This is an optimization exercise on Yosys and OpenROAD, whose aim is small area and a short achievable clock period, not a production implementation. Where RTL was checked, it was by simulation tests only, not by an equivalence proof against the original. Some runs may be left out. An edit can pass the tests and still lose a function that they never use. The RTL of runs 2 and 7 to 16 was laid out without a check of its function.

**flow/run.sh**
```bash
#!/bin/bash
# synth_recipe.tcl (not shown) runs the flow's synth.tcl, then flattens the netlist and writes it again
# the make line also repeats each setting of config.mk as NAME=value (left out here)
make -C /OpenROAD-flow-scripts/flow DESIGN_CONFIG=/design/flow/config.mk WORK_HOME=/design/flow/orfs CLKGATE_MAP_FILE= SYNTH_SCRIPT=/design/flow/synth_recipe.tcl finish
```
**flow/config.mk**
```make
export PLATFORM = sky130hd
export DESIGN_NAME = cordic_cos
export DESIGN_NICKNAME = cordic_cos
export VERILOG_FILES = /design/flow/design.v
export SDC_FILE = /design/flow/constraint.sdc
export NUM_CORES = 4
export LEC_CHECK = 0
export CAP_MARGIN = 20
export CORE_MARGIN = 2
export CORE_UTILIZATION = 40
export SLEW_MARGIN = 20
```
**flow/constraint.sdc**
```tcl
create_clock -name core_clock -period 10.0 [get_ports {clk}]
set_input_delay 2.0000 -clock core_clock [delete_from_list [all_inputs] [get_ports {clk}]]
set_output_delay 2.0000 -clock core_clock [all_outputs]
set_load 0.01 [all_outputs]
```
**flow/design.v**
```verilog
`timescale 1ns/1ps
module lut_arctan(
    input  wire [4:0] idx,        
    output reg  [31:0] atan_val
);
    always @(*) begin
        case(idx)
            5'd0:  atan_val = 32'h3243F6A9;  
            5'd1:  atan_val = 32'h1DAC6705;  
            5'd2:  atan_val = 32'h0FADBAFC;  
            5'd3:  atan_val = 32'h07F56EA6;
            5'd4:  atan_val = 32'h03FEAB76;
            5'd5:  atan_val = 32'h01FFD55B;
            5'd6:  atan_val = 32'h00FFFABA;
            5'd7:  atan_val = 32'h007FFFD5;
            5'd8:  atan_val = 32'h003FFFFF;
            5'd9:  atan_val = 32'h001FFFFF;
            5'd10: atan_val = 32'h000FFFFF;
            5'd11: atan_val = 32'h0007FFFF;
            5'd12: atan_val = 32'h0003FFFF;
            5'd13: atan_val = 32'h0001FFFF;
            5'd14: atan_val = 32'h0000FFFF;
            5'd15: atan_val = 32'h00007FFF;
            default: atan_val = 32'h0;
        endcase
    end
endmodule
module cordic_cos #(
    parameter WIDTH = 32,
    parameter ITER  = 16        
)(
    input  wire                 clk,
    input  wire                 rst,
    input  wire [WIDTH-1:0]     angle_in,   
    output reg  [WIDTH-1:0]     cos_out,    
    output reg  [WIDTH-1:0]     sin_out     
);
    localparam [WIDTH-1:0] K = 32'h4DBA76D0;
    reg signed [WIDTH-1:0] x, y;
    reg [WIDTH-1:0] z;
    reg [4:0] i;
    reg busy;
    wire [WIDTH-1:0] atan_val;
    lut_arctan arctan_lookup(.idx(i[4:0]), .atan_val(atan_val));
    always @(posedge clk or posedge rst) begin
        if (rst) begin
            x       <= 0;
            y       <= 0;
            z       <= 0;
            i       <= 0;
            busy    <= 0;
            cos_out <= 0;
            sin_out <= 0;
        end else begin
            if (!busy) begin
                x    <= K;
                y    <= 0;
                z    <= angle_in;
                i    <= 0;
                busy <= 1;
            end else if (i < ITER) begin
                if (z[WIDTH-1] == 0) begin  
                    x <= x - (y >>> i);
                    y <= y + (x >>> i);
                    z <= z - atan_val;
                end else begin
                    x <= x + (y >>> i);
                    y <= y - (x >>> i);
                    z <= z + atan_val;
                end
                i <= i + 1;
            end else begin
                cos_out <= x;
                sin_out <= y;
                busy <= 0;
            end
        end
    end
endmodule
```
run_1/pinout.png
Drawn at 1.5 px/um. Pins as bars across the die edge, other pins in grey.
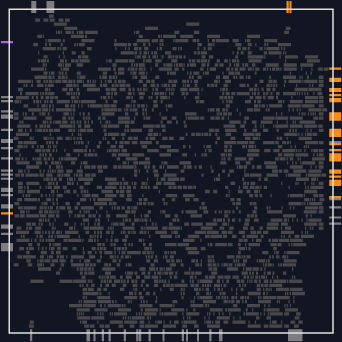
- purple: `clk` (pins 1; direction input; edge west)
- orange: `cos_out` (pins 32; direction output; edge 29 east, 2 north, 1 west)
- all pins by edge: 34 east, 27 west, 27 south, 10 north

run_1/top_view.png
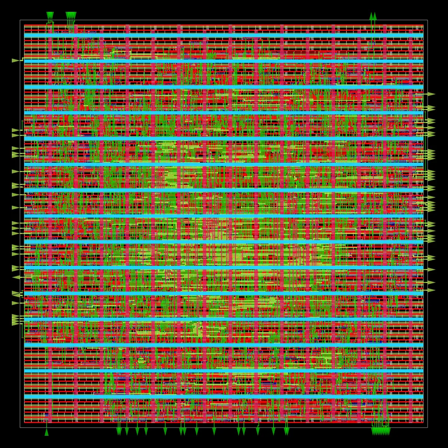
num ports: 98
Layout Utilization: 44.8%
final WL: 63900 um
Die Wd: 215 um

==> notes.md, run 1 <==
clk latency of the worst-skew pair=0.50 ns; most frequent cell after synthesis=nand2_1; CP arrival=7.99 ns; Setup Viol. Count Final=0; Tapcells=592; Top Family by Delay on Critical Path=compound AO/OA/AOI/OAI gates; full die area=roughly 0.046 sq mm; grt met3 use=under 10%; H-tree level count=4; post-synthesis compound-gate area fraction=between 20% and 30%; Top FF cell, synth=dfrtp_1; status=no timing/DRC/antenna violations; bufs w/o clock=about 120; commonest non-fill, non-tap cell in the layout=nand2_1; Clock-cell share=3.16%; fin area=0.0197 sq mm; metal3 WL=~5500 um; WP data required=~10 ns; period utilisation layout=between 70% and 80%; Crit. End Element=register; layout sequential cell count=between 150 and 200; GR Layer Usage met1=a little under two fifths; CP Class=reg2reg; fraction of area in multi-input gates=approximately 65%; Crit path largest cell delay=0.95 ns; Filler Cell Count=~4400; largest net degree at the start of global routing=between 100 and 150; Initial Utilization=around two fifths; WHS Path Cells=2; area taken by multi-input logic gates=approximately 0.013 sq mm; Worst-path clk slew=roughly 0.070 ns; Ant. Diodes=2; multiplexer share of the synthesized area=between 15 and 20%; RSZ-0062 raised after global routing=no; # hold bufs at CTS=0; critical path startpoint=i[1]
run_1/clock_wires.png
Drawn at 3 px/um.
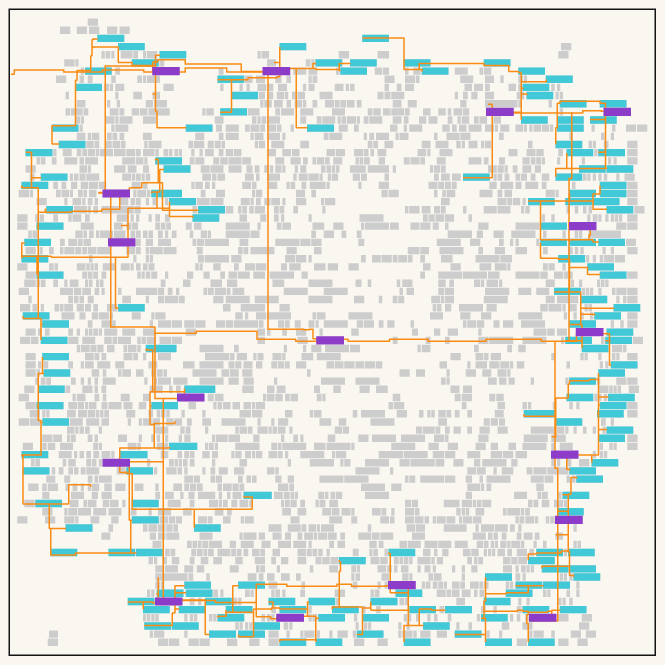
- orange: clock wires (length 2790 um)
- cyan: flip-flops (count 166)
- purple: clock-net drivers (count 17)
- flops lie: spread over the die
- routed clock nets: 18

run_1/m3.png
Drawn at 1.5 px/um. Cells faint in the background.
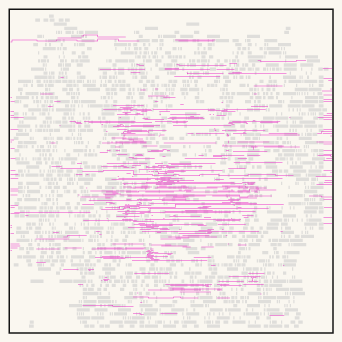

## Run 2: what changed since run 1
==> flow/design.v (replaced) <==
`timescale 1ns/1ps
module cordic_cos (
    input  wire        clk,
    input  wire        rst,
    input  wire [31:0] angle_in,
    output reg  [31:0] cos_out,
    output reg  [31:0] sin_out
);
    localparam [31:0] K = 32'h4DBA76D0;
    reg [4:0] c;
    wire load = c[4] & c[0];
    wire publ = c[4] & ~c[0];
    always @(posedge clk or posedge rst) begin
        if (rst)
            c <= 5'd17;
        else if (c[4])
            c <= c[0] ? 5'd0 : 5'd17;
        else
            c <= c + 5'd1;
    end
    reg [31:0] atan;
    always @(*) begin
        case (c[3:0])
            4'd0:  atan = 32'h3243F6A9;
            4'd1:  atan = 32'h1DAC6705;
            4'd2:  atan = 32'h0FADBAFC;
            4'd3:  atan = 32'h07F56EA6;
            4'd4:  atan = 32'h03FEAB76;
            4'd5:  atan = 32'h01FFD55B;
            4'd6:  atan = 32'h00FFFABA;
            4'd7:  atan = 32'h007FFFD5;
            4'd8:  atan = 32'h003FFFFF;
            4'd9:  atan = 32'h001FFFFF;
            4'd10: atan = 32'h000FFFFF;
            4'd11: atan = 32'h0007FFFF;
            4'd12: atan = 32'h0003FFFF;
            4'd13: atan = 32'h0001FFFF;
            4'd14: atan = 32'h0000FFFF;
            default: atan = 32'h00007FFF;
        endcase
    end
    reg signed [31:0] x, y;
    reg        [31:0] z;
    wire signed [31:0] xs = x >>> c[3:0];
    wire signed [31:0] ys = y >>> c[3:0];
    wire neg = z[31];
    wire [31:0] xn = x + (ys ^ {32{~neg}}) + {31'd0, ~neg};
    wire [31:0] yn = y + (xs ^ {32{neg}})  + {31'd0, neg};
    wire [31:0] zn = z + (atan ^ {32{~neg}}) + {31'd0, ~neg};
    always @(posedge clk) begin
        if (load) begin
            x <= K;
            y <= 32'd0;
            z <= angle_in;
        end else begin
            x <= xn;
            y <= yn;
            z <= zn;
        end
    end
    always @(posedge clk or posedge rst) begin
        if (rst) begin
            cos_out <= 32'd0;
            sin_out <= 32'd0;
        end else if (publ) begin
            cos_out <= x;
            sin_out <= y;
        end
    end
endmodule
run_2/m3.png
Drawn at 2 px/um. Cells faint in the background.
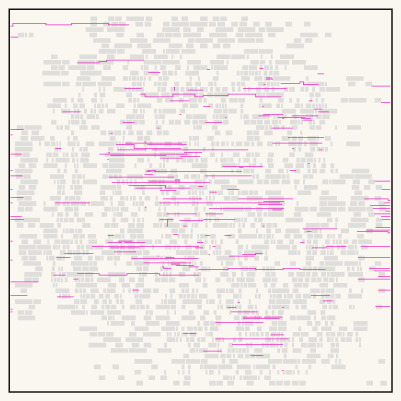
- wire length on this layer: 2040 um
- share of all routed wire: 5.1%
grt met3 use: 4.32%
Vias: 11900
final WL: 39900 um

==> run 2 against run 1 <==
Maximum frequency increased by 25%. Flip-flop and latch count down 1. First-iteration DRC count fell by 54%. Global-route usage fell by 5.4 points. Count of clock-buffer cells in the layout stayed put. Sequential share of layout area increased by 1.9 points. Clock skew shrank 0.0021 ns. Final area shrank 20%. Synthesized cell count is 25% lower. Critical endpoint is now y[28]. Largest cell class unchanged.
==> notes.md, run 2 <==
area taken by multi-input logic gates=0.00983 sq mm (-23%); Filler Cell Count=3422 (-23%); Initial Utilization=40.5% (+0.065 points); post-synthesis compound-gate area fraction=20.0% (-1.3 points); CTS tree=built; critical path cell sequence=buf_4 > mux4_2 > mux4_2 > nor2_1 > a21oi_1 > fa_1 > nor2b_1 > o21ai_0 > a21boi_0 > o21ai_0 > o31ai_1 > o21ai_0 > o31ai_1 > a211oi_1 > or3_1 > a21oi_1; critical path startpoint=c[0]; num ports=98 (unchanged); multiplexer share of the synthesized area=16.1% (+0.51 points); fmax=roughly 0.16 GHz; total negative setup slack=0 ns; CP arrival=6.46 ns (-1.53 ns); WP data required=10.38 ns (about the same); Synth top area share=13.8%; H-tree level count=4 (unchanged); Die Wd=191 um (-11%); nets=between 1500 and 2000; Max Buffers Root-to-Sink=2; Top Family by Delay on Critical Path=compound AO/OA/AOI/OAI gates; WHS Path Cells=1 (-1); status=no timing/DRC/antenna violations; Crit. End Element=register; commonest non-fill, non-tap cell in the layout=nand2_1; largest net degree at the start of global routing=72 (-43%); fin area=0.0158 sq mm (-20%); Worst-Margin Slew=0.926 ns; fraction of area in multi-input gates=62.0% (-3.0 points); Top FF cell, synth=dfxtp_1; syn_area_per_cell=roughly 8.7 sq um; Layout Utilization=46.0% (+1.2 points); Placed Cells=around 2100; period utilisation layout=60.8% (-15 points); bufs w/o clock=110 (-9.8%); Via density=5.62; full die area=0.0364 sq mm (-21%); CP Class=reg2reg; metal3 WL=2040 um (-63%); clock skew=0.0140 ns; Tapcells=455 (-23%); Crit path largest cell delay=0.88 ns (-0.07 ns); port buffer count=just under 100; max-cap violation count=0; Ant. Diodes=0 (-2); Setup Viol. Count Final=0 (unchanged); cell taking the most area after synthesis=dfxtp_1; Die H=191 um; Clock-cell share=3.72% (+0.56 points); clk latency of the worst-skew pair=0.46 ns (-0.04 ns); Worst-path clk slew=0.08 ns (about the same); inverters=34; # hold bufs at CTS=0 (unchanged); Crit path top cell by count=o21ai_0; layout sequential cell count=165 (-0.60%); CTS Buf Count=17; RSZ-0062 raised after global routing=no; GR Layer Usage met1=30.5% (-6.3 points); most frequent cell after synthesis=nand2_1; Buf/Inv on CP=1
run_2/m4.png
Drawn at 3 px/um. Supply wires on this layer in grey.
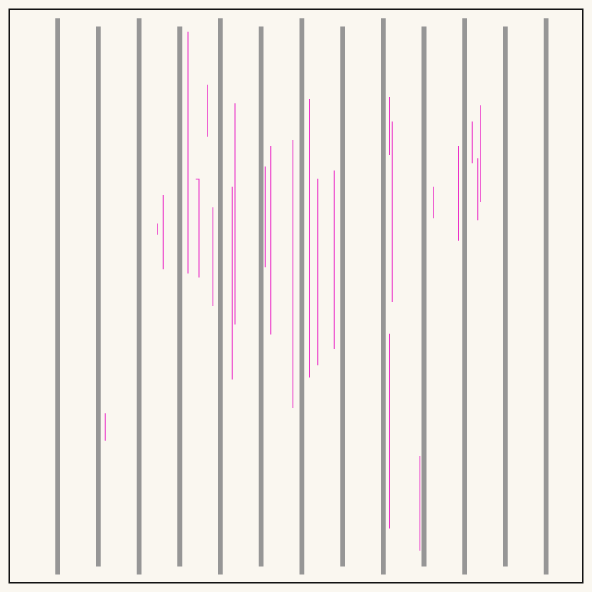
- share of all routed wire: 2.6%
- wire length on this layer: 1020 um

run_2/pinout.png
Drawn at 2 px/um. Pins as bars across the die edge, other pins in grey.
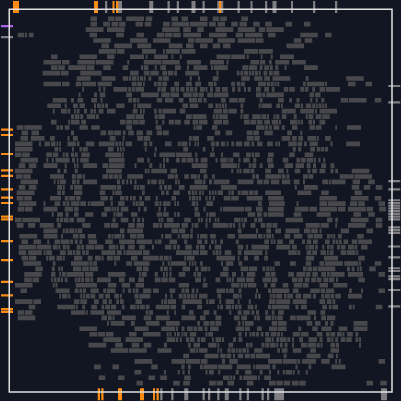

## Run 3: what changed since run 2
--- a/flow/design.v
+++ b/flow/design.v
@@ -41,8 +41,13 @@
     end
     reg signed [31:0] x, y;
     reg        [31:0] z;
-    wire signed [31:0] xs = x >>> c[3:0];
-    wire signed [31:0] ys = y >>> c[3:0];
+    reg [3:0] sx, syn;
+    always @(posedge clk) begin
+        sx  <= (load | c[4]) ? 4'd0 : c[3:0] + 4'd1;
+        syn <= ~((load | c[4]) ? 4'd0 : c[3:0] + 4'd1);
+    end
+    wire signed [31:0] xs = x >>> sx;
+    wire signed [31:0] ys = y >>> ~syn;
     wire neg = z[31];
     wire [31:0] xn = x + (ys ^ {32{~neg}}) + {31'd0, ~neg};
     wire [31:0] yn = y + (xs ^ {32{neg}})  + {31'd0, neg};
--- a/flow/config.mk
+++ b/flow/config.mk
@@ -8,4 +8,5 @@
 export CAP_MARGIN = 20
 export CORE_MARGIN = 2
 export CORE_UTILIZATION = 40
+export SETUP_SLACK_MARGIN = 5
 export SLEW_MARGIN = 20
run_3/pinout.png
Drawn at 2 px/um. Pins as bars across the die edge, other pins in grey.
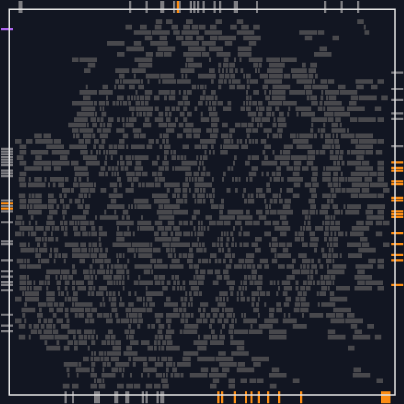
Die Wd: 192 um
port buffer count: 97
Die H: 192 um

run_3/m4.png
Drawn at 3 px/um. Supply wires on this layer in grey.
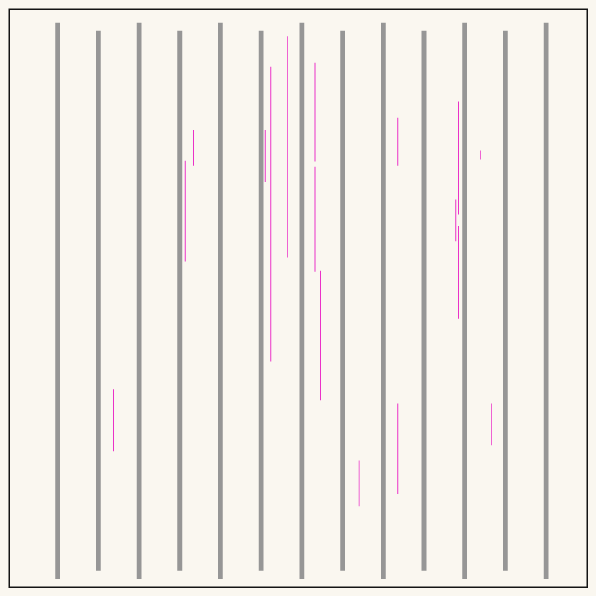
Vias: 11900
final WL: 39000 um

==> run 3 against run 2 <==
Flip-flop and latch count rose by 8. Final cell count increased by 0.19%. First-iteration DRC count increased by 1.4%. Via count increased by 0.13%. Count of clock-buffer cells in the layout up 2. Critical path type unchanged.
==> notes.md, run 3 <==
status=no timing/DRC/antenna violations; fmax=0.212 GHz (+29%); multiplexer share of the synthesized area=17.6% (+1.5 points); Setup WS pre-CTS=roughly 4.4 ns; RSZ-0062 raised after global routing=yes; critical path startpoint=syn[0]; critical path cell sequence=buf_6 > mux4_2 > mux2_2 > o21ai_0 > xnor2_1 > inv_1 > fa_1 > nor2b_1 > o2111ai_1 > a2111oi_2 > nor2_1 > o21bai_2 > a31oi_1 > o2111ai_1 > and3_1 > o21ai_0; Worst-Margin Slew=1.03 ns (+0.105 ns); CTS tree=built; most frequent cells in the layout=nand2_1 (148), a21oi_1 (129), xnor2_1 (123); fraction of area in multi-input gates=61.1% (-0.98 points); most frequent cell after synthesis=nand2_1; Filler Cell Count=3427 (+0.15%); CP arrival=5.03 ns (-1.43 ns); M1 WL=approximately 18000 um; inverters=57 (+68%); H-tree level count=4 (unchanged); Gate Count Post-Synth=1610; largest family of logic cells by synthesized area=compound AO/OA/AOI/OAI gates; Synth top area share=14.7% (+0.91 points); area grow syn2layout=13.9%; cell taking the most area after synthesis=dfxtp_1; Worst R2R Start=syn[0]; Max Buffers Root-to-Sink=2 (unchanged); Top Family by Delay on Critical Path=compound AO/OA/AOI/OAI gates; clk latency of the worst-skew pair=0.46 ns (about the same); post-synthesis compound-gate area fraction=19.2% (-0.72 points); layout sequential cell count=173 (+4.8%); Worst-path clk slew=0.07 ns (about the same); register area=roughly 0.0038 sq mm; CTS Buf Count=17 (unchanged); Crit path largest cell delay=0.62 ns (-0.26 ns); CP Class=reg2reg; GR Layer Usage met1=28.7% (-1.7 points); area taken by multi-input logic gates=0.00985 sq mm (+0.15%); Crit. End Element=register; # DRC=0; Tapcells=455 (unchanged); Buf/Inv on CP=2 (+1); full die area=0.0369 sq mm (+1.6%); max-cap violation count=0 (unchanged); bufs w/o clock=109 (-0.91%); Placed Cells=2089 (+0.14%); nets=1799 (+0.22%); metal3 WL=1420 um (-31%); grt met3 use=2.94% (-1.4 points); Layout Utilization=46.4% (+0.47 points); Via density=5.61 (about the same); Async SR Flop Fraction=39.9%; syn_area_per_cell=8.80 sq um (+1.4%); # hold bufs at CTS=0 (unchanged); GR Util met2=36.2%; Top FF cell, synth=dfxtp_1; period utilisation layout=47.1% (-14 points); hold crit path type=reg2reg; num ports=98 (unchanged); Ant. Diodes=0 (unchanged); post_cts resized=6; synthesized area=roughly 0.014 sq mm; Adder-Cell Fraction of Synth Area=under 10%; largest net degree at the start of global routing=70 (-2.8%); WP data required=10.32 ns (-0.06 ns); commonest non-fill, non-tap cell in the layout=nand2_1
run_3/top_view.png
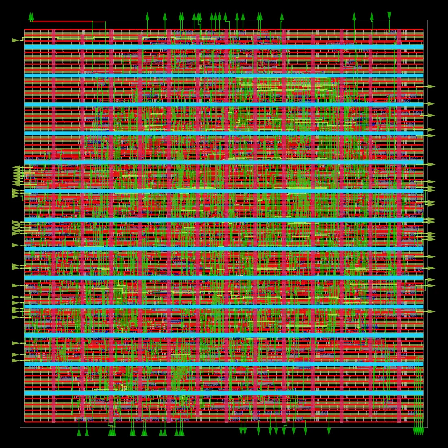

## Run 4: what changed since run 3
==> flow/flow/run.sh (new file) <==
#!/bin/bash
# Standard ORFS layout, with two changes: ABC maps for delay (flow/abc_map.script,
# classic delay-driven "map") instead of ORFS's speed script, and repair_timing aims
# for a larger setup margin. The SDC, period and all other steps are the standard flow's own.
set -euo pipefail
W=$PWD
export MY_ABC_SCRIPT=$W/flow/abc_map.script
export MY_ABC_D=2000
MARGIN=$(cat $W/flow/margin.txt)
bash $W/standard.sh SYNTH_SCRIPT=$W/flow/my_synth.tcl SETUP_SLACK_MARGIN=$MARGIN finish > $W/flow_standard.log 2>&1
==> flow/flow/abc_map.script (new file) <==
strash
dch
map {D}
topo
stime -c
buffer -c
upsize -c {D}
dnsize -c {D}
stime -c
==> flow/flow/margin.txt (new file) <==
6.8
==> flow/flow/my_synth.tcl (new file) <==
proc synth {args} { yosys synth -nofsm -noshare {*}$args }
proc abc {args} {
  set new {}
  set skip 0
  foreach a $args {
    if {$skip} { set skip 0; lappend new $::env(MY_ABC_SCRIPT); continue }
    if {$a eq "-script"} { set skip 1; lappend new $a; continue }
    lappend new $a
  }
  if {[info exists ::env(MY_ABC_D)]} {
    set i [lsearch $new -D]
    if {$i >= 0} { set new [lreplace $new $i [expr {$i+1}]] }
    lappend new -D $::env(MY_ABC_D)
  }
  puts "MY ABC: $new"
  yosys abc {*}$new
}
source $::env(SCRIPTS_DIR)/synth.tcl
# left out here: clear keep_hierarchy, flatten, clean up, hide names made inside functions, write 1_2_yosys.v
==> flow/standard.sh (new file) <==
#!/bin/bash
# synth_recipe.tcl (not shown) runs the flow's synth.tcl, then flattens the netlist and writes it again
# the make line also repeats each setting of config.mk as NAME=value (left out here)
make -C /OpenROAD-flow-scripts/flow DESIGN_CONFIG=/design/flow/config.mk WORK_HOME=/design/flow/orfs CLKGATE_MAP_FILE= SYNTH_SCRIPT=/design/flow/synth_recipe.tcl "${@:-finish}"
--- a/flow/config.mk
+++ b/flow/config.mk
@@ -8,5 +8,4 @@
 export CAP_MARGIN = 20
 export CORE_MARGIN = 2
 export CORE_UTILIZATION = 40
-export SETUP_SLACK_MARGIN = 5
 export SLEW_MARGIN = 20
removed: flow/run.sh
run_4/top_view.png
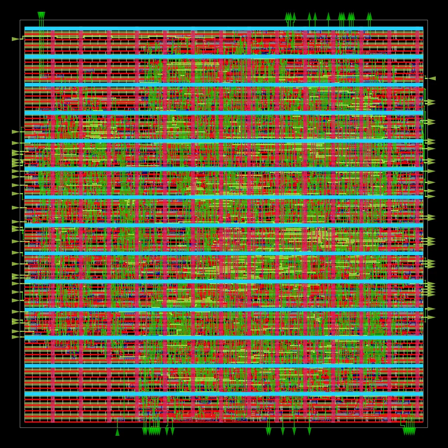
Layout Utilization: 58.3%
final WL: 59200 um

run_4/m3.png
Drawn at 2 px/um. Cells faint in the background.
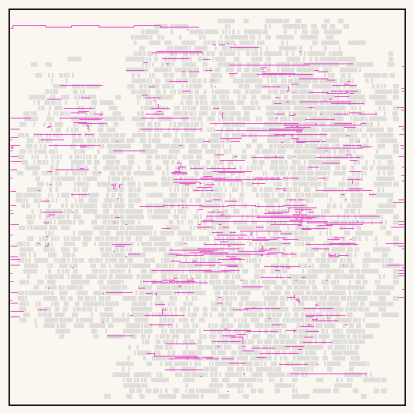
- share of all routed wire: 5.8%
- main direction: horizontal
- longest straight run: 86.5 um
- nets with wire on the layer: 303
- wire length on this layer: 3400 um

==> run 4 against run 3 <==
Synthesized cell count is 36% higher. Count of clock-buffer cells in the layout is 4 lower. Sequential share of layout area is 5.7 points lower. Non-clock buffer count is 201 higher. Wire length is 52% higher. Maximum frequency is 32% higher. Global-route usage is 6.5 points higher. Critical path depth is 4 higher.
==> notes.md, run 4 <==
status=no timing/DRC/antenna violations; Tapcells=468 (+2.9%); area taken by multi-input logic gates=0.0124 sq mm (+26%); Synth Warn #=1; CP Depth=20; Filler Cell Count=3362 (-1.9%); startpoint types=register; max-cap violation count=0 (unchanged); Clock-cell share=under 10%; CTS tree=built; cell taking the most area after synthesis=dfxtp_1; Vias=16900 (+42%); inverters=221 (+290%); Antenna Violating Nets Remaining=0; M1 WL=24400 um (+34%); Worst-Margin Slew=1.03 ns (+0.00298 ns); layout sequential cell count=173 (unchanged); Worst setup endpoint=x[26]; GR Util met2=47.8% (+12 points); Die Wd=197 um (+2.7%); bufs w/o clock=310 (+180%); Top FF cell, synth=dfxtp_1; metal3 WL=3400 um (+140%); nets=2575 (+43%); area grow syn2layout=43.3%; full die area=0.0389 sq mm (+5.4%); layout cells sized above 1=approximately a third; CP arrival=3.95 ns (-1.08 ns); fin area=around 0.021 sq mm; post-synthesis compound-gate area fraction=28.1% (+8.9 points); WP data required=10.37 ns (+0.05 ns); Critical Path Fanout Max=5; Max Buffers Root-to-Sink=2 (unchanged); Fin Hold WS=a little over 0.5 ns; GR Layer Usage met1=34.8% (+6.1 points); Setup WS pre-CTS=5.61 ns (+1.16 ns); commonest non-fill, non-tap cell in the layout=nand2_1; Adder-Cell Fraction of Synth Area=9.45% (-0.52 points); CTS sink count=173; Synth Area in Simple Gates=a little over a fifth; Synth top area share=13.9% (-0.76 points); clk_buf instances=17; Worst-path clk slew=0.08 ns (about the same); CP Class=reg2reg; Top Family by Delay on Critical Path=compound AO/OA/AOI/OAI gates; Ant. Diodes=0 (unchanged); synthesized area=0.0149 sq mm (+5.5%); Crit. End Element=register; Via density=5.79 (+3.2%); DP Wirelength=39500 um; post_cts resized=355 (+349); Final min period=roughly 3.6 ns; Die H=197 um (+2.7%); fraction of area in multi-input gates=57.7% (-3.3 points); Placed Cells=2677 (+28%); syn_area_per_cell=6.81 sq um (-23%); CP max-delay cell=dfxtp_4; RSZ-0062 raised after global routing=yes; port buffer count=97 (unchanged); period utilisation layout=35.8% (-11 points); most frequent cells in the layout=nand2_1 (313), nor2_1 (179), inv_1 (178); CTS Buf Count=17 (unchanged); Gate Count Post-Synth=2193 (+36%); largest net degree at the start of global routing=80 (+14%); clk latency of the worst-skew pair=0.47 ns (about the same); register area share after synthesis=~26%; Seq/total area=between 15 and 20%; register area=0.00384 sq mm (+0.52%); Crit path largest cell delay=0.42 ns (-0.20 ns); critical path startpoint=syn[0]; critical path cell sequence=buf_12 > buf_16 > nand2_4 > o21ai_4 > mux2i_2 > nand2_1 > o21ai_2 > nor2_1 > a31oi_1 > xor2_1 > ha_2 > a21oi_2 > o21ai_1 > a21oi_1 > nand2_2 > a21oi_2 > o21bai_2 > a21oi_2 > o21ai_1 > a21o_1; multiplexer share of the synthesized area=0.796% (-17 points); H-tree level count=4 (unchanged); DRT iter0 DRCs=1497; largest family of logic cells by synthesized area=compound AO/OA/AOI/OAI gates; grt met3 use=3.30% (+0.35 points); # hold bufs at CTS=0 (unchanged); # DRC=0 (unchanged); Async SR Flop Fraction=39.9% (unchanged); register bit count reported by yosys=173; top post-synthesis cells by area=dfxtp_1 (14%), dfrtp_1 (11%), nand2_1 (9.4%); fmax=0.279 GHz (+32%); Worst R2R Start=syn[0]; most frequent cell after synthesis=nand2_1; hold crit path type=reg2reg; met2 WL=around 28000 um; Core Area=between 0.03 and 0.04 sq mm; Buf/Inv on CP=2 (unchanged); num ports=98 (unchanged)
run_4/m4.png
Drawn at 3 px/um. Supply wires on this layer in grey.
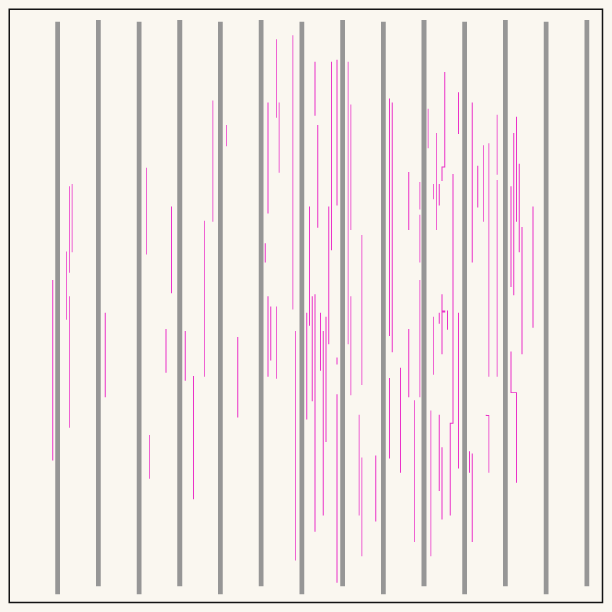

## Run 5: what changed since run 4
==> flow/flow/run.sh (replaced) <==
#!/bin/bash
# Standard ORFS layout, with these changes: ABC maps for delay (flow/abc_map.script,
# classic delay-driven "map") instead of ORFS's speed script, ports are buffered with
# buf_1 (resized later as timing needs), and repair_timing aims for a larger setup
# margin. The SDC, period and all other steps are the standard flow's own.
set -euo pipefail
W=$PWD
export MY_ABC_SCRIPT=$W/flow/abc_map.script
export MY_ABC_D=2000
MARGIN=$(cat $W/flow/margin.txt)
bash $W/standard.sh SYNTH_SCRIPT=$W/flow/my_synth.tcl SETUP_SLACK_MARGIN=$MARGIN \
  "BUFFER_PORTS_ARGS=-buffer_cell sky130_fd_sc_hd__buf_1" finish > $W/flow_standard.log 2>&1
==> flow/flow/abc_map.script (replaced) <==
strash
dch
map -B 0.9 {D}
topo
stime -c
buffer -c
upsize -c {D}
dnsize -c {D}
stime -c
==> flow/flow/margin.txt (replaced) <==
5.8
run_5/m4.png
Drawn at 3 px/um. Supply wires on this layer in grey.
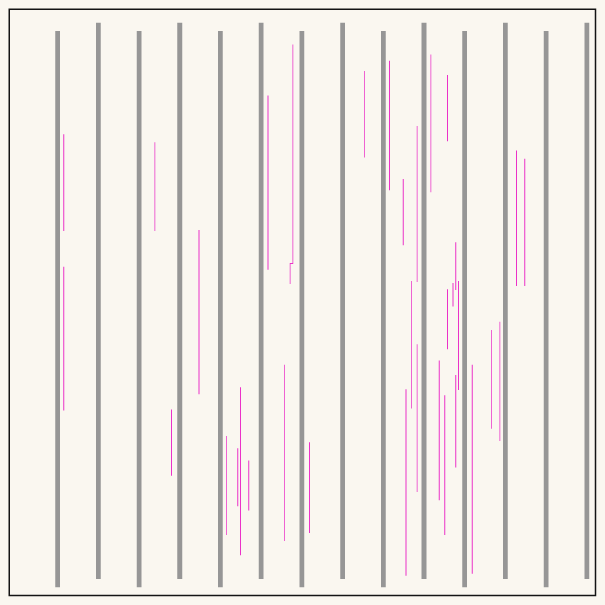
- main direction: vertical
- share of all routed wire: 2.9%
- nets with wire on the layer: 26
- wire length on this layer: 1330 um
- longest straight run: 72.9 um
Vias: 14200
final WL: 46300 um

run_5/clock_wires.png
Drawn at 3 px/um.
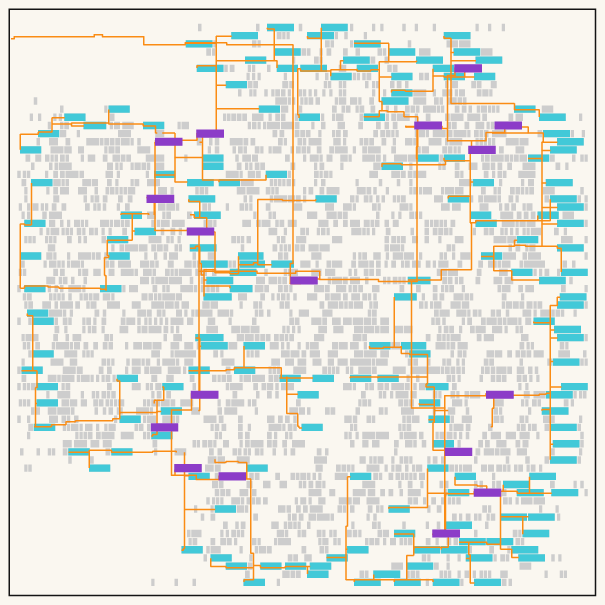
clock skew: 0.0110 ns

==> run 5 against run 4 <==
Still clean. Register-to-register slack got worse by 0.33 ns. Core utilization decreased by 14 points. Final cell count decreased by 9.4%. Global-route usage decreased by 3.4 points. Critical path depth decreased by 4. Sequential share of layout area increased by 6.3 points. First-iteration DRC count decreased by 33%. Area after synthesis decreased by 2.4%. Flip-flop and latch count unchanged. Die area decreased by 2.4%. Critical path type unchanged.
==> notes.md, run 5 <==
CTS Buf Count=17 (unchanged); clk_buf instances=20 (+3); Top FF cell, synth=dfxtp_1; Synth top area share=14.3% (+0.35 points); critical path cell sequence=o21ai_0 > o21ai_0 > mux2i_1 > mux2i_1 > xor2_1 > ha_1 > a21o_1 > a31oi_1 > o21ai_0 > a21oi_1 > inv_1 > nand4_1 > nand2_1 > nand3_1 > a21o_1 > nand3_1; CP max-delay cell=dfxtp_4; Clock-cell share=3.40% (+0.62 points); Critical Path Fanout Max=53 (+48); multiplexer share of the synthesized area=4.66% (+3.9 points); clk latency of the worst-skew pair=0.46 ns (about the same); largest family of logic cells by synthesized area=simple AND/OR/NAND/NOR gates; CP Depth=16 (-20%); most frequent cell after synthesis=nand2_1; startpoint types=register; register bit count reported by yosys=173 (unchanged); Ant. Diodes=0 (unchanged); Async SR Flop Fraction=39.9% (unchanged); CTS sink count=173 (unchanged); Synth Area in Simple Gates=23.3% (+2.4 points); layout sequential cell count=173 (unchanged); register area=0.00383 sq mm (-0.23%); Worst setup endpoint=x[24]; CP Class=reg2reg; Setup WS pre-CTS=5.51 ns (-0.0951 ns); syn_area_per_cell=6.88 sq um (+1.0%); nets=2309 (-10%); DP Wirelength=36500 um (-7.4%); DRT iter0 DRCs=1000 (-33%); period utilisation layout=39.1% (+3.3 points); Worst-path clk slew=0.07 ns (about the same); num ports=98 (unchanged); GR Layer Usage met1=31.3% (-3.5 points); layout cells sized above 1=6.61% (-26 points); Crit path largest cell delay=0.65 ns (+0.23 ns); fmax=0.256 GHz (-8.3%); Placed Cells=2600 (-2.9%); GR Util met2=41.3% (-6.5 points); Fin Hold WS=0.483 ns (-0.0204 ns); Seq/total area=24.2% (+6.3 points); WP data required=10.30 ns (-0.07 ns); post_cts resized=5 (-99%); register area share after synthesis=26.1% (+0.64 points); cell taking the most area after synthesis=dfxtp_1; largest net degree at the start of global routing=81 (+1.3%); Worst-Margin Slew=0.908 ns (-0.126 ns); RSZ-0062 raised after global routing=no; synthesized area=0.0146 sq mm (-2.4%); post-synthesis compound-gate area fraction=21.4% (-6.8 points); H-tree level count=4 (unchanged); status=no timing/DRC/antenna violations; Synth Warn #=1 (unchanged)
run_5/m3.png
Drawn at 2 px/um. Cells faint in the background.
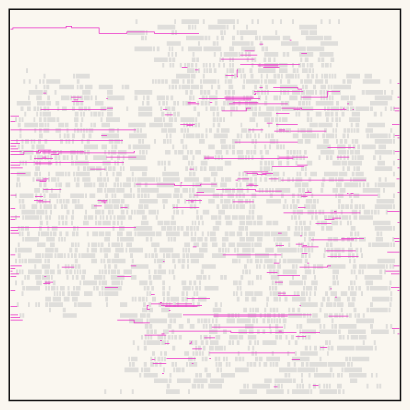

## Run 6: what changed since run 5
==> flow/flow/margin.txt (replaced) <==
6.3
run_6/m3.png
Drawn at 2 px/um. Cells faint in the background.
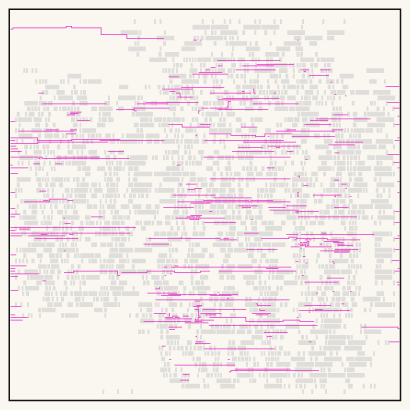
final WL: 47300 um
Vias: 14500

==> run 6 against run 5 <==
Wire length grew 2.1%. Area after synthesis is the same. Core utilization grew 1.2 points. Hold slack is essentially flat. Critical path depth shrank 1. Final area grew 2.8%. Synthesized cell count is the same. Maximum frequency grew 11%. First-iteration DRC count grew 20%. Global-route usage grew 0.084 points. Highest routed layer unchanged.
==> notes.md, run 6 <==
Synth Area in Simple Gates=23.3% (unchanged); DP Wirelength=36100 um (-1.1%); critical path cell sequence=inv_1 > o21ai_0 > o21ai_0 > o21ai_0 > inv_1 > o21ai_0 > xor2_1 > ha_1 > nand2_1 > inv_1 > nand3_1 > nor3_1 > nand4_1 > a21oi_1 > nor2_1; status=no timing/DRC/antenna violations; Async SR Flop Fraction=39.9% (unchanged); Crit path largest cell delay=0.51 ns (-0.14 ns); Critical Path Fanout Max=4 (-92%); Setup WS pre-CTS=5.61 ns (+0.0967 ns); DRT iter0 DRCs=1202 (+20%); register area share after synthesis=26.1% (unchanged); clk latency of the worst-skew pair=0.47 ns (about the same); CP Depth=15 (-1); clock skew=0.0172 ns (+0.00621 ns); clk_buf instances=20 (unchanged); CTS Buf Count=17 (unchanged); post_cts resized=21 (+16); largest family of logic cells by synthesized area=simple AND/OR/NAND/NOR gates; largest net degree at the start of global routing=85 (+4.9%); cell taking the most area after synthesis=dfxtp_1; Total Routing Usage GR=24.5%; H-tree level count=4 (unchanged); Worst setup endpoint=y[30]; nets=2335 (+1.1%); Fin Hold WS=0.482 ns (-0.000398 ns); full die area=roughly 0.038 sq mm; CTS sink count=173 (unchanged); Synth top area share=14.3% (unchanged); Ant. Diodes=0 (unchanged); WP data required=10.36 ns (+0.06 ns); register area=0.00385 sq mm (+0.49%); Final min period=about 3.5 ns; layout sequential cell count=173 (unchanged); Core Area=roughly 0.036 sq mm; Crit. End Element=register; syn_area_per_cell=6.88 sq um (unchanged); Top FF cell, synth=dfxtp_1; CP max-delay cell=dfxtp_1; RSZ-0062 raised after global routing=yes; Tapcells=about 460; multiplexer share of the synthesized area=4.66% (unchanged); Setup Viol. Count Final=0; Worst-path clk slew=0.08 ns (about the same); synthesized area=0.0146 sq mm (unchanged); post-synthesis compound-gate area fraction=21.4% (unchanged); most frequent cells after synthesis=nand2_1 (455), o21ai_0 (281), inv_1 (214), a21oi_1 (170), nor2_1 (136); register bit count reported by yosys=173 (unchanged); CTS root buf=clkbuf_16; row count=69; # DRC=0; num ports=98 (unchanged); Seq/total area=23.7% (-0.53 points); Worst-Margin Slew=0.907 ns (-0.000887 ns); CP Class=reg2reg; GR Util met2=42.4% (+1.1 points); Clock-cell share=3.48% (+0.086 points); most frequent cell after synthesis=nand2_1; initial antenna violation count=0; startpoint types=register; Synth Warn #=1 (unchanged); Placed Cells=2601 (+0.038%); WL/cell=between 15 and 20 um; period utilisation layout=35.3% (-3.8 points)
run_6/pinout.png
Drawn at 2 px/um. Pins as bars across the die edge, other pins in grey.
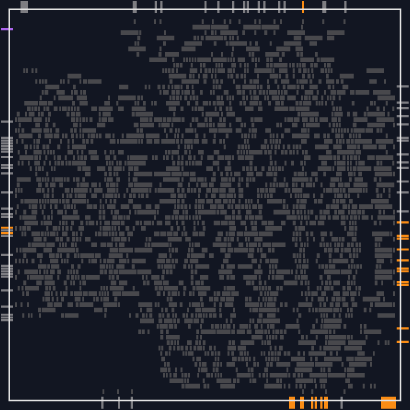
Die Wd: 195 um
Die H: 195 um

run_6/m4.png
Drawn at 3 px/um. Supply wires on this layer in grey.
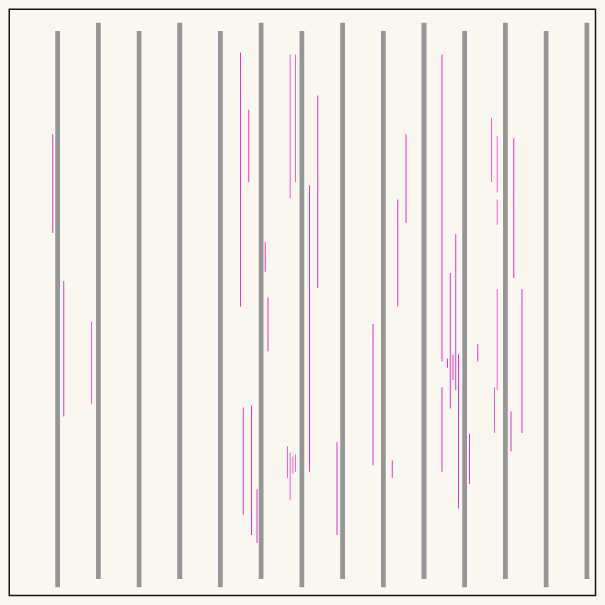

## Run 7: what changed since run 6
--- a/flow/design.v
+++ b/flow/design.v
@@ -1,4 +1,25 @@
 `timescale 1ns/1ps
+module sra16 (
+    input  wire [31:0] d,
+    input  wire [3:0]  h,
+    input  wire [3:0]  q,
+    output wire [31:0] o
+);
+    wire [46:0] de = {{15{d[31]}}, d};
+    wire [46:0] m;
+    genvar k;
+    generate
+        for (k = 0; k < 44; k = k + 1) begin : lo
+            assign m[k] = (h[0] & de[k]) | (h[1] & de[k+1]) | (h[2] & de[k+2]) | (h[3] & de[k+3]);
+        end
+        for (k = 44; k < 47; k = k + 1) begin : hi
+            assign m[k] = d[31];
+        end
+        for (k = 0; k < 32; k = k + 1) begin : out
+            assign o[k] = (q[0] & m[k]) | (q[1] & m[k+4]) | (q[2] & m[k+8]) | (q[3] & m[k+12]);
+        end
+    endgenerate
+endmodule
 module cordic_cos (
     input  wire        clk,
     input  wire        rst,
@@ -39,19 +60,29 @@
             default: atan = 32'h00007FFF;
         endcase
     end
-    reg signed [31:0] x, y;
-    reg        [31:0] z;
-    reg [3:0] sx, syn;
+    wire [3:0] snext = (load | c[4]) ? 4'd0 : c[3:0] + 4'd1;
+    wire [3:0] hn = 4'b0001 << snext[1:0];
+    wire [3:0] qn = 4'b0001 << snext[3:2];
+    reg  [3:0] hx, qx, hyn, qyn;
     always @(posedge clk) begin
-        sx  <= (load | c[4]) ? 4'd0 : c[3:0] + 4'd1;
-        syn <= ~((load | c[4]) ? 4'd0 : c[3:0] + 4'd1);
+        hx  <= hn;
+        qx  <= qn;
+        hyn <= ~hn;
+        qyn <= ~qn;
     end
-    wire signed [31:0] xs = x >>> sx;
-    wire signed [31:0] ys = y >>> ~syn;
-    wire neg = z[31];
-    wire [31:0] xn = x + (ys ^ {32{~neg}}) + {31'd0, ~neg};
-    wire [31:0] yn = y + (xs ^ {32{neg}})  + {31'd0, neg};
-    wire [31:0] zn = z + (atan ^ {32{~neg}}) + {31'd0, ~neg};
+    reg [31:0] x, y, z;
+    wire [31:0] xs, ys;
+    sra16 shx (.d(x), .h(hx), .q(qx), .o(xs));
+    sra16 shy (.d(y), .h(~hyn), .q(~qyn), .o(ys));
+    wire [31:0] sx = {32{~z[31]}};    
+    wire [31:0] sy = {32{z[31]}};     
+    wire [31:0] ax = x ^ sx, ay = y ^ sy, az = z ^ sx;
+    wire [31:0] cx = (ax + ys) ^ ax ^ ys;        
+    wire [31:0] cy = (ay + xs) ^ ay ^ xs;
+    wire [31:0] cz = (az + atan) ^ az ^ atan;
+    wire [31:0] xn = x ^ ys ^ cx;
+    wire [31:0] yn = y ^ xs ^ cy;
+    wire [31:0] zn = z ^ atan ^ cz;
     always @(posedge clk) begin
         if (load) begin
             x <= K;
==> flow/flow/margin.txt (replaced) <==
7.0
run_7/m4.png
Drawn at 3 px/um. Supply wires on this layer in grey.
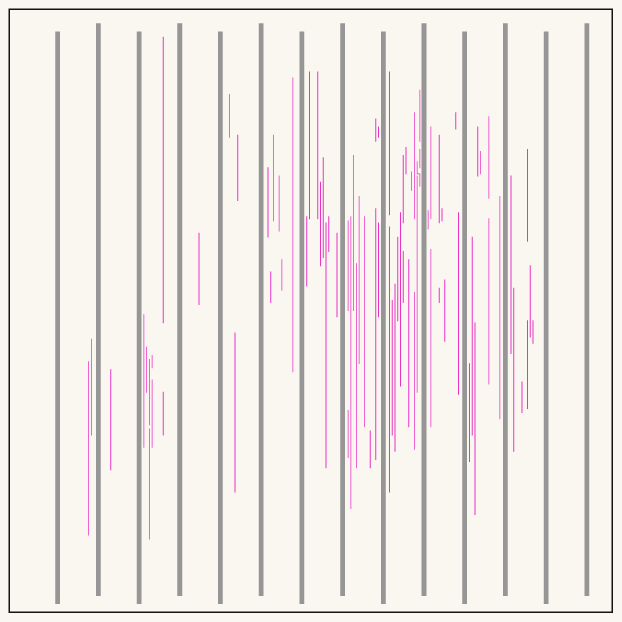
Vias: 17300
final WL: 58400 um

==> run 7 against run 6 <==
Still clean on timing, DRC and antenna. Core utilization increased by 8.9 points. Count of clock-buffer cells in the layout decreased by 1. Via count increased by 20%.
==> notes.md, run 7 <==
nets=2655 (+14%); startpoint types=register; synthesized area=0.0154 sq mm (+6.0%); multiplexer share of the synthesized area=0% (-4.7 points); CP max-delay cell=dfxtp_4; DP Wirelength=41100 um (+14%); register bit count reported by yosys=181 (+4.6%); layout sequential cell count=181 (+4.6%); Synth top area share=14.5% (+0.23 points); register area share after synthesis=25.7% (-0.44 points); row count=71 (+2.9%); Ant. Diodes=0 (unchanged); syn_area_per_cell=6.77 sq um (-1.6%); Fin Hold WS=0.484 ns (+0.00128 ns); Synth Warn #=1 (unchanged); critical path cell sequence=clkinvlp_4 > buf_6 > o22ai_1 > nor2_2 > inv_1 > a22oi_1 > o221ai_2 > ha_4 > nand2_1 > inv_1 > nand2_2 > nand2_4 > o21bai_4 > nand4_1 > nand2_2 > nand2_1 > nand2_1 > nor2_1; clock skew=0.0119 ns (-0.00523 ns); largest net degree at the start of global routing=108 (+27%); RSZ-0062 raised after global routing=yes; Worst setup endpoint=y[25]; Async SR Flop Fraction=38.1% (-1.8 points); CTS root buf=clkbuf_16; most frequent cell after synthesis=nand2_1; initial antenna violation count=0 (unchanged); Tapcells=511 (+11%); Placed Cells=2804 (+7.8%); post_cts resized=182 (+770%); DRT iter0 DRCs=1712 (+42%); CP Depth=18 (+3); Total Routing Usage GR=26.7% (+2.2 points); CTS Buf Count=17 (unchanged); Crit. End Element=register; num ports=98 (unchanged); H-tree level count=4 (unchanged); Crit path largest cell delay=0.39 ns (-0.12 ns); WP data required=10.36 ns (about the same); Clock-cell share=2.94% (-0.55 points); CTS sink count=181 (+4.6%); GR Util met2=42.1% (-0.33 points); Worst-Margin Slew=0.916 ns (+0.00862 ns); status=no timing/DRC/antenna violations; Seq/total area=19.7% (-4.0 points)
run_7/pinout.png
Drawn at 2 px/um. Pins as bars across the die edge, other pins in grey.
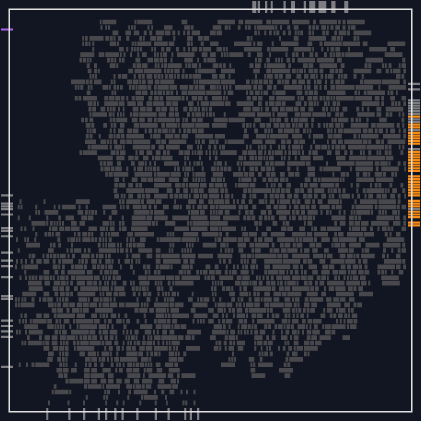
- orange: `cos_out` (pins 32; direction output; edge east)
- purple: `clk` (pins 1; direction input; edge west)
- all pins by edge: 45 east, 20 west, 20 north, 13 south
Die Wd: 201 um
Die H: 201 um

run_7/clock_wires.png
Drawn at 3 px/um.
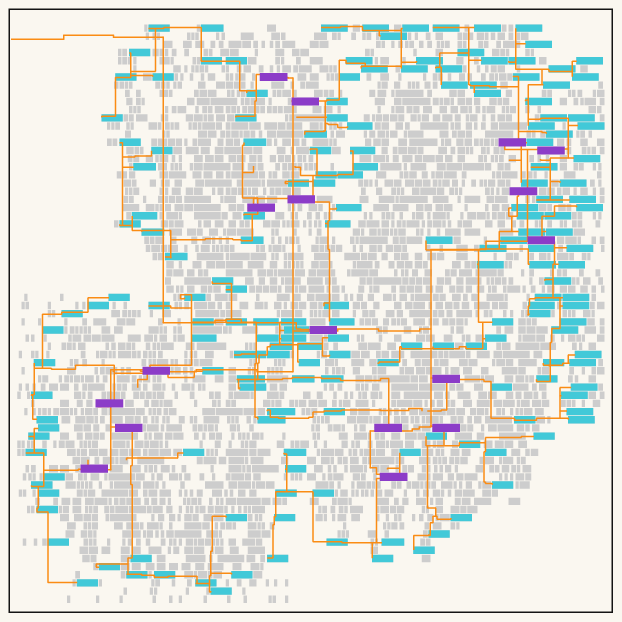

## Run 8: what changed since run 7
==> flow/flow/margin.txt (replaced) <==
6.8
run_8/clock_wires.png
Drawn at 3 px/um.
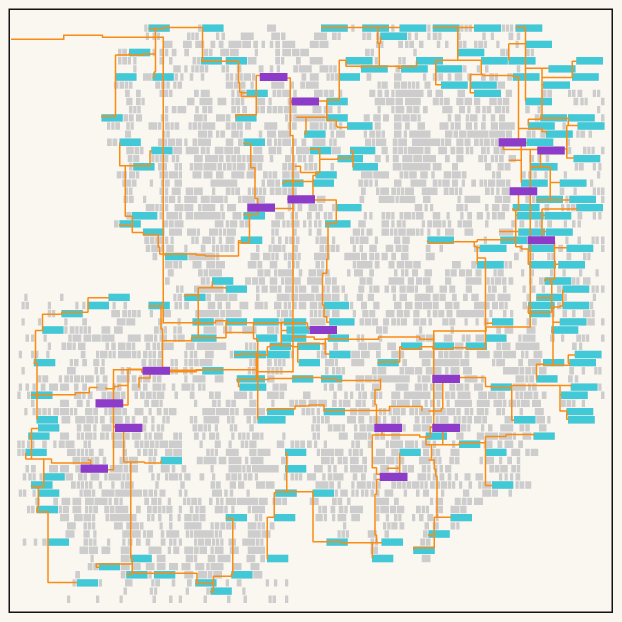
- orange: clock wires (length 2910 um)
- purple: clock-net drivers (count 17)
- cyan: flip-flops (count 181)
- routed clock nets: 18

==> run 8 against run 7 <==
Register-to-register slack lost 0.06 ns. First-iteration DRC count rose by 0.99%. Sequential share of layout area up 2.5 points. Maximum frequency is 2.0% lower. Setup slack worse by 0.064 ns. Final area fell by 12%. Largest cell class unchanged.
==> notes.md, run 8 <==
startpoint types=register; CTS sink count=181 (unchanged); WP data required=10.36 ns (about the same); Async SR Flop Fraction=38.1% (unchanged); Crit path top cell by count=nand2_1; clock skew=0.0107 ns (-0.00121 ns); status=no timing/DRC/antenna violations; most frequent cells after synthesis=nand2_1 (486), inv_1 (216), o21ai_0 (206), a21oi_1 (203), nor2_1 (197); most frequent cell after synthesis=nand2_1; Core Area=between 0.03 and 0.04 sq mm; final cell count without fillers=2923; register bit count reported by yosys=181 (unchanged); bufs w/o clock=around 190; Crit path largest cell delay=0.48 ns (+0.09 ns); syn_area_per_cell=6.77 sq um (unchanged); multiplexer share of the synthesized area=0% (unchanged); vias in the first global route=15100; post-synthesis compound-gate area fraction=~24%; Worst-path clk slew=0.07 ns; Synth top area share=14.5% (unchanged); area grow syn2layout=17.8%; CP max-delay cell=o21ai_0; clk_buf instances=19; Seq/total area=22.1% (+2.5 points); area taken by multi-input logic gates=around 0.011 sq mm; CP Depth=14 (-4); Die H=201 um (unchanged); post_cts resized=66 (-64%); Synth Warn #=1 (unchanged); largest net degree at the start of global routing=108 (unchanged); num ports=98 (unchanged); Fin Hold WS=0.484 ns (+0.000241 ns); CTS root buf=clkbuf_16; largest cell class by area=multi-input gates; hold path endpoint=cos_out[2]; Crit. End Element=register; nets=2536 (-4.5%); H-tree level count=4 (unchanged); Via density=about 5.7; DRT iter0 DRCs=1729 (+0.99%); DP Wirelength=41100 um (unchanged); row count=71 (unchanged); CTS Buf Count=17 (unchanged); critical path cell sequence=inv_6 > o22ai_1 > o21ai_0 > o2111ai_1 > ha_1 > nand3_1 > nand2_1 > a21oi_2 > o21bai_1 > nand4_1 > nand2_1 > nand2_1 > nand2_1 > nor2_1; CP Class=reg2reg; RSZ-0062 raised after global routing=yes; Placed Cells=2804 (unchanged); synthesized area=0.0154 sq mm (unchanged); register area share after synthesis=25.7% (unchanged); most frequent cells in the layout=nand2_1 (474), inv_1 (195), a21oi_1 (179); Die Wd=201 um (unchanged); clk latency of the worst-skew pair=0.47 ns; # DRC=0; max-cap violation count=0; layout sequential cell count=181 (unchanged); Clock-cell share=3.33% (+0.39 points); Filler Cell Count=around 3900; # hold bufs at CTS=0; Overflow after GRT=0; initial antenna violation count=1 (+1); Ant. Diodes=0 (unchanged); Layout Utilization=48.1%; GRT busiest layer=met2; Total Routing Usage GR=26.2% (-0.48 points); Worst setup endpoint=y[25]; Buf/Inv on CP=1; Tapcells=511 (unchanged); Worst R2R End=y[25]; DRT Pass-1 Iters=8; GR Util met2=40.6% (-1.5 points); Worst-Margin Slew=0.918 ns (+0.00196 ns)
run_8/m3.png
Drawn at 2 px/um. Cells faint in the background.
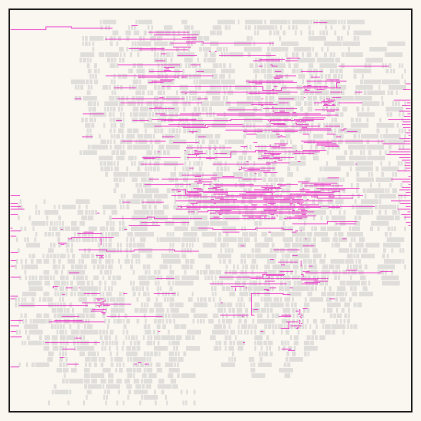
final WL: 55000 um
Vias: 16600
grt met3 use: 5.54%

run_8/m4.png
Drawn at 3 px/um. Supply wires on this layer in grey.
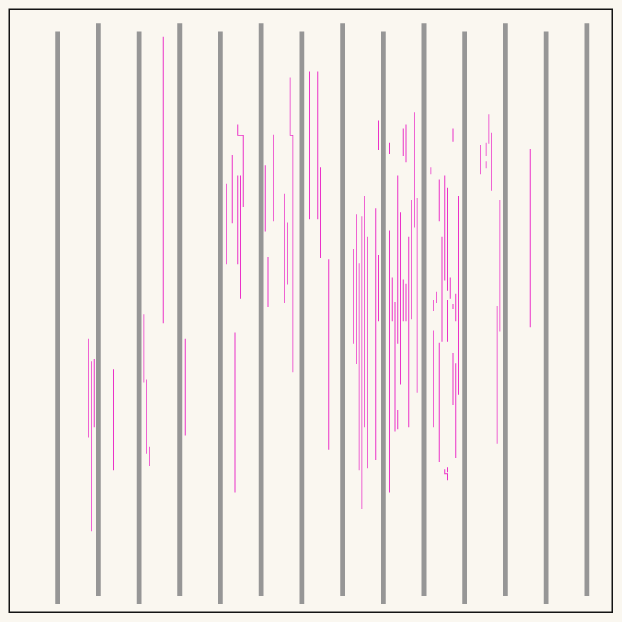

## Run 9: what changed since run 8
==> flow/flow/run.sh (replaced) <==
#!/bin/bash
# Standard ORFS layout (standard.sh and its settings), with these changes:
# - ABC maps for delay (flow/abc_map.script, classic delay-driven "map") instead of
#   ORFS's speed script;
# - ports are buffered with buf_1 (resized later as timing needs);
# - repair_timing aims for a larger setup margin up to CTS (flow/margin_cts.txt) than
#   after global routing (flow/margin_grt.txt);
# - flow/extra.txt: further ORFS variables for the steps after CTS.
# The SDC, period and all other steps are the standard flow's own.
set -euo pipefail
W=$PWD
export MY_ABC_SCRIPT=$W/flow/abc_map.script
M1=$(cat $W/flow/margin_cts.txt)
M2=$(cat $W/flow/margin_grt.txt)
EXTRA=$(cat $W/flow/extra.txt)
bash $W/standard.sh SYNTH_SCRIPT=$W/flow/my_synth.tcl SETUP_SLACK_MARGIN=$M1 \
  "BUFFER_PORTS_ARGS=-buffer_cell sky130_fd_sc_hd__buf_1" cts > $W/flow_to_cts.log 2>&1
bash $W/standard.sh SYNTH_SCRIPT=$W/flow/my_synth.tcl SETUP_SLACK_MARGIN=$M2 \
  "BUFFER_PORTS_ARGS=-buffer_cell sky130_fd_sc_hd__buf_1" $EXTRA finish > $W/flow_finish.log 2>&1
==> flow/flow/extra.txt (new file) <==
RECOVER_POWER=100
==> flow/flow/margin_cts.txt (new file) <==
7.0
==> flow/flow/margin_grt.txt (new file) <==
6.0
--- a/flow/config.mk
+++ b/flow/config.mk
@@ -7,5 +7,5 @@
 export LEC_CHECK = 0
 export CAP_MARGIN = 20
 export CORE_MARGIN = 2
-export CORE_UTILIZATION = 40
+export CORE_UTILIZATION = 65
 export SLEW_MARGIN = 20
removed: flow/flow/margin.txt
run_9/m4.png
Drawn at 4 px/um. Supply wires on this layer in grey.
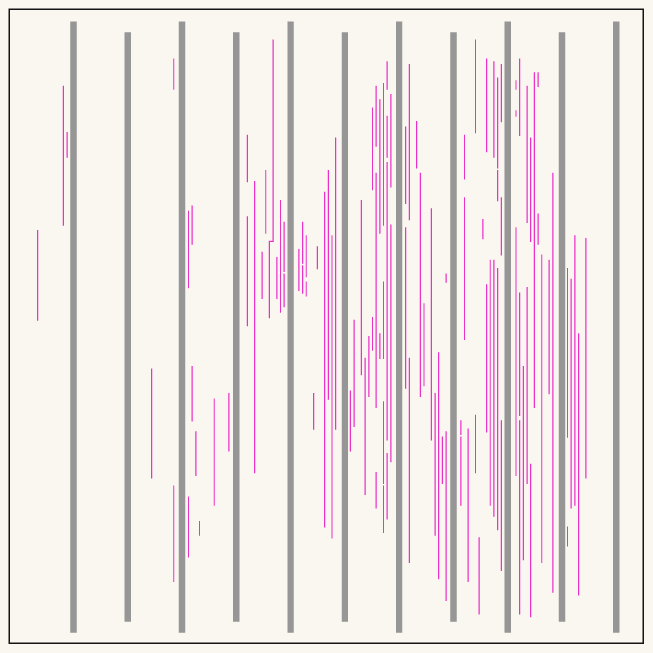
Vias: 17100
final WL: 53600 um

==> run 9 against run 8 <==
The layout now fails its checks (max-capacitance violations, max-slew violations). Global-route usage up 16 points. Count of clock-buffer cells in the layout is 3 higher. Register-to-register slack got worse by 2.2 ns. Setup slack lost 2.2 ns.
==> notes.md, run 9 <==
status=failed layout checks; Blocking Checks=max-capacitance violations, max-slew violations; startpoint types=register; critical path cell sequence=clkbuf_1 > nand2_1 > inv_1 > a21oi_1 > o21ai_0; synthesized area=0.0154 sq mm (unchanged); largest net degree at the start of global routing=130 (+20%); vias in the first global route=15600 (+3.5%); Tapcells=319 (-38%); clk_buf instances=22 (+3); most frequent cells in the layout=nand2_1 (485), inv_1 (206), o21ai_0 (198), a21oi_1 (198), nor2_1 (187); Seq/total area=23.2% (+1.1 points); CTS sink count=181 (unchanged); clock skew=0.0170 ns (+0.00624 ns); CTS root buf=clkbuf_16; num ports=98 (unchanged); area taken by multi-input logic gates=0.0105 sq mm (-3.7%); Layout Utilization=73.6% (+26 points); Worst-path clk slew=0.07 ns (about the same); post-synthesis compound-gate area fraction=24.1% (unchanged); register bit count reported by yosys=181 (unchanged); Synth top area share=14.5% (unchanged); Buf/Inv on CP=2 (+1); WP data required=10.29 ns (-0.07 ns); Die Wd=158 um (-21%); Worst R2R End=x[19]; # hold bufs at CTS=0 (unchanged); Slew Viols, Final=~330; DP Wirelength=39000 um (-5.2%); grt met3 use=9.58% (+4.0 points); max-cap violation count=4 (+4); area grow syn2layout=11.5%; layout sequential cell count=181 (unchanged); # DRC=0 (unchanged); post_cts resized=135 (+100%); GRT busiest layer=met2; Total Routing Usage GR=42.5% (+16 points); Die H=158 um (-21%); hold path endpoint=cos_out[27]; DRT Pass-1 Iters=11 (+3); register area share after synthesis=25.7% (unchanged); most frequent cell after synthesis=nand2_1; Fin Hold WS=0.482 ns (-0.00217 ns); CP Class=reg2reg; Worst setup endpoint=x[19]; Synth Warn #=1 (unchanged); RSZ-0062 raised after global routing=no; initial antenna violation count=1 (unchanged); largest cell class by area=multi-input gates; Async SR Flop Fraction=38.1% (unchanged); nets=2501 (-1.4%); CP Depth=5 (-9); Worst-Margin Slew=3.67 ns (+2.76 ns); Crit. End Element=register; bufs w/o clock=151 (-18%); Placed Cells=2611 (-6.9%); GR Util met2=64.8% (+24 points); Overflow after GRT=0 (unchanged)
run_9/clock_wires.png
Drawn at 4 px/um.
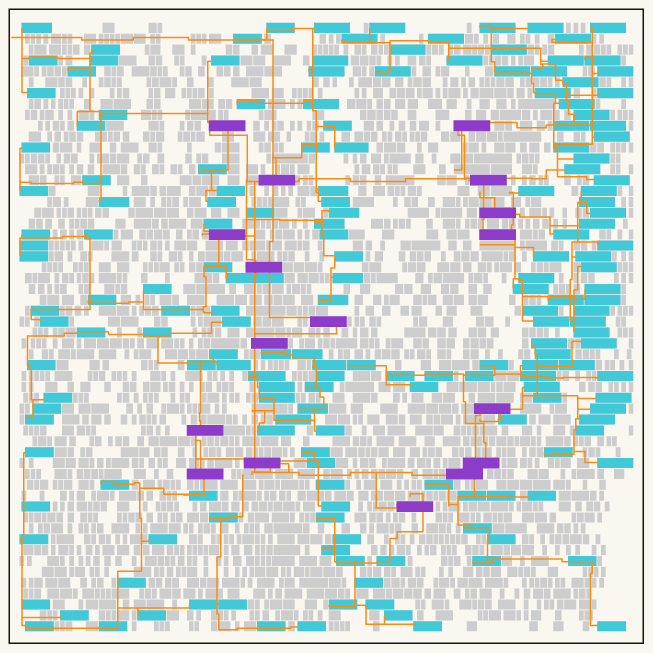
- cyan: flip-flops (count 181)
- orange: clock wires (length 2530 um)
- purple: clock-net drivers (count 17)
- routed clock nets: 18

run_9/m3.png
Drawn at 2 px/um. Cells faint in the background.
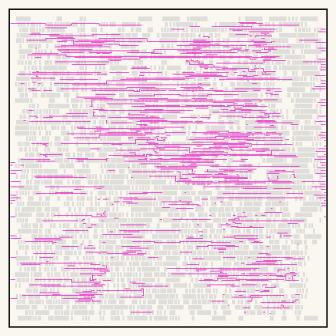

## Run 10: what changed since run 9
==> flow/flow/extra.txt (replaced) <==
run_10/m3.png
Drawn at 2 px/um. Cells faint in the background.
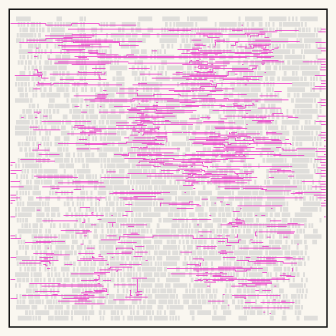
- main direction: horizontal
- wire length on this layer: 6460 um
- longest straight run: 97.3 um
- share of all routed wire: 12%
grt met3 use: 9.58%
final WL: 53500 um
Vias: 17100

run_10/m4.png
Drawn at 4 px/um. Supply wires on this layer in grey.
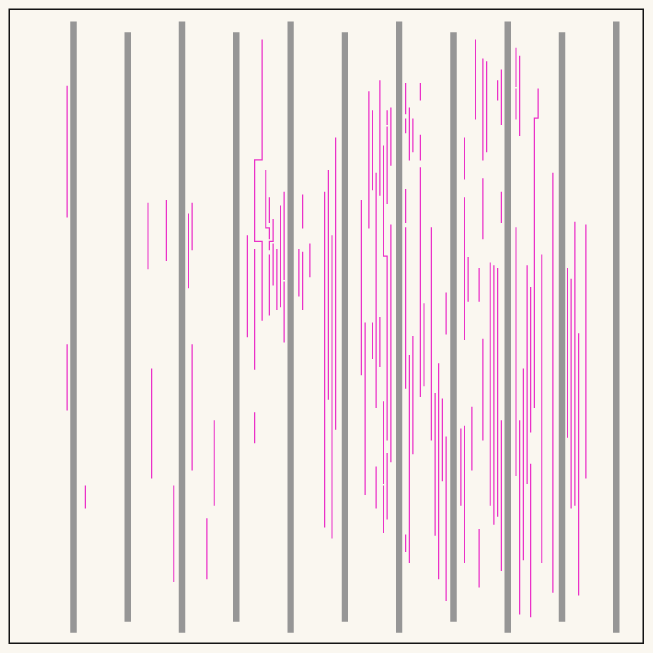

==> run 10 against run 9 <==
Now clean on timing, DRC and antenna. Critical path depth rose by 6. Hold slack worse by 0.00089 ns. Setup slack gained 1.9 ns. Clock skew rose by 0.0043 ns. Count of clock-buffer cells in the layout stayed put. First-iteration DRC count fell by 1.8%. Register-to-register slack gained 1.9 ns. Non-clock buffer count is the same. Final cell count is the same. Final area increased by 0.84%. Maximum frequency is 54% higher. Highest routed layer unchanged.
==> notes.md, run 10 <==
status=no timing/DRC/antenna violations; Die H=158 um (unchanged); post_cts resized=135 (unchanged); Layout Utilization=74.2% (+0.62 points); largest cell class by area=multi-input gates; number of synthesized flops with an enable pin=0; top post-synthesis cells by area=dfxtp_1 (15%), nand2_1 (12%), dfrtp_1 (11%); GRT busiest layer=met2; RSZ-0062 raised after global routing=no; GR Util met2=64.8% (unchanged); hold path endpoint=cos_out[27]; Worst-Margin Slew=1.07 ns (-2.60 ns); nets=2501 (unchanged); Crit. End Element=register; total negative setup slack=0 ns; Die Wd=158 um (unchanged); WP data required=10.31 ns (+0.02 ns); bufs w/o clock=151 (unchanged); clk_buf instances=22 (unchanged); area taken by multi-input logic gates=0.0106 sq mm (+0.88%); Async SR Flop Fraction=38.1% (unchanged); # DRC=0 (unchanged); register area share after synthesis=25.7% (unchanged); Seq/total area=23.1% (-0.14 points); Placed Cells=2611 (unchanged); Synth top area share=14.5% (unchanged); Overflow after GRT=0 (unchanged); vias in the first global route=15600 (unchanged); Synth Area in Simple Gates=a little under a quarter; Worst R2R End=x[19]; CTS sink count=181 (unchanged); synthesized area=0.0154 sq mm (unchanged); Tapcells=319 (unchanged); Total Routing Usage GR=42.5% (unchanged); CP Depth=11 (+6); CTS root buf=clkbuf_16; row count=56; startpoint types=register; register bit count reported by yosys=181 (unchanged); critical path cell sequence=inv_1 > o21ai_0 > a21oi_1 > o221ai_1 > ha_1 > a21oi_1 > o21ai_0 > a21o_1 > o21bai_1 > a21oi_1 > o21ai_0; post-synthesis compound-gate area fraction=24.1% (unchanged); Worst-path clk slew=0.09 ns (+0.02 ns); CP Class=reg2reg; Slew Viols, Final=0 (-100%); max-cap violation count=0 (-4); Buf/Inv on CP=1 (-1); most frequent cell after synthesis=nand2_1; Worst setup endpoint=x[19]; Fin Hold WS=0.481 ns (-0.000892 ns); largest net degree at the start of global routing=130 (unchanged); clock skew=0.0212 ns (+0.00428 ns); area grow syn2layout=12.4%; most frequent cells in the layout=nand2_1 (483), inv_1 (205), a21oi_1 (194); # hold bufs at CTS=0 (unchanged); initial antenna violation count=1 (unchanged); num ports=98 (unchanged); layout sequential cell count=181 (unchanged)
run_10/top_view.png
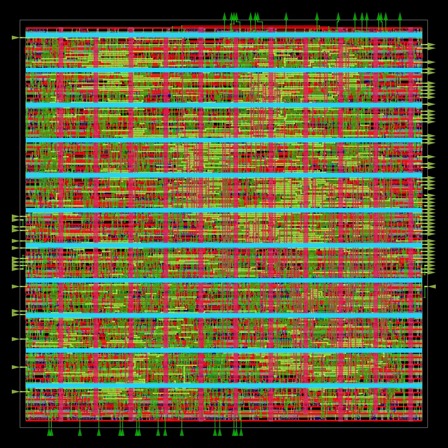

## Run 11: what changed since run 10
==> flow/flow/run.sh (replaced) <==
#!/bin/bash
# Standard ORFS layout (standard.sh and its settings), with these changes:
# - adders use Yosys's default Brent-Kung carry network instead of ORFS's Kogge-Stone
#   extra map (SYNTH_OPERATIONS_ARGS set, so synth.tcl adds no -extra-map);
# - ABC maps for delay (flow/abc_map.script, classic delay-driven "map") instead of
#   ORFS's speed script;
# - ports are buffered with buf_1 (resized later as timing needs);
# - repair_timing aims for a larger setup margin (flow/margin.txt).
# The SDC, period and all other steps are the standard flow's own.
set -euo pipefail
W=$PWD
export MY_ABC_SCRIPT=$W/flow/abc_map.script
M=$(cat $W/flow/margin.txt)
bash $W/standard.sh SYNTH_SCRIPT=$W/flow/my_synth.tcl SYNTH_OPERATIONS_ARGS=-nofsm \
  SETUP_SLACK_MARGIN=$M "BUFFER_PORTS_ARGS=-buffer_cell sky130_fd_sc_hd__buf_1" \
  finish > $W/flow_standard.log 2>&1
==> flow/flow/margin.txt (new file) <==
6.8
--- a/flow/config.mk
+++ b/flow/config.mk
@@ -7,5 +7,5 @@
 export LEC_CHECK = 0
 export CAP_MARGIN = 20
 export CORE_MARGIN = 2
-export CORE_UTILIZATION = 65
+export CORE_UTILIZATION = 40
 export SLEW_MARGIN = 20
removed: flow/flow/extra.txt
removed: flow/flow/margin_cts.txt
removed: flow/flow/margin_grt.txt
run_11/top_view.png
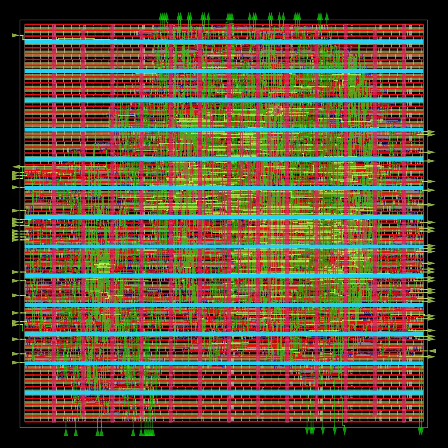
final cell count without fillers: 2398
Die H: 190 um
full die area: 0.0360 sq mm

run_11/ff_map.png
Drawn at 4 px/um. Other sequential cells in the stronger grey, the rest of the logic in the fainter grey.
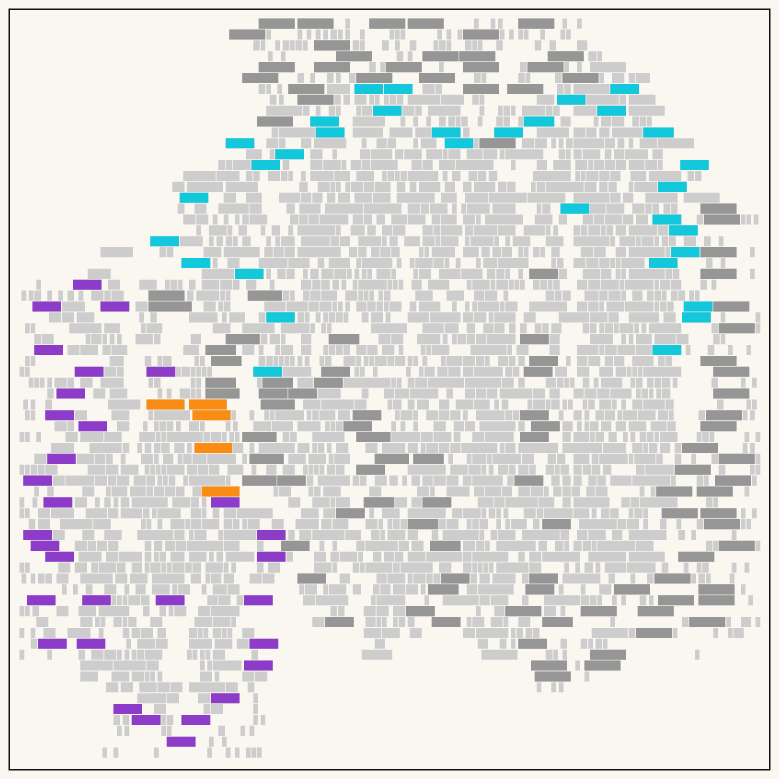
- purple: `z` (flops 31)
- cyan: `y` (flops 32)
- orange: `c` (flops 5; where west)
Layout Utilization: 54.0%
Seq/total area: 21.8%
register area: 0.00404 sq mm

==> run 11 against run 10 <==
Still clean on timing, DRC and antenna. Setup slack worse by 0.36 ns. Wire length is 14% lower. Count of clock-buffer cells in the layout decreased by 5. Core utilization shrank 20 points. First-iteration DRC count decreased by 43%. Flip-flop and latch count did not move. Register-to-register slack worse by 0.36 ns. Synthesized cell count down 24%. Global-route usage decreased by 19 points. Sequential share of layout area down 1.3 points. Largest cell class unchanged.
==> notes.md, run 11 <==
Die Wd=190 um (+20%); critical path cell sequence=clkinvlp_2 > o22ai_1 > nor3_2 > buf_4 > inv_1 > ha_1 > nand4_1 > nor2_1 > nand2_1 > nand2_2 > buf_6 > inv_4 > o21bai_4 > a31oi_4 > fa_2 > buf_4 > a21oi_2; synthesized area=0.0138 sq mm (-11%); area taken by multi-input logic gates=0.0103 sq mm (-2.1%); post-synthesis compound-gate area fraction=22.7% (-1.5 points); bufs w/o clock=262 (+74%); nets=2104 (-16%); Crit. End Element=register; Crit path top cell by count=buf_4; Async SR Flop Fraction=38.1% (unchanged); Buf/Inv on CP=6 (+5); max-cap violation count=0 (unchanged); area grow syn2layout=34.2%; CTS sink count=181 (unchanged); num ports=98 (unchanged); CP Class=reg2reg; Placed Cells=2198 (-16%); layout sequential cell count=181 (unchanged); Slew Viols, Final=0 (unchanged); GRT busiest layer=met2; most frequent cell after synthesis=nand2_1; # DRC=0 (unchanged); Synth Area in Simple Gates=13.0% (-9.6 points); GR Util met2=38.6% (-26 points); Top FF cell, synth=dfxtp_1; Vias=13400 (-21%); CP Depth=17 (+6); # hold bufs at CTS=0 (unchanged); initial antenna violation count=0 (-1); RSZ-0062 raised after global routing=yes; critical path startpoint=qx[1]; largest net degree at the start of global routing=130 (unchanged); Worst R2R End=y[22]; Total Routing Usage GR=23.5% (-19 points); largest cell class by area=multi-input gates; CTS root buf=clkbuf_16; post_cts resized=225 (+67%); Worst-path clk slew=0.08 ns (about the same); number of synthesized flops with an enable pin=1 (+1); Worst setup endpoint=y[22]; Synth top area share=16.1% (+1.6 points); register area share after synthesis=28.9% (+3.1 points); hold path endpoint=cos_out[3]; register bit count reported by yosys=181 (unchanged); total negative setup slack=0 ns (unchanged); Tapcells=455 (+43%); clk_buf instances=17 (-23%); final WL=45900 um (-14%); Worst-Margin Slew=0.937 ns (-0.132 ns); row count=68 (+21%); vias in the first global route=12300 (-21%); port buffer count=97; Overflow after GRT=0 (unchanged); GR Layer Usage met1=between 30% and 40%; top post-synthesis cells by area=dfxtp_1 (16%), dfrtp_1 (12%), ha_1 (8.4%); CP arrival=approximately 4.2 ns; Gate Count Post-Synth=between 1500 and 2000; Fin Hold WS=0.482 ns (+0.00107 ns); most frequent cells in the layout=nand2_1 (199), inv_1 (161), o21ai_0 (129); grt met3 use=3.84% (-5.7 points); startpoint types=register; status=no timing/DRC/antenna violations
run_11/m3.png
Drawn at 2 px/um. Cells faint in the background.
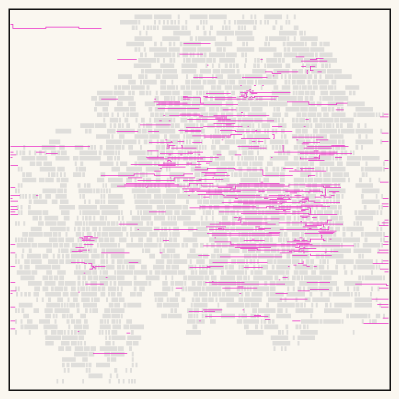

## Run 12: what changed since run 11
==> flow/flow/margin.txt (replaced) <==
6.5
run_12/m3.png
Drawn at 2 px/um. Cells faint in the background.
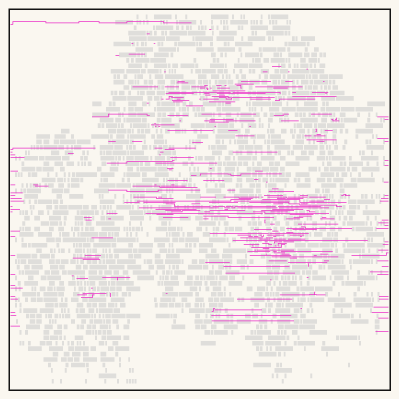
- wire length on this layer: 2930 um
- longest straight run: 67.2 um
- main direction: horizontal
- share of all routed wire: 6.6%
grt met3 use: 4.96%
Vias: 13100

==> run 12 against run 11 <==
Wire length is 3.3% lower. Via count is 2.6% lower. Flip-flop and latch count stayed put. Area after synthesis stayed put. Synthesized cell count stayed put. Setup slack worse by 0.086 ns. Sequential share of layout area is 1.2 points higher. Final cell count is 1.3% lower. Register-to-register slack worse by 0.09 ns. Maximum frequency is 2.2% lower.
==> notes.md, run 12 <==
status=no timing/DRC/antenna violations; initial antenna violation count=0 (unchanged); register area share after synthesis=28.9% (unchanged); most frequent cells in the layout=nand2_1 (201), inv_1 (180), o21ai_0 (146); Seq/total area=23.0% (+1.2 points); most frequent cell after synthesis=nand2_1; largest cell class by area=multi-input gates; CP arrival=4.21 ns (+0.05 ns); Top FF cell, synth=dfxtp_1; clk_buf instances=27 (+10); nets=2074 (-1.4%); clock skew=around 0.015 ns; Tapcells=455 (unchanged); Worst R2R End=y[22]; num ports=98 (unchanged); Gate Count Post-Synth=1733 (unchanged); area grow syn2layout=26.9%; RSZ-0062 raised after global routing=yes; Synth Area in Simple Gates=13.0% (unchanged); startpoint types=register; CP Class=reg2reg; post-synthesis compound-gate area fraction=22.7% (unchanged); # hold bufs at CTS=0 (unchanged); Fin Hold WS=0.478 ns (-0.00349 ns); Async SR Flop Fraction=38.1% (unchanged); register bit count reported by yosys=181 (unchanged); area taken by multi-input logic gates=0.00975 sq mm (-5.8%); hold path endpoint=cos_out[30]; number of synthesized flops with an enable pin=1 (unchanged); period utilisation layout=approximately 39%; Crit. End Element=register; Die H=190 um (unchanged); CTS root buf=clkbuf_16; Worst-Margin Slew=1.02 ns (+0.0823 ns); post_cts resized=211 (-6.2%); top post-synthesis cells by area=dfxtp_1 (16%), dfrtp_1 (12%), ha_1 (8.4%); Worst-path clk slew=0.07 ns (about the same); register area=0.00402 sq mm (-0.31%); Total Routing Usage GR=24.1% (+0.55 points); Die Wd=190 um (unchanged); full die area=0.0360 sq mm (unchanged); total negative setup slack=0 ns (unchanged); largest net degree at the start of global routing=130 (unchanged); max-cap violation count=0 (unchanged); Overflow after GRT=0 (unchanged); row count=68 (unchanged); GR Layer Usage met1=30.3% (-0.14 points); final cell count without fillers=2368 (-1.3%); CTS sink count=181 (unchanged); DRT Pass-1 Iters=7; bufs w/o clock=234 (-11%); critical path cell sequence=clkinvlp_4 > o22ai_1 > a221oi_2 > buf_4 > o221ai_1 > fa_2 > inv_2 > nor2_2 > a211oi_2 > o21ai_2 > nand2_1 > nand2_2 > buf_4 > inv_2 > o21bai_4 > a31oi_4 > fa_2 > o21ai_1 > a21oi_1; fmax=0.256 GHz; critical path startpoint=hx[1]; GRT busiest layer=met2; # DRC=0 (unchanged); Worst setup endpoint=y[22]; Synth top area share=16.1% (unchanged); Buf/Inv on CP=5 (-1); Placed Cells=2198 (unchanged); GR Util met2=39.4% (+0.80 points); CP Depth=19 (+2)
run_12/m4.png
Drawn at 3 px/um. Supply wires on this layer in grey.
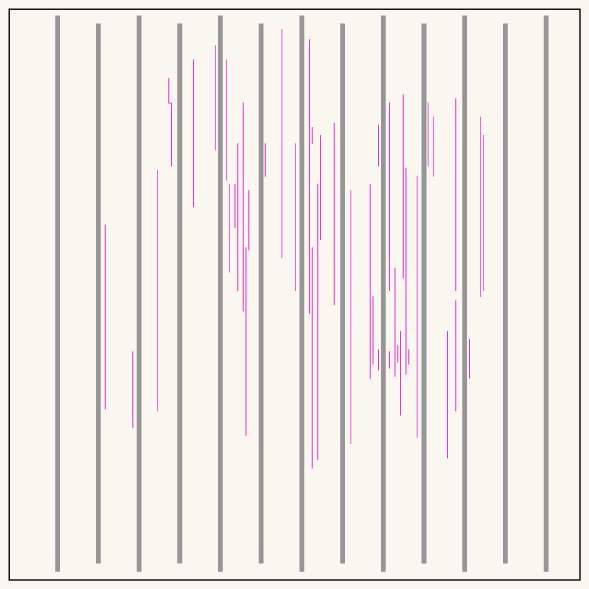
- nets with wire on the layer: 41
- longest straight run: 91.8 um
- wire length on this layer: 1920 um
- share of all routed wire: 4.3%
- main direction: vertical
final WL: 44400 um

run_12/clock_wires.png
Drawn at 3 px/um.
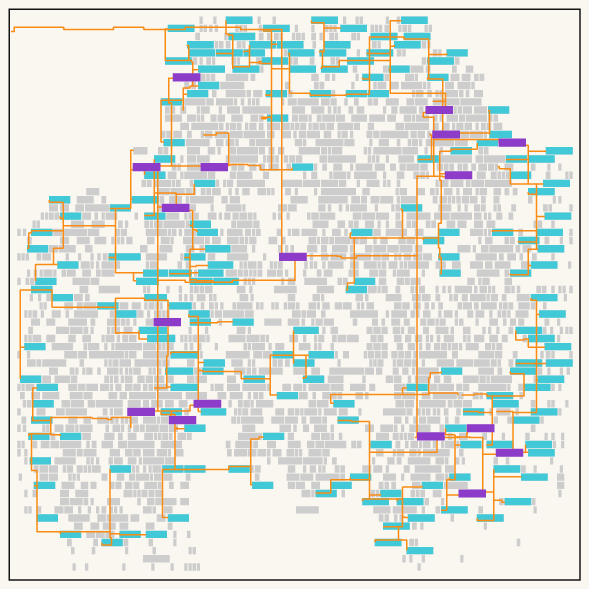

## Run 13: what changed since run 12
==> flow/flow/run.sh (replaced) <==
#!/bin/bash
# The standard layout (standard.sh, with its config and SDC), with these changes:
# - synthesis runs ORFS's synth.tcl through flow/my_synth.tcl, which differs from
#   synth_recipe.tcl only in the ABC script: flow/abc_map.script (delay-driven
#   mapping) with the delay target in flow/abc_d.txt;
# - repair_timing aims for the setup margin in flow/margin.txt;
# - flow/make_args.txt: further ORFS variables, one per line (port buffer cell, ...).
# The clock period, SDC, reset and I/O constraints are the standard flow's own.
set -euo pipefail
W=$PWD
export MY_ABC_SCRIPT=$W/flow/abc_map.script
export MY_ABC_D=$(cat $W/flow/abc_d.txt)
M=$(cat $W/flow/margin.txt)
ARGS=()
while IFS= read -r line; do [ -n "$line" ] && ARGS+=("$line"); done < $W/flow/make_args.txt
bash $W/standard.sh SYNTH_SCRIPT=$W/flow/my_synth.tcl SETUP_SLACK_MARGIN=$M "${ARGS[@]}" \
  finish > $W/flow_standard.log 2>&1
==> flow/flow/abc_d.txt (new file) <==
1000
==> flow/flow/make_args.txt (new file) <==
BUFFER_PORTS_ARGS=-buffer_cell sky130_fd_sc_hd__buf_1
ADDER_MAP_FILE=
==> flow/flow/margin.txt (replaced) <==
6.8
run_13/clock_wires.png
Drawn at 2 px/um.
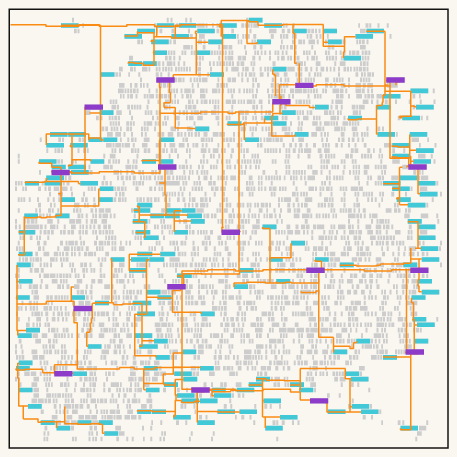
clock skew: 0.0176 ns
clk latency of the worst-skew pair: 0.52 ns

==> run 13 against run 12 <==
Count of clock-buffer cells in the layout decreased by 10. Critical endpoint is now cos_out[0].
==> notes.md, run 13 <==
status=no timing/DRC/antenna violations; CTS sink count=181 (unchanged); post_cts resized=2 (-99%); Synth top area share=23.2% (+7.0 points); syn_area_per_cell=~5.7 sq um; nets=3303 (+59%); critical path startpoint=cos_out[0]; register area share after synthesis=21.6% (-7.3 points); num ports=98 (unchanged); area taken by multi-input logic gates=0.0123 sq mm (+27%); M1 WL=27900 um; Die Wd=219 um (+15%); Top FF cell, synth=dfxtp_1; critical path cell sequence=buf_1; largest net degree at the start of global routing=72 (-45%); initial antenna violation count=0 (unchanged); register area=0.00399 sq mm (-0.75%); Synth Area in Simple Gates=45.8% (+33 points); Placed Cells=3849 (+75%); final cell count without fillers=3882 (+64%); fmax=0.322 GHz (+26%); # hold bufs at CTS=0 (unchanged); commonest non-fill, non-tap cell in the layout=nand2_1; DP Wirelength=approximately 48000 um; RSZ-0062 raised after global routing=yes; Total Routing Usage GR=26.0% (+1.9 points); Worst-path clk slew=0.09 ns (+0.02 ns); fraction of area in multi-input gates=between 60% and 70%; GR Util met2=43.1% (+3.7 points); # DRC=0 (unchanged); most frequent cells after synthesis=nand2_1 (1136), nor2_1 (415), inv_1 (376), o21ai_0 (185), nand3_1 (158); Crit. End Element=primary output; startpoint types=register; period utilisation layout=31.1% (-8.1 points); full die area=0.0478 sq mm (+33%); most frequent cell after synthesis=nand2_1; Tapcells=600 (+32%); Overflow after GRT=0 (unchanged); inverters=413; max-cap violation count=0 (unchanged); DRT Pass-1 Iters=6 (-1); CTS root buf=clkbuf_16; register bit count reported by yosys=181 (unchanged); Worst R2R End=x[17]; Buf/Inv on CP=1 (-4); total negative setup slack=0 ns (unchanged); Layout Utilization=between 40% and 50%; post-synthesis compound-gate area fraction=10.8% (-12 points); CTS Buf Count=17; relative slew slack=about two fifths; most frequent cells in the layout=nand2_1 (1134), nor2_1 (415), inv_1 (375); CP Class=reg2out; row count=78 (+15%); clk_buf instances=17 (-37%); number of synthesized flops with an enable pin=0 (-1); Fin Hold WS=0.483 ns (+0.00441 ns); Seq/total area=20.3% (-2.7 points); GRT busiest layer=met2; bufs w/o clock=103 (-56%); largest cell class by area=multi-input gates; Worst-Margin Slew=0.924 ns (-0.0951 ns); Async SR Flop Fraction=38.1% (unchanged); CP Depth=1 (-18); hold path endpoint=cos_out[11]; CP arrival=1.11 ns (-3.10 ns); WP data required=8.00 ns; CTS tree=built; Worst setup endpoint=cos_out[0]; Final min period=around 3.1 ns; first-pass GRT wire length=96000 um; area grow syn2layout=6.94%; Die H=219 um (+15%); top post-synthesis cells by area=nand2_1 (23%), dfxtp_1 (12%), dfrtp_1 (9.1%); Gate Count Post-Synth=3240 (+87%)
run_13/m3.png
Drawn at 1.5 px/um. Cells faint in the background.
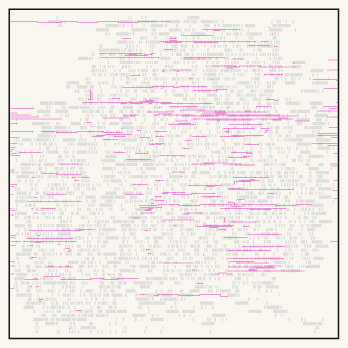
- nets with wire on the layer: 222
- longest straight run: 63.9 um
final WL: 60800 um
Vias: 19100
grt met3 use: 4.34%

run_13/pinout.png
Drawn at 1.5 px/um. Pins as bars across the die edge, other pins in grey.
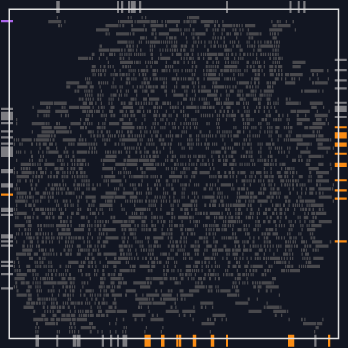

## Run 14: what changed since run 13
==> flow/flow/abc_d.txt (replaced) <==
1500
==> flow/flow/abc_map.script (replaced) <==
strash
dch
amap
topo
stime -c
buffer -c
upsize -c {D}
dnsize -c {D}
stime -c
run_14/pinout.png
Drawn at 2 px/um. Pins as bars across the die edge, other pins in grey.
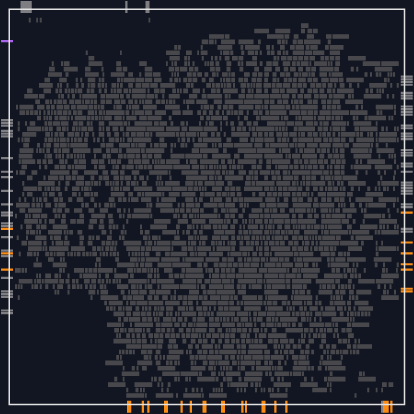
- orange: `cos_out` (pins 32; direction output; edge 22 south, 7 east, 3 west)
- purple: `clk` (pins 1; direction input; edge west)
Die H: 197 um
Die Wd: 197 um

==> run 14 against run 13 <==
Critical endpoint is now y[31]. Critical path depth up 17. Hold slack improved by 0.042 ns. Area after synthesis is 19% lower. Wire length is 8.7% higher. Count of clock-buffer cells in the layout did not move. Still clean on timing, DRC and antenna. Non-clock buffer count rose by 368.
==> notes.md, run 14 <==
CTS sink count=181 (unchanged); GRT busiest layer=met2; Total Routing Usage GR=30.9% (+4.9 points); WP data required=10.40 ns (+2.40 ns); largest net degree at the start of global routing=85 (+18%); max-cap violation count=0 (unchanged); total negative setup slack=0 ns (unchanged); # DRC=0 (unchanged); Synth top area share=15.1% (-8.1 points); first-pass GRT wire length=94300 um (-1.8%); largest cell class by area=multi-input gates; most frequent cells in the layout=buf_4 (303), nor2_1 (295), o22ai_1 (179); register area=0.00410 sq mm (+2.6%); register area share after synthesis=26.7% (+5.1 points); Final min period=3.77 ns (+0.663 ns); Fin Hold WS=0.525 ns (+0.0417 ns); initial antenna violation count=2 (+2); CTS Buf Count=17 (unchanged); Buf/Inv on CP=4 (+3); Top FF cell, synth=dfxtp_1; post-synthesis compound-gate area fraction=44.2% (+33 points); # hold bufs at CTS=0 (unchanged); DRT Pass-1 Iters=10 (+4); final cell count without fillers=2970 (-23%); bufs w/o clock=471 (+360%); Synth Area in Simple Gates=20.8% (-25 points); critical path cell sequence=buf_12 > inv_12 > buf_12 > o22ai_1 > a221oi_2 > buf_4 > nor2_1 > nor2_1 > o221ai_2 > o21ai_2 > or3_4 > o21a_1 > nor3_4 > a2111oi_2 > o21ai_1 > a31oi_2 > o21ai_1 > a21oi_1; CP Class=reg2reg; Crit. End Element=register; relative slew slack=38.7% (+0.33 points); fmax=0.265 GHz (-18%); top post-synthesis cells by area=dfxtp_1 (15%), dfrtp_1 (11%), nor2_1 (9.3%); Tapcells=468 (-22%); status=no timing/DRC/antenna violations; most frequent cells after synthesis=nor2_1 (367), o22ai_1 (207), a21oi_1 (171), inv_1 (165), nand2_1 (141); period utilisation layout=37.7% (+6.6 points); CTS root buf=clkbuf_16; Placed Cells=2565 (-33%); startpoint types=register; inverters=193 (-53%); Worst-Margin Slew=0.920 ns (-0.00488 ns); Overflow after GRT=0 (unchanged); row count=70 (-10%); GR Util met2=49.5% (+6.4 points)
run_14/m4.png
Drawn at 3 px/um. Supply wires on this layer in grey.
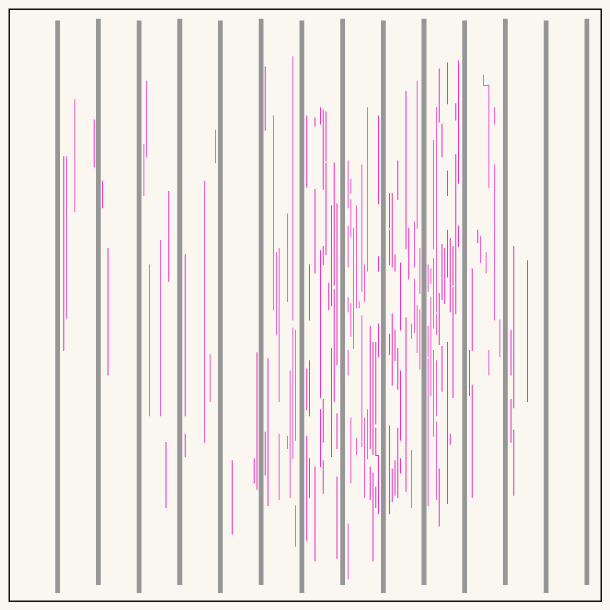
Vias: 19000
final WL: 66100 um

run_14/m3.png
Drawn at 2 px/um. Cells faint in the background.
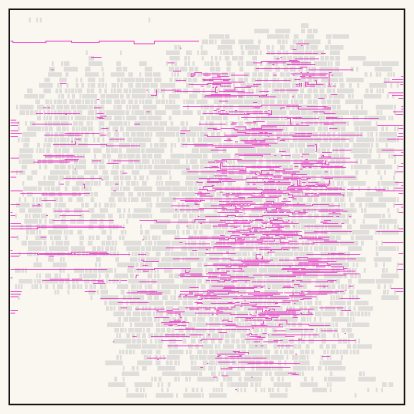

## Run 15: what changed since run 14
==> flow/flow/abc_d.txt (replaced) <==
2000
==> flow/flow/abc_map.script (replaced) <==
strash
dch
map -B 0.9 {D}
topo
stime -c
buffer -c
upsize -c {D}
dnsize -c {D}
stime -c
==> flow/flow/make_args.txt (replaced) <==
BUFFER_PORTS_ARGS=-buffer_cell sky130_fd_sc_hd__buf_1
CTS_ARGS=-sink_clustering_enable -repair_clock_nets -dont_use_dummy_load
run_15/m3.png
Drawn at 2 px/um. Cells faint in the background.
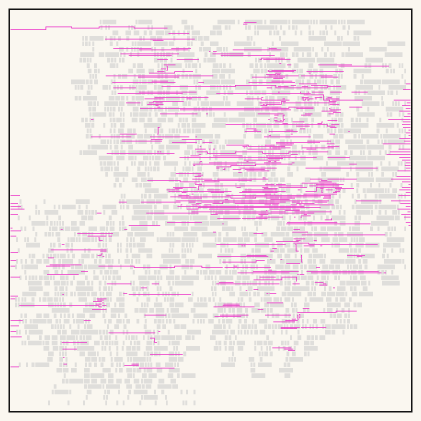
- main direction: horizontal
- wire length on this layer: 4940 um
- share of all routed wire: 8.9%

run_15/m4.png
Drawn at 3 px/um. Supply wires on this layer in grey.
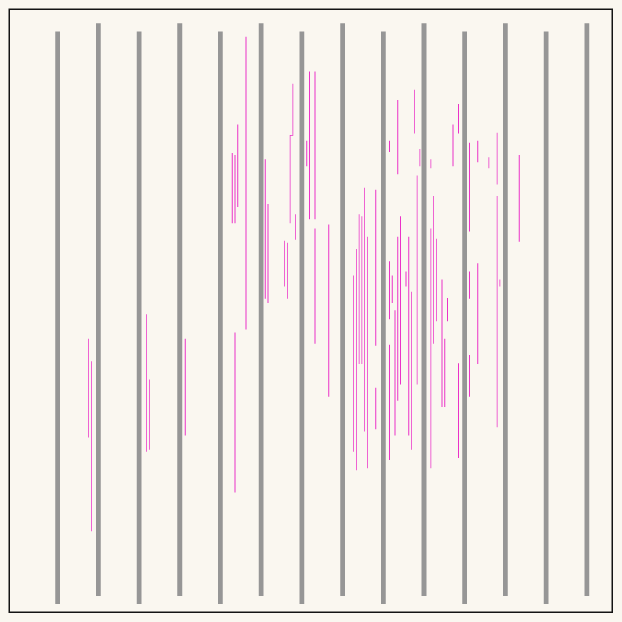
- main direction: vertical
- nets with wire on the layer: 57
- share of all routed wire: 4.0%
final WL: 55300 um
Vias: 16600

==> run 15 against run 14 <==
Highest routed layer unchanged. Synthesized cell count grew 9.5%. First-iteration DRC count shrank 24%. Register-to-register slack gained 0.65 ns. Critical path type unchanged. Still clean.
==> notes.md, run 15 <==
status=no timing/DRC/antenna violations; DRT Pass-1 Iters=6 (-4); number of synthesized flops with an enable pin=0; largest cell class by area=multi-input gates; DRT iter0 DRCs=between 1500 and 2000; period utilisation layout=31.1% (-6.5 points); critical path startpoint=hyn[3]; max-cap violation count=0 (unchanged); most frequent cells after synthesis=nand2_1 (486), inv_1 (216), o21ai_0 (206), a21oi_1 (203), nor2_1 (197); Tapcells=511 (+9.2%); port buffer count=97; fmax=0.321 GHz (+21%); critical path cell sequence=clkinvlp_4 > buf_4 > buf_4 > a21oi_1 > o21ai_2 > a22oi_1 > o221ai_2 > ha_1 > nand2_1 > nor2_2 > inv_1 > nor4_1 > nand2_1 > a21oi_1 > nor2_1; synthesized area=between 0.015 and 0.02 sq mm; Placed Area=0.0161 sq mm; CP Class=reg2reg; multiplexer share of the synthesized area=0%; grt met3 use=5.23%; relative slew slack=39.4% (+0.67 points); Top FF cell, synth=dfxtp_1; # DRC=0 (unchanged); min-delay src=cos_out[2]; commonest non-fill, non-tap cell in the layout=nand2_1; Worst setup endpoint=x[25]; WHS Path Cells=2; Layout Utilization=about 48%; Overflow after GRT=0 (unchanged); Max Buffers Root-to-Sink=2; vias in the first global route=roughly 15000; Crit. End Element=register; most frequent cells in the layout=nand2_1 (474), inv_1 (197), a21oi_1 (174); row count=71 (+1.4%); largest net degree at the start of global routing=108 (+27%); post-synthesis compound-gate area fraction=24.1% (-20 points); CTS root buf=clkbuf_16; CTS sink count=181 (unchanged); #MultiIn Comb=approximately 1800; Adder-Cell Fraction of Synth Area=about 8.5%; CP Depth=15; largest family of logic cells by synthesized area=compound AO/OA/AOI/OAI gates; Die H=201 um (+1.9%); DP Wirelength=around 40000 um; Buf/Inv on CP=4 (unchanged); num ports=98; WL/cell=19.0 um; total negative setup slack=0 ns (unchanged); # hold bufs at CTS=0 (unchanged); GR Util met2=40.3% (-9.2 points); startpoint types=register; Synth Area in Simple Gates=22.6% (+1.7 points); Antenna Violating Nets Remaining=0; Worst-Margin Slew=0.910 ns (-0.0100 ns); Core Area=0.0378 sq mm; Slew Viols, Final=0; clk latency of the worst-skew pair=roughly 0.46 ns; first-pass GRT wire length=83200 um (-12%); inverters=228 (+18%); final hold vios=0; Fin Hold WS=0.483 ns (-0.0413 ns); clk_buf instances=17; area taken by multi-input logic gates=approximately 0.011 sq mm; most frequent cell after synthesis=nand2_1; WP data required=10.34 ns (-0.06 ns); metal3 WL=just under 5000 um; Placed Cells=2804 (+9.3%); Final min period=3.11 ns (-0.654 ns); Die Wd=201 um (+1.9%); RSZ-0062 raised after global routing=yes; top post-synthesis cells by area=dfxtp_1 (15%), nand2_1 (12%), dfrtp_1 (11%); Setup WS pre-CTS=between 6 and 7 ns; initial antenna violation count=1 (-1); GRT busiest layer=met2; Seq/total area=22.3%; CP max-delay cell=ha_1; Async SR Flop Fraction=38.1%; register area share after synthesis=25.7% (-0.99 points); register area=0.00403 sq mm (-1.7%); final cell count without fillers=2910 (-2.0%); H-tree level count=4; Synth top area share=14.5% (-0.56 points); cell taking the most area after synthesis=dfxtp_1; bufs w/o clock=187 (-60%); syn_area_per_cell=around 6.8 sq um; Filler Cell Count=slightly below 4000; non-clk buf share=6.36%; gpl congestion=about 1.0; Synth Area in XOR/XNOR=between 10% and 20%; Total Routing Usage GR=26.1% (-4.8 points); CTS Buf Count=17 (unchanged)
run_15/clock_wires.png
Drawn at 3 px/um.
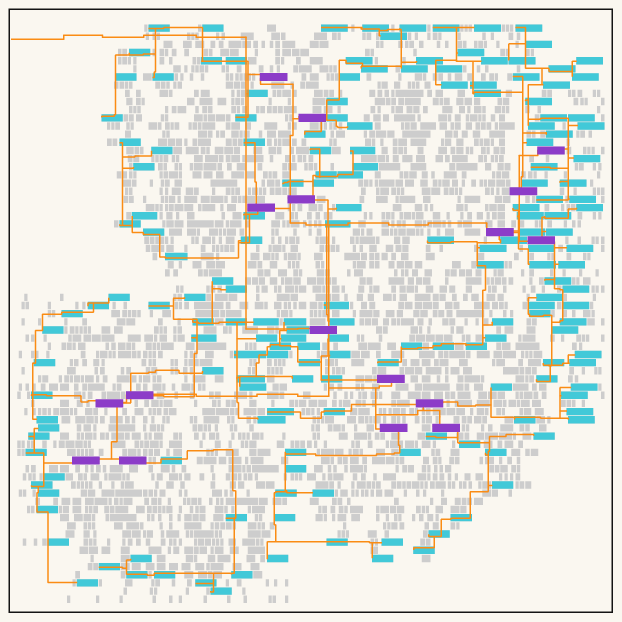

## Run 16: what changed since run 15
--- a/flow/design.v
+++ b/flow/design.v
@@ -60,20 +60,18 @@
             default: atan = 32'h00007FFF;
         endcase
     end
-    wire [3:0] snext = (load | c[4]) ? 4'd0 : c[3:0] + 4'd1;
-    wire [3:0] hn = 4'b0001 << snext[1:0];
-    wire [3:0] qn = 4'b0001 << snext[3:2];
-    reg  [3:0] hx, qx, hyn, qyn;
+    wire [1:0] lnext = c[4] ? 2'd0 : c[1:0] + 2'd1;
+    wire [3:0] hn = 4'b0001 << lnext;
+    reg  [3:0] hx, hyn;
     always @(posedge clk) begin
         hx  <= hn;
-        qx  <= qn;
         hyn <= ~hn;
-        qyn <= ~qn;
     end
+    wire [3:0] qs = 4'b0001 << c[3:2];
     reg [31:0] x, y, z;
     wire [31:0] xs, ys;
-    sra16 shx (.d(x), .h(hx), .q(qx), .o(xs));
-    sra16 shy (.d(y), .h(~hyn), .q(~qyn), .o(ys));
+    sra16 shx (.d(x), .h(hx), .q(qs), .o(xs));
+    sra16 shy (.d(y), .h(~hyn), .q(qs), .o(ys));
     wire [31:0] sx = {32{~z[31]}};    
     wire [31:0] sy = {32{z[31]}};     
     wire [31:0] ax = x ^ sx, ay = y ^ sy, az = z ^ sx;
run_16/clock_wires.png
Drawn at 3 px/um.
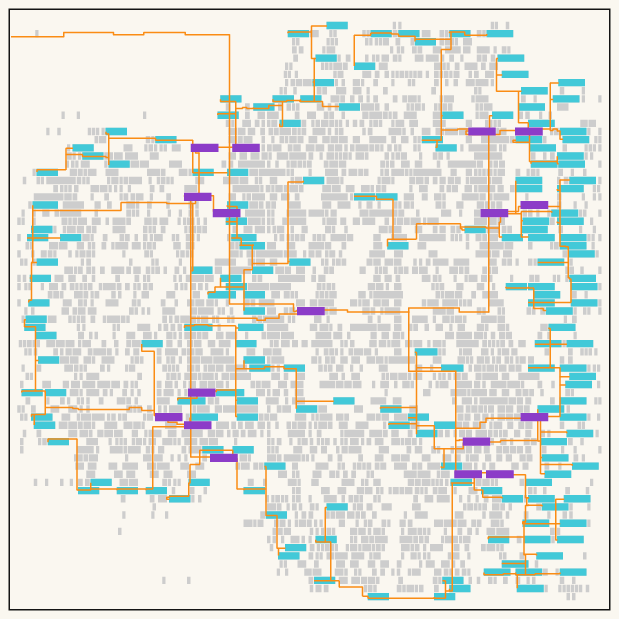
- cyan: flip-flops (count 173)
- orange: clock wires (length 2560 um)
- purple: clock-net drivers (count 17)
- routed clock nets: 18
- flops lie: spread over the die
clock skew: 0.0204 ns
clk latency of the worst-skew pair: 0.45 ns

==> run 16 against run 15 <==
Still clean. Wire length up 2.8%. Register-to-register slack worse by 0.10 ns. Via count up 0.80%. Die area down 0.87%. Hold slack worse by 0.0029 ns. Critical path type unchanged. Largest cell class unchanged.
==> notes.md, run 16 <==
Filler Cell Count=3838 (-1.8%); Top FF cell, synth=dfxtp_1; non-clk buf share=8.20% (+1.8 points); first-pass GRT wire length=84700 um (+1.8%); most frequent cell after synthesis=nand2_1; critical path cell sequence=buf_12 > o22ai_1 > nor3_2 > buf_4 > inv_1 > a22oi_1 > o221ai_1 > ha_1 > a21oi_1 > o21ai_1 > a21oi_1 > nand2_2 > a21o_1 > a21oi_1 > o21ai_0; final hold vios=0 (unchanged); gpl congestion=1.04 (+0.68%); Placed Cells=2759 (-1.6%); grt met3 use=4.68% (-0.55 points); relative slew slack=35.1% (-4.2 points); largest net degree at the start of global routing=124 (+15%); Vias=16700 (+0.80%); Antenna Violating Nets Remaining=0 (unchanged); total negative setup slack=0 ns (unchanged); metal3 WL=5090 um (+3.2%); CP Class=reg2reg; final cell count without fillers=2886 (-0.82%); max-cap violation count=0 (unchanged); # DRC=0 (unchanged); WHS Path Cells=2 (unchanged); Placed Area=0.0159 sq mm (-1.1%); Synth top area share=13.6% (-0.92 points); Max Buffers Root-to-Sink=2 (unchanged); most frequent cells after synthesis=nand2_1 (426), inv_1 (221), a21oi_1 (215), nor2_1 (200), o21ai_0 (194); register area share after synthesis=24.9% (-0.82 points); RSZ-0062 raised after global routing=yes; Final min period=3.22 ns (+0.102 ns); Fin Hold WS=0.480 ns (-0.00288 ns); startpoint types=register; inverters=235 (+3.1%); Slew Viols, Final=0 (unchanged); most frequent cells in the layout=nand2_1 (414), inv_1 (204), a21oi_1 (195); WP data required=10.33 ns (about the same); commonest non-fill, non-tap cell in the layout=nand2_1; CP max-delay cell=ha_1; largest cell class by area=multi-input gates; number of synthesized flops with an enable pin=0 (unchanged); clk_buf instances=17 (unchanged); largest family of logic cells by synthesized area=compound AO/OA/AOI/OAI gates; final WL=56900 um (+2.8%); Synth Area in XOR/XNOR=11.1% (+0.041 points); WL/cell=19.7 um (+3.6%); post-synthesis compound-gate area fraction=25.0% (+0.83 points); Die Wd=200 um (-0.43%); DRT iter0 DRCs=1820 (-1.8%); CP Depth=15 (unchanged); DRT Pass-1 Iters=8 (+2); Buf/Inv on CP=3 (-1); Crit. End Element=register; Overflow after GRT=0 (unchanged); Core Area=0.0377 sq mm (-0.47%); GRT busiest layer=met2; status=no timing/DRC/antenna violations; Tapcells=511 (unchanged); Async SR Flop Fraction=39.9% (+1.8 points); min-delay src=sin_out[4]; Synth Area in Simple Gates=21.5% (-1.0 points)
run_16/m3.png
Drawn at 2 px/um. Cells faint in the background.
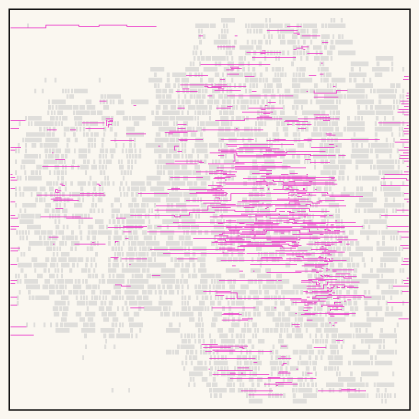
- longest straight run: 103 um
- wire length on this layer: 5090 um
- share of all routed wire: 9.0%

run_16/pinout.png
Drawn at 2 px/um. Pins as bars across the die edge, other pins in grey.
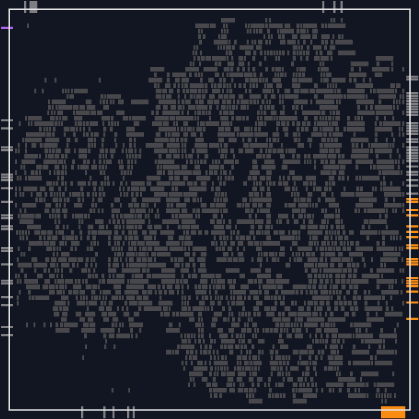

## Run 17: what changed since run 16
--- a/flow/design.v
+++ b/flow/design.v
@@ -19,6 +19,39 @@
             assign o[k] = (q[0] & m[k]) | (q[1] & m[k+4]) | (q[2] & m[k+8]) | (q[3] & m[k+12]);
         end
     endgenerate
+endmodule
+module carries32 (
+    input  wire [31:0] a,
+    input  wire [31:0] b,
+    output wire [31:0] c
+);
+    wire [31:0] g [0:6];
+    wire [31:0] p [0:6];
+    assign g[0] = a & b;
+    assign p[0] = a ^ b;
+    genvar l, k;
+    generate
+        for (l = 0; l < 5; l = l + 1) begin : ks
+            for (k = 0; k < 32; k = k + 1) begin : bk
+                if ((k & 1) && k >= (1 << l)) begin : n
+                    assign g[l+1][k] = g[l][k] | (p[l][k] & g[l][k - (1 << l)]);
+                    assign p[l+1][k] = p[l][k] & p[l][k - (1 << l)];
+                end else begin : w
+                    assign g[l+1][k] = g[l][k];
+                    assign p[l+1][k] = p[l][k];
+                end
+            end
+        end
+        for (k = 0; k < 32; k = k + 1) begin : ev
+            if (!(k & 1) && k >= 2) begin : n
+                assign g[6][k] = g[5][k] | (p[5][k] & g[5][k-1]);
+            end else begin : w
+                assign g[6][k] = g[5][k];
+            end
+            assign p[6][k] = p[5][k];
+        end
+    endgenerate
+    assign c = {g[6][30:0], 1'b0};
 endmodule
 module cordic_cos (
     input  wire        clk,
@@ -60,35 +93,42 @@
             default: atan = 32'h00007FFF;
         endcase
     end
-    wire [1:0] lnext = c[4] ? 2'd0 : c[1:0] + 2'd1;
-    wire [3:0] hn = 4'b0001 << lnext;
-    reg  [3:0] hx, hyn;
+    wire [3:0] snext = (load | c[4]) ? 4'd0 : c[3:0] + 4'd1;
+    wire [3:0] hn = 4'b0001 << snext[1:0];
+    wire [3:0] qn = 4'b0001 << snext[3:2];
+    reg  [3:0] hx, qx, hyn, qyn;
     always @(posedge clk) begin
         hx  <= hn;
+        qx  <= qn;
         hyn <= ~hn;
+        qyn <= ~qn;
     end
-    wire [3:0] qs = 4'b0001 << c[3:2];
     reg [31:0] x, y, z;
+    reg        zpos;
     wire [31:0] xs, ys;
-    sra16 shx (.d(x), .h(hx), .q(qs), .o(xs));
-    sra16 shy (.d(y), .h(~hyn), .q(qs), .o(ys));
-    wire [31:0] sx = {32{~z[31]}};    
+    sra16 shx (.d(x), .h(hx), .q(qx), .o(xs));
+    sra16 shy (.d(y), .h(~hyn), .q(~qyn), .o(ys));
+    wire [31:0] sx = {32{zpos}};      
     wire [31:0] sy = {32{z[31]}};     
     wire [31:0] ax = x ^ sx, ay = y ^ sy, az = z ^ sx;
-    wire [31:0] cx = (ax + ys) ^ ax ^ ys;        
-    wire [31:0] cy = (ay + xs) ^ ay ^ xs;
-    wire [31:0] cz = (az + atan) ^ az ^ atan;
+    wire [31:0] cx, cy;                          
+    carries32 kx (.a(ax), .b(ys), .c(cx));
+    carries32 ky (.a(ay), .b(xs), .c(cy));
+    wire [31:0] cz;
+    carries32 kz (.a(az), .b(atan), .c(cz));
     wire [31:0] xn = x ^ ys ^ cx;
     wire [31:0] yn = y ^ xs ^ cy;
     wire [31:0] zn = z ^ atan ^ cz;
     always @(posedge clk) begin
         if (load) begin
+            zpos <= ~angle_in[31];
             x <= K;
             y <= 32'd0;
             z <= angle_in;
         end else begin
             x <= xn;
             y <= yn;
+            zpos <= ~zn[31];
             z <= zn;
         end
     end
==> flow/flow/margin.txt (replaced) <==
7.0
run_17/pinout.png
Drawn at 2 px/um. Pins as bars across the die edge, other pins in grey.
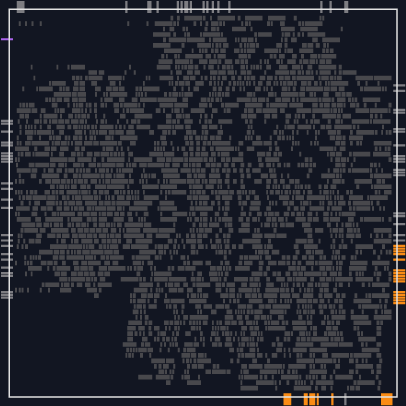
- orange: `cos_out` (pins 32; direction output; edge 17 south, 15 east)
- purple: `clk` (pins 1; direction input; edge west)
- all pins by edge: 33 east, 25 west, 22 north, 18 south

==> run 17 against run 16 <==
Critical path type unchanged. Flip-flop and latch count increased by 9. Die area shrank 6.4%. Maximum frequency grew 5.2%.
==> notes.md, run 17 <==
status=no timing/DRC/antenna violations; clk_buf instances=17 (unchanged); DRT Pass-1 Iters=6 (-2); Synth Area in XOR/XNOR=12.9% (+1.8 points); first-pass GRT wire length=74300 um (-12%); Fin Hold WS=0.481 ns (+0.000928 ns); M1 WL=about 22000 um; Synth top area share=15.8% (+2.2 points); DR top layer=met4; metal3 WL=3000 um (-41%); GRT busiest layer=met2; CP Class=reg2reg; non-clk buf share=10.9% (+2.7 points); CP Depth=18 (+3); Worst-path clk slew=around 0.060 ns; Slew Viols, Final=0 (unchanged); final hold vios=0 (unchanged); Filler Cell Count=3408 (-11%); Antenna Violating Nets Remaining=0 (unchanged); most frequent cells in the layout=nand2_1 (334), xor2_1 (186), buf_4 (177); Synth Area in Simple Gates=19.5% (-2.1 points); clk latency of the worst-skew pair=0.45 ns (about the same); WHS Path Cells=2 (unchanged); nets=between 2000 and 2500; clock skew=0.0199 ns (-0.000548 ns); final cell count without fillers=2738 (-5.1%); largest cell class by area=multi-input gates; max-cap violation count=0 (unchanged); most frequent cell after synthesis=nand2_1; # DRC=0 (unchanged); WP data required=10.35 ns (+0.02 ns); Placed Area=0.0149 sq mm (-6.2%); Worst R2R Start=c[0]; Core Area=0.0354 sq mm (-6.0%); Overflow after GRT=0 (unchanged); WL/cell=18.6 um (-5.5%); most frequent cells after synthesis=nand2_1 (380), inv_1 (224), nor2_1 (192), xor2_1 (186), a21oi_1 (178); Tapcells=461 (-9.8%); CTS tree=built; Async SR Flop Fraction=37.9% (-2.0 points); largest family of logic cells by synthesized area=compound AO/OA/AOI/OAI gates; Final min period=3.06 ns (-0.158 ns); critical path cell sequence=buf_6 > ha_4 > inv_4 > ha_4 > o22ai_4 > inv_2 > ha_4 > a21o_1 > a21oi_2 > nand2_2 > a21oi_4 > o21ai_4 > nand2_1 > nand4_1 > nand3_1 > nand3_1 > nand2_1 > inv_1; Crit. End Element=register; Synth Warn #=2; Max Buffers Root-to-Sink=2 (unchanged); gpl congestion=0.951 (-8.9%); Die Wd=193 um (-3.3%); relative slew slack=39.4% (+4.3 points); Top FF cell, synth=dfxtp_1; commonest non-fill, non-tap cell in the layout=nand2_1; min-delay src=sin_out[28]; DRT iter0 DRCs=1334 (-27%); Placed Cells=2525 (-8.5%); Buf/Inv on CP=4 (+1); RSZ-0062 raised after global routing=yes; startpoint types=register; total negative setup slack=0 ns (unchanged); inverters=239 (+1.7%); post-synthesis compound-gate area fraction=22.4% (-2.6 points)
run_17/m3.png
Drawn at 2 px/um. Cells faint in the background.
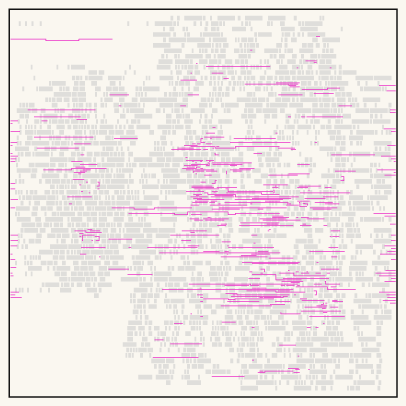
grt met3 use: 2.91%
final WL: 51000 um
Vias: 15100

run_17/top_view.png
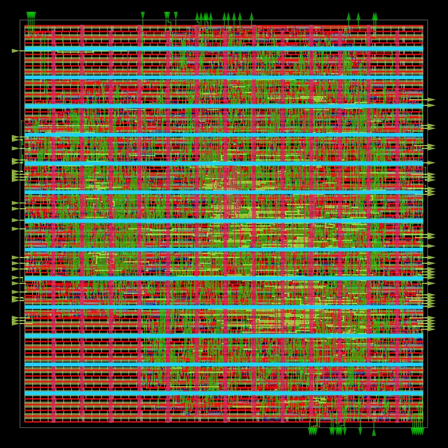

## Run 18: what changed since run 17
==> flow/flow/margin.txt (replaced) <==
6.2
run_18/top_view.png
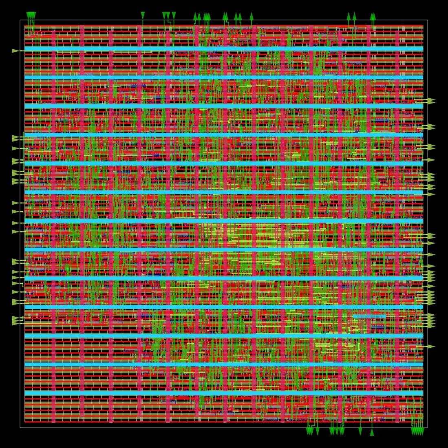
Die H: 193 um
Die Wd: 193 um
Layout Utilization: 43.7%
full die area: 0.0373 sq mm

run_18/pinout.png
Drawn at 2 px/um. Pins as bars across the die edge, other pins in grey.
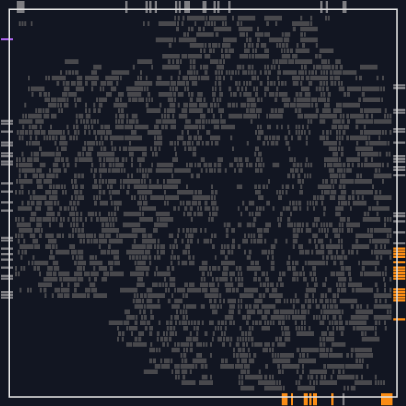

==> run 18 against run 17 <==
Sequential share of layout area up 4.3 points. Maximum frequency down 15%. Via count down 8.9%. Hold slack worse by 0.00059 ns. Flip-flop and latch count unchanged. Critical path type unchanged.
==> notes.md, run 18 <==
status=no timing/DRC/antenna violations; Top FF cell, synth=dfxtp_1; clk latency of the worst-skew pair=0.46 ns (about the same); M1 WL=20400 um (-6.3%); Buf/Inv on CP=2 (-2); final hold vios=0 (unchanged); area taken by multi-input logic gates=approximately 0.009 sq mm; most frequent cell after synthesis=nand2_1; Async SR Flop Fraction=37.9% (unchanged); Synth Warn #=2 (unchanged); layout cells sized above 1=4.75%; clock skew=0.0243 ns (+0.00440 ns); WHS Path Cells=2 (unchanged); register area=0.00401 sq mm; port buffer count=97; top post-synthesis cells by area=dfxtp_1 (16%), dfrtp_1 (12%), xor2_1 (11%); Top Family by Delay on Critical Path=compound AO/OA/AOI/OAI gates; clk_buf instances=17 (unchanged); bufs w/o clock=between 100 and 150; fmax=between 0.2 and 0.3 GHz; register area share after synthesis=about 28%; DR top layer=met5; largest net degree at the start of global routing=roughly 100; Overflow after GRT=0 (unchanged); Crit. End Element=register; hold crit path type=reg2reg; GRT busiest layer=met2; Filler Cell Count=3691 (+8.3%); Placed Area=0.0149 sq mm (about the same); Fin Hold WS=0.481 ns (-0.000587 ns); Core Area=0.0354 sq mm (unchanged); most frequent cells in the layout=nand2_1 (378), inv_1 (221), nor2_1 (192); Setup WS pre-CTS=just over 6 ns; DRT iter0 DRCs=1243 (-6.8%); GR Util met2=approximately 40%; Distinct cells, synth=54; CP arrival=about 4 ns; CTS tree=built; area grow syn2layout=8.12%; Slew Viols, Final=0 (unchanged); vias in the first global route=about 13000; max-cap violation count=0 (unchanged); fin area=between 0.015 and 0.02 sq mm; total negative setup slack=0 ns (unchanged); largest cell class by area=multi-input gates; relative slew slack=30.7% (-8.8 points); first-pass GRT wire length=70400 um (-5.3%); critical path cell sequence=inv_4 > o211ai_1 > inv_1 > nor2_1 > a21oi_1 > o211ai_1 > ha_1 > a21oi_1 > o21ai_0 > a21oi_1 > o221a_2 > nand2_1 > nand2_1 > nand3_1 > nand2_1 > nor2_1; startpoint types=register; post-synthesis compound-gate area fraction=22.4% (unchanged); gpl congestion=0.952 (+0.12%); non-clk buf share=2.97% (-7.9 points); grt met3 use=3.48% (+0.56 points); synthesized area=0.0143 sq mm; CP Depth=16 (-2); Antenna Violating Nets Remaining=0 (unchanged); WP data required=10.36 ns (about the same); Tapcells=461 (unchanged); # DRC=0 (unchanged); final WL=45500 um (-11%); commonest non-fill, non-tap cell in the layout=nand2_1; final cell count without fillers=2547 (-7.0%); Placed Cells=2526 (+0.040%); Seq/total area=between 20 and 30%; # hold bufs at CTS=0; Worst R2R Start=hx[0]; Worst-path clk slew=0.08 ns (+0.02 ns); largest family of logic cells by synthesized area=compound AO/OA/AOI/OAI gates; inverters=234 (-2.1%); Max Buffers Root-to-Sink=2 (unchanged); Crit path largest cell delay=~0.67 ns; met2 WL=20800 um; Vias=13800 (-8.9%); Final min period=3.61 ns (+0.551 ns); metal3 WL=2480 um (-17%); WL/cell=17.9 um (-4.1%); reg2reg path depth=16; critical path startpoint=hx[0]; DP Wirelength=roughly 35000 um; Initial Utilization=40.4%; Synth Area in XOR/XNOR=12.9% (unchanged); RSZ-0062 raised after global routing=yes; Critical Path Fanout Max=27; Synth Area in Simple Gates=19.5% (unchanged); nets=2220 (-7.9%); Worst-Margin Slew=roughly 1.0 ns; most frequent cells after synthesis=nand2_1 (380), inv_1 (224), nor2_1 (192), xor2_1 (186), a21oi_1 (178); Total Routing Usage GR=approximately a quarter; GR Layer Usage met1=between 30% and 40%; Ant. Diodes=0; post_cts resized=4; CP Class=reg2reg; CTS root buf=clkbuf_16; Synth top area share=15.8% (unchanged); initial antenna violation count=1; min-delay src=sin_out[8]; hold path endpoint=sin_out[8]; DRT Pass-1 Iters=6 (unchanged)
run_18/m4.png
Drawn at 3 px/um. Supply wires on this layer in grey.
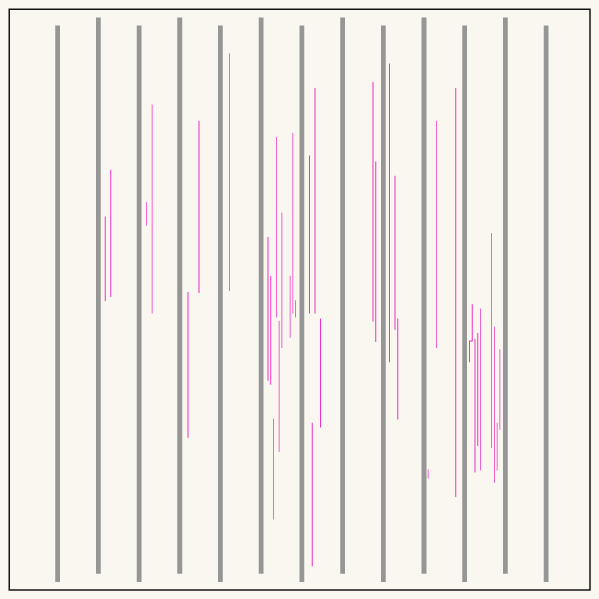

## Run 19: what changed since run 18
==> flow/flow/margin.txt (replaced) <==
6.8
run_19/m4.png
Drawn at 3 px/um. Supply wires on this layer in grey.
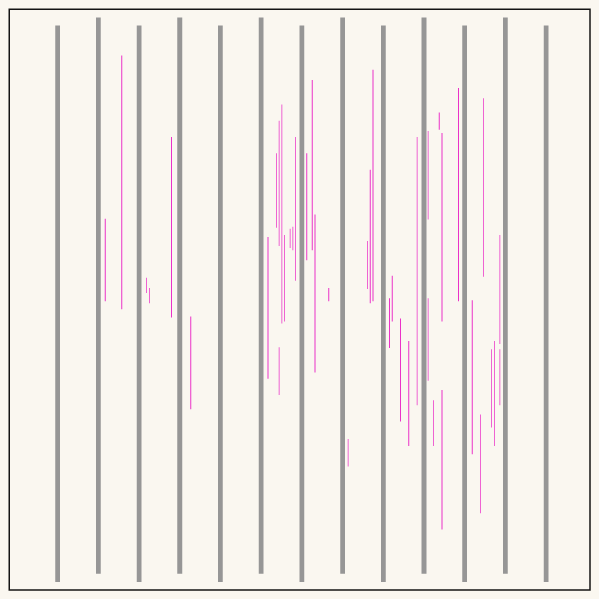
final WL: 47600 um
Vias: 14400

==> run 19 against run 18 <==
Area after synthesis is the same. Highest routed layer is now met4. Sequential share of layout area decreased by 2.1 points. Critical endpoint is now y[24]. Final cell count grew 3.4%. Flip-flop and latch count unchanged. Wire length rose by 4.7%. Critical path depth increased by 2. Via count grew 4.5%.
==> notes.md, run 19 <==
clk_buf instances=17 (unchanged); min-delay src=sin_out[28]; most frequent cells in the layout=nand2_1 (361), xor2_1 (186), inv_1 (179); Placed Cells=2525 (-0.040%); Worst R2R Start=hx[2]; layout cells sized above 1=17.6% (+13 points); post-synthesis compound-gate area fraction=22.4% (unchanged); Total Routing Usage GR=24.8% (+0.27 points); CTS tree=built; Die Wd=193 um (unchanged); M1 WL=21400 um (+4.9%); non-clk buf share=6.50% (+3.5 points); RSZ-0062 raised after global routing=yes; Synth Warn #=2 (unchanged); clk latency of the worst-skew pair=0.45 ns (about the same); status=no timing/DRC/antenna violations; DRT Pass-1 Iters=5 (-1); synthesized area=0.0143 sq mm (unchanged); reg2reg path depth=18 (+2); GR Layer Usage met1=32.7% (+0.61 points); WL/cell=18.1 um (+1.3%); final hold vios=0 (unchanged); Ant. Diodes=0 (unchanged); most frequent cell after synthesis=nand2_1; area taken by multi-input logic gates=0.00982 sq mm (+8.0%); Seq/total area=23.9% (-2.1 points); DRT iter0 DRCs=1381 (+11%); Fin Hold WS=0.479 ns (-0.00154 ns); # hold bufs at CTS=0 (unchanged); Top FF cell, synth=dfxtp_1; Placed Area=0.0149 sq mm (about the same); Filler Cell Count=3595 (-2.6%); Core Area=0.0354 sq mm (unchanged); register area share after synthesis=27.9% (unchanged); startpoint types=register; Critical Path Fanout Max=17 (-37%); Worst-Margin Slew=1.03 ns (-0.0123 ns); Overflow after GRT=0 (unchanged); met2 WL=22500 um (+8.1%); critical path cell sequence=clkinv_4 > o22ai_1 > nor2_1 > inv_1 > a22oi_1 > o211ai_1 > buf_4 > ha_4 > a21oi_2 > inv_1 > a31oi_1 > inv_1 > a21oi_2 > nor2_1 > a211oi_1 > nand2_1 > xor2_1 > nor2_1; most frequent cells after synthesis=nand2_1 (380), inv_1 (224), nor2_1 (192), xor2_1 (186), a21oi_1 (178); GR Util met2=41.3% (+1.3 points); vias in the first global route=13200 (+3.6%); Top Family by Delay on Critical Path=compound AO/OA/AOI/OAI gates; Max Buffers Root-to-Sink=2 (unchanged); Synth Area in Simple Gates=19.5% (unchanged); largest family of logic cells by synthesized area=compound AO/OA/AOI/OAI gates; full die area=0.0373 sq mm (unchanged); CP arrival=3.45 ns (-0.52 ns); grt met3 use=2.90% (-0.58 points); Final min period=3.13 ns (-0.479 ns); area grow syn2layout=18.6%; relative slew slack=31.5% (+0.82 points); Crit path largest cell delay=0.52 ns (-0.15 ns); Setup WS pre-CTS=6.12 ns (+0.0776 ns); hold path endpoint=sin_out[28]; commonest non-fill, non-tap cell in the layout=nand2_1; largest net degree at the start of global routing=103 (+0.98%); Crit. End Element=register; total negative setup slack=0 ns (unchanged)
run_19/clock_wires.png
Drawn at 3 px/um.
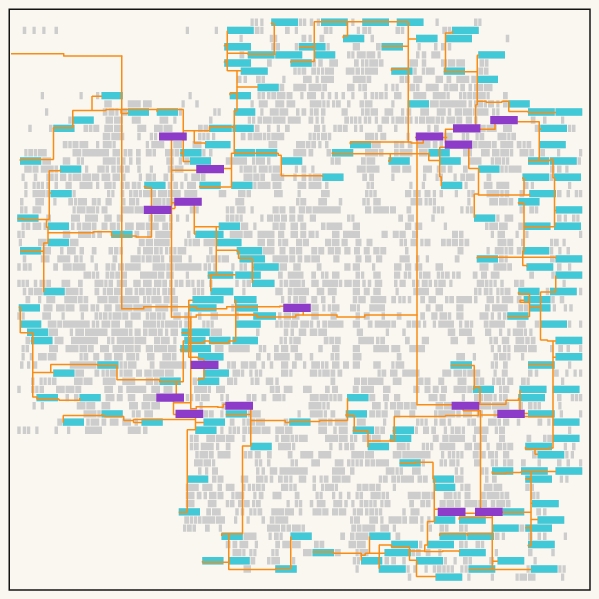
- cyan: flip-flops (count 182)
- purple: clock-net drivers (count 17)
- orange: clock wires (length 2550 um)
- routed clock nets: 18
clock skew: 0.0200 ns

==> port drivers added, routing unchanged <==
How much do the figures lean on ideal ports? The routed layouts below were timed once more, with nothing changed but the port constraints.
Step 1, drivers: a clkbuf_16 drives clk and a buf_2 each remaining input, both assumed.
Step 2 also shifts input and output timing later by t, the mid clock arrival at the registers, as if the neighbouring blocks saw the same clock.
a / b / c = no drivers / after step 1 / after step 2; a / b = the first two.
run | t, ns | slack for setup (ns) | hold slack, ns | worst slew at a driven data input, ns
run 1 | 0.548 | 2.378 / 2.378 / 2.378 | 0.471 / 0.471 / 0.471 | 0.04
run 2 | 0.503 | 3.915 / 3.915 / 3.915 | 0.505 / 0.505 / 0.505 | 0.04
run 3 | 0.502 | 5.285 / 5.285 / 5.285 | 0.507 / 0.507 / 0.507 | 0.04
run 4 | 0.518 | 6.420 / 6.420 / 6.420 | 0.503 / 0.503 / 0.503 | 0.04
run 5 | 0.506 | 6.094 / 6.094 / 6.094 | 0.483 / 0.483 / 0.483 | 0.04
run 6 | 0.510 | 6.473 / 6.473 / 6.473 | 0.482 / 0.482 / 0.482 | 0.05
run 7 | 0.519 | 6.920 / 6.890 / 6.920 | 0.484 / 0.484 / 0.484 | 0.03
run 8 | 0.519 | 6.856 / 6.856 / 6.856 | 0.484 / 0.484 / 0.484 | 0.03
run 9 | 0.494 | 4.650 / 4.650 / 4.471 | 0.482 / 0.482 / 0.482 | 0.03
run 10 | 0.497 | 6.536 / 6.536 / 6.536 | 0.481 / 0.481 / 0.481 | 0.03
run 11 | 0.514 | 6.175 / 6.175 / 6.175 | 0.482 / 0.482 / 0.482 | 0.03
run 12 | 0.506 | 6.089 / 6.089 / 6.089 | 0.478 / 0.478 / 0.478 | 0.03
run 13 | 0.567 | 6.895 / 6.837 / 6.984 | 0.483 / 0.483 / 0.483 | 0.03
run 14 | 0.521 | 6.231 / 6.231 / 6.231 | 0.525 / 0.525 / 0.525 | 0.05
run 15 | 0.502 | 6.886 / 6.886 / 6.886 | 0.483 / 0.483 / 0.483 | 0.03
run 16 | 0.497 | 6.783 / 6.783 / 6.783 | 0.480 / 0.480 / 0.480 | 0.05
run 17 | 0.496 | 6.941 / 6.941 / 6.941 | 0.481 / 0.481 / 0.481 | 0.04
run 18 | 0.497 | 6.391 / 6.391 / 6.391 | 0.481 / 0.481 / 0.481 | 0.04
run 19 | 0.492 | 6.870 / 6.870 / 6.870 | 0.479 / 0.479 / 0.479 | 0.04
For run 9, which loses most, drivers alone change the setup slack by 0.000 ns; drivers and shift together by -0.179 ns. Setup slack includes reset recovery checks.
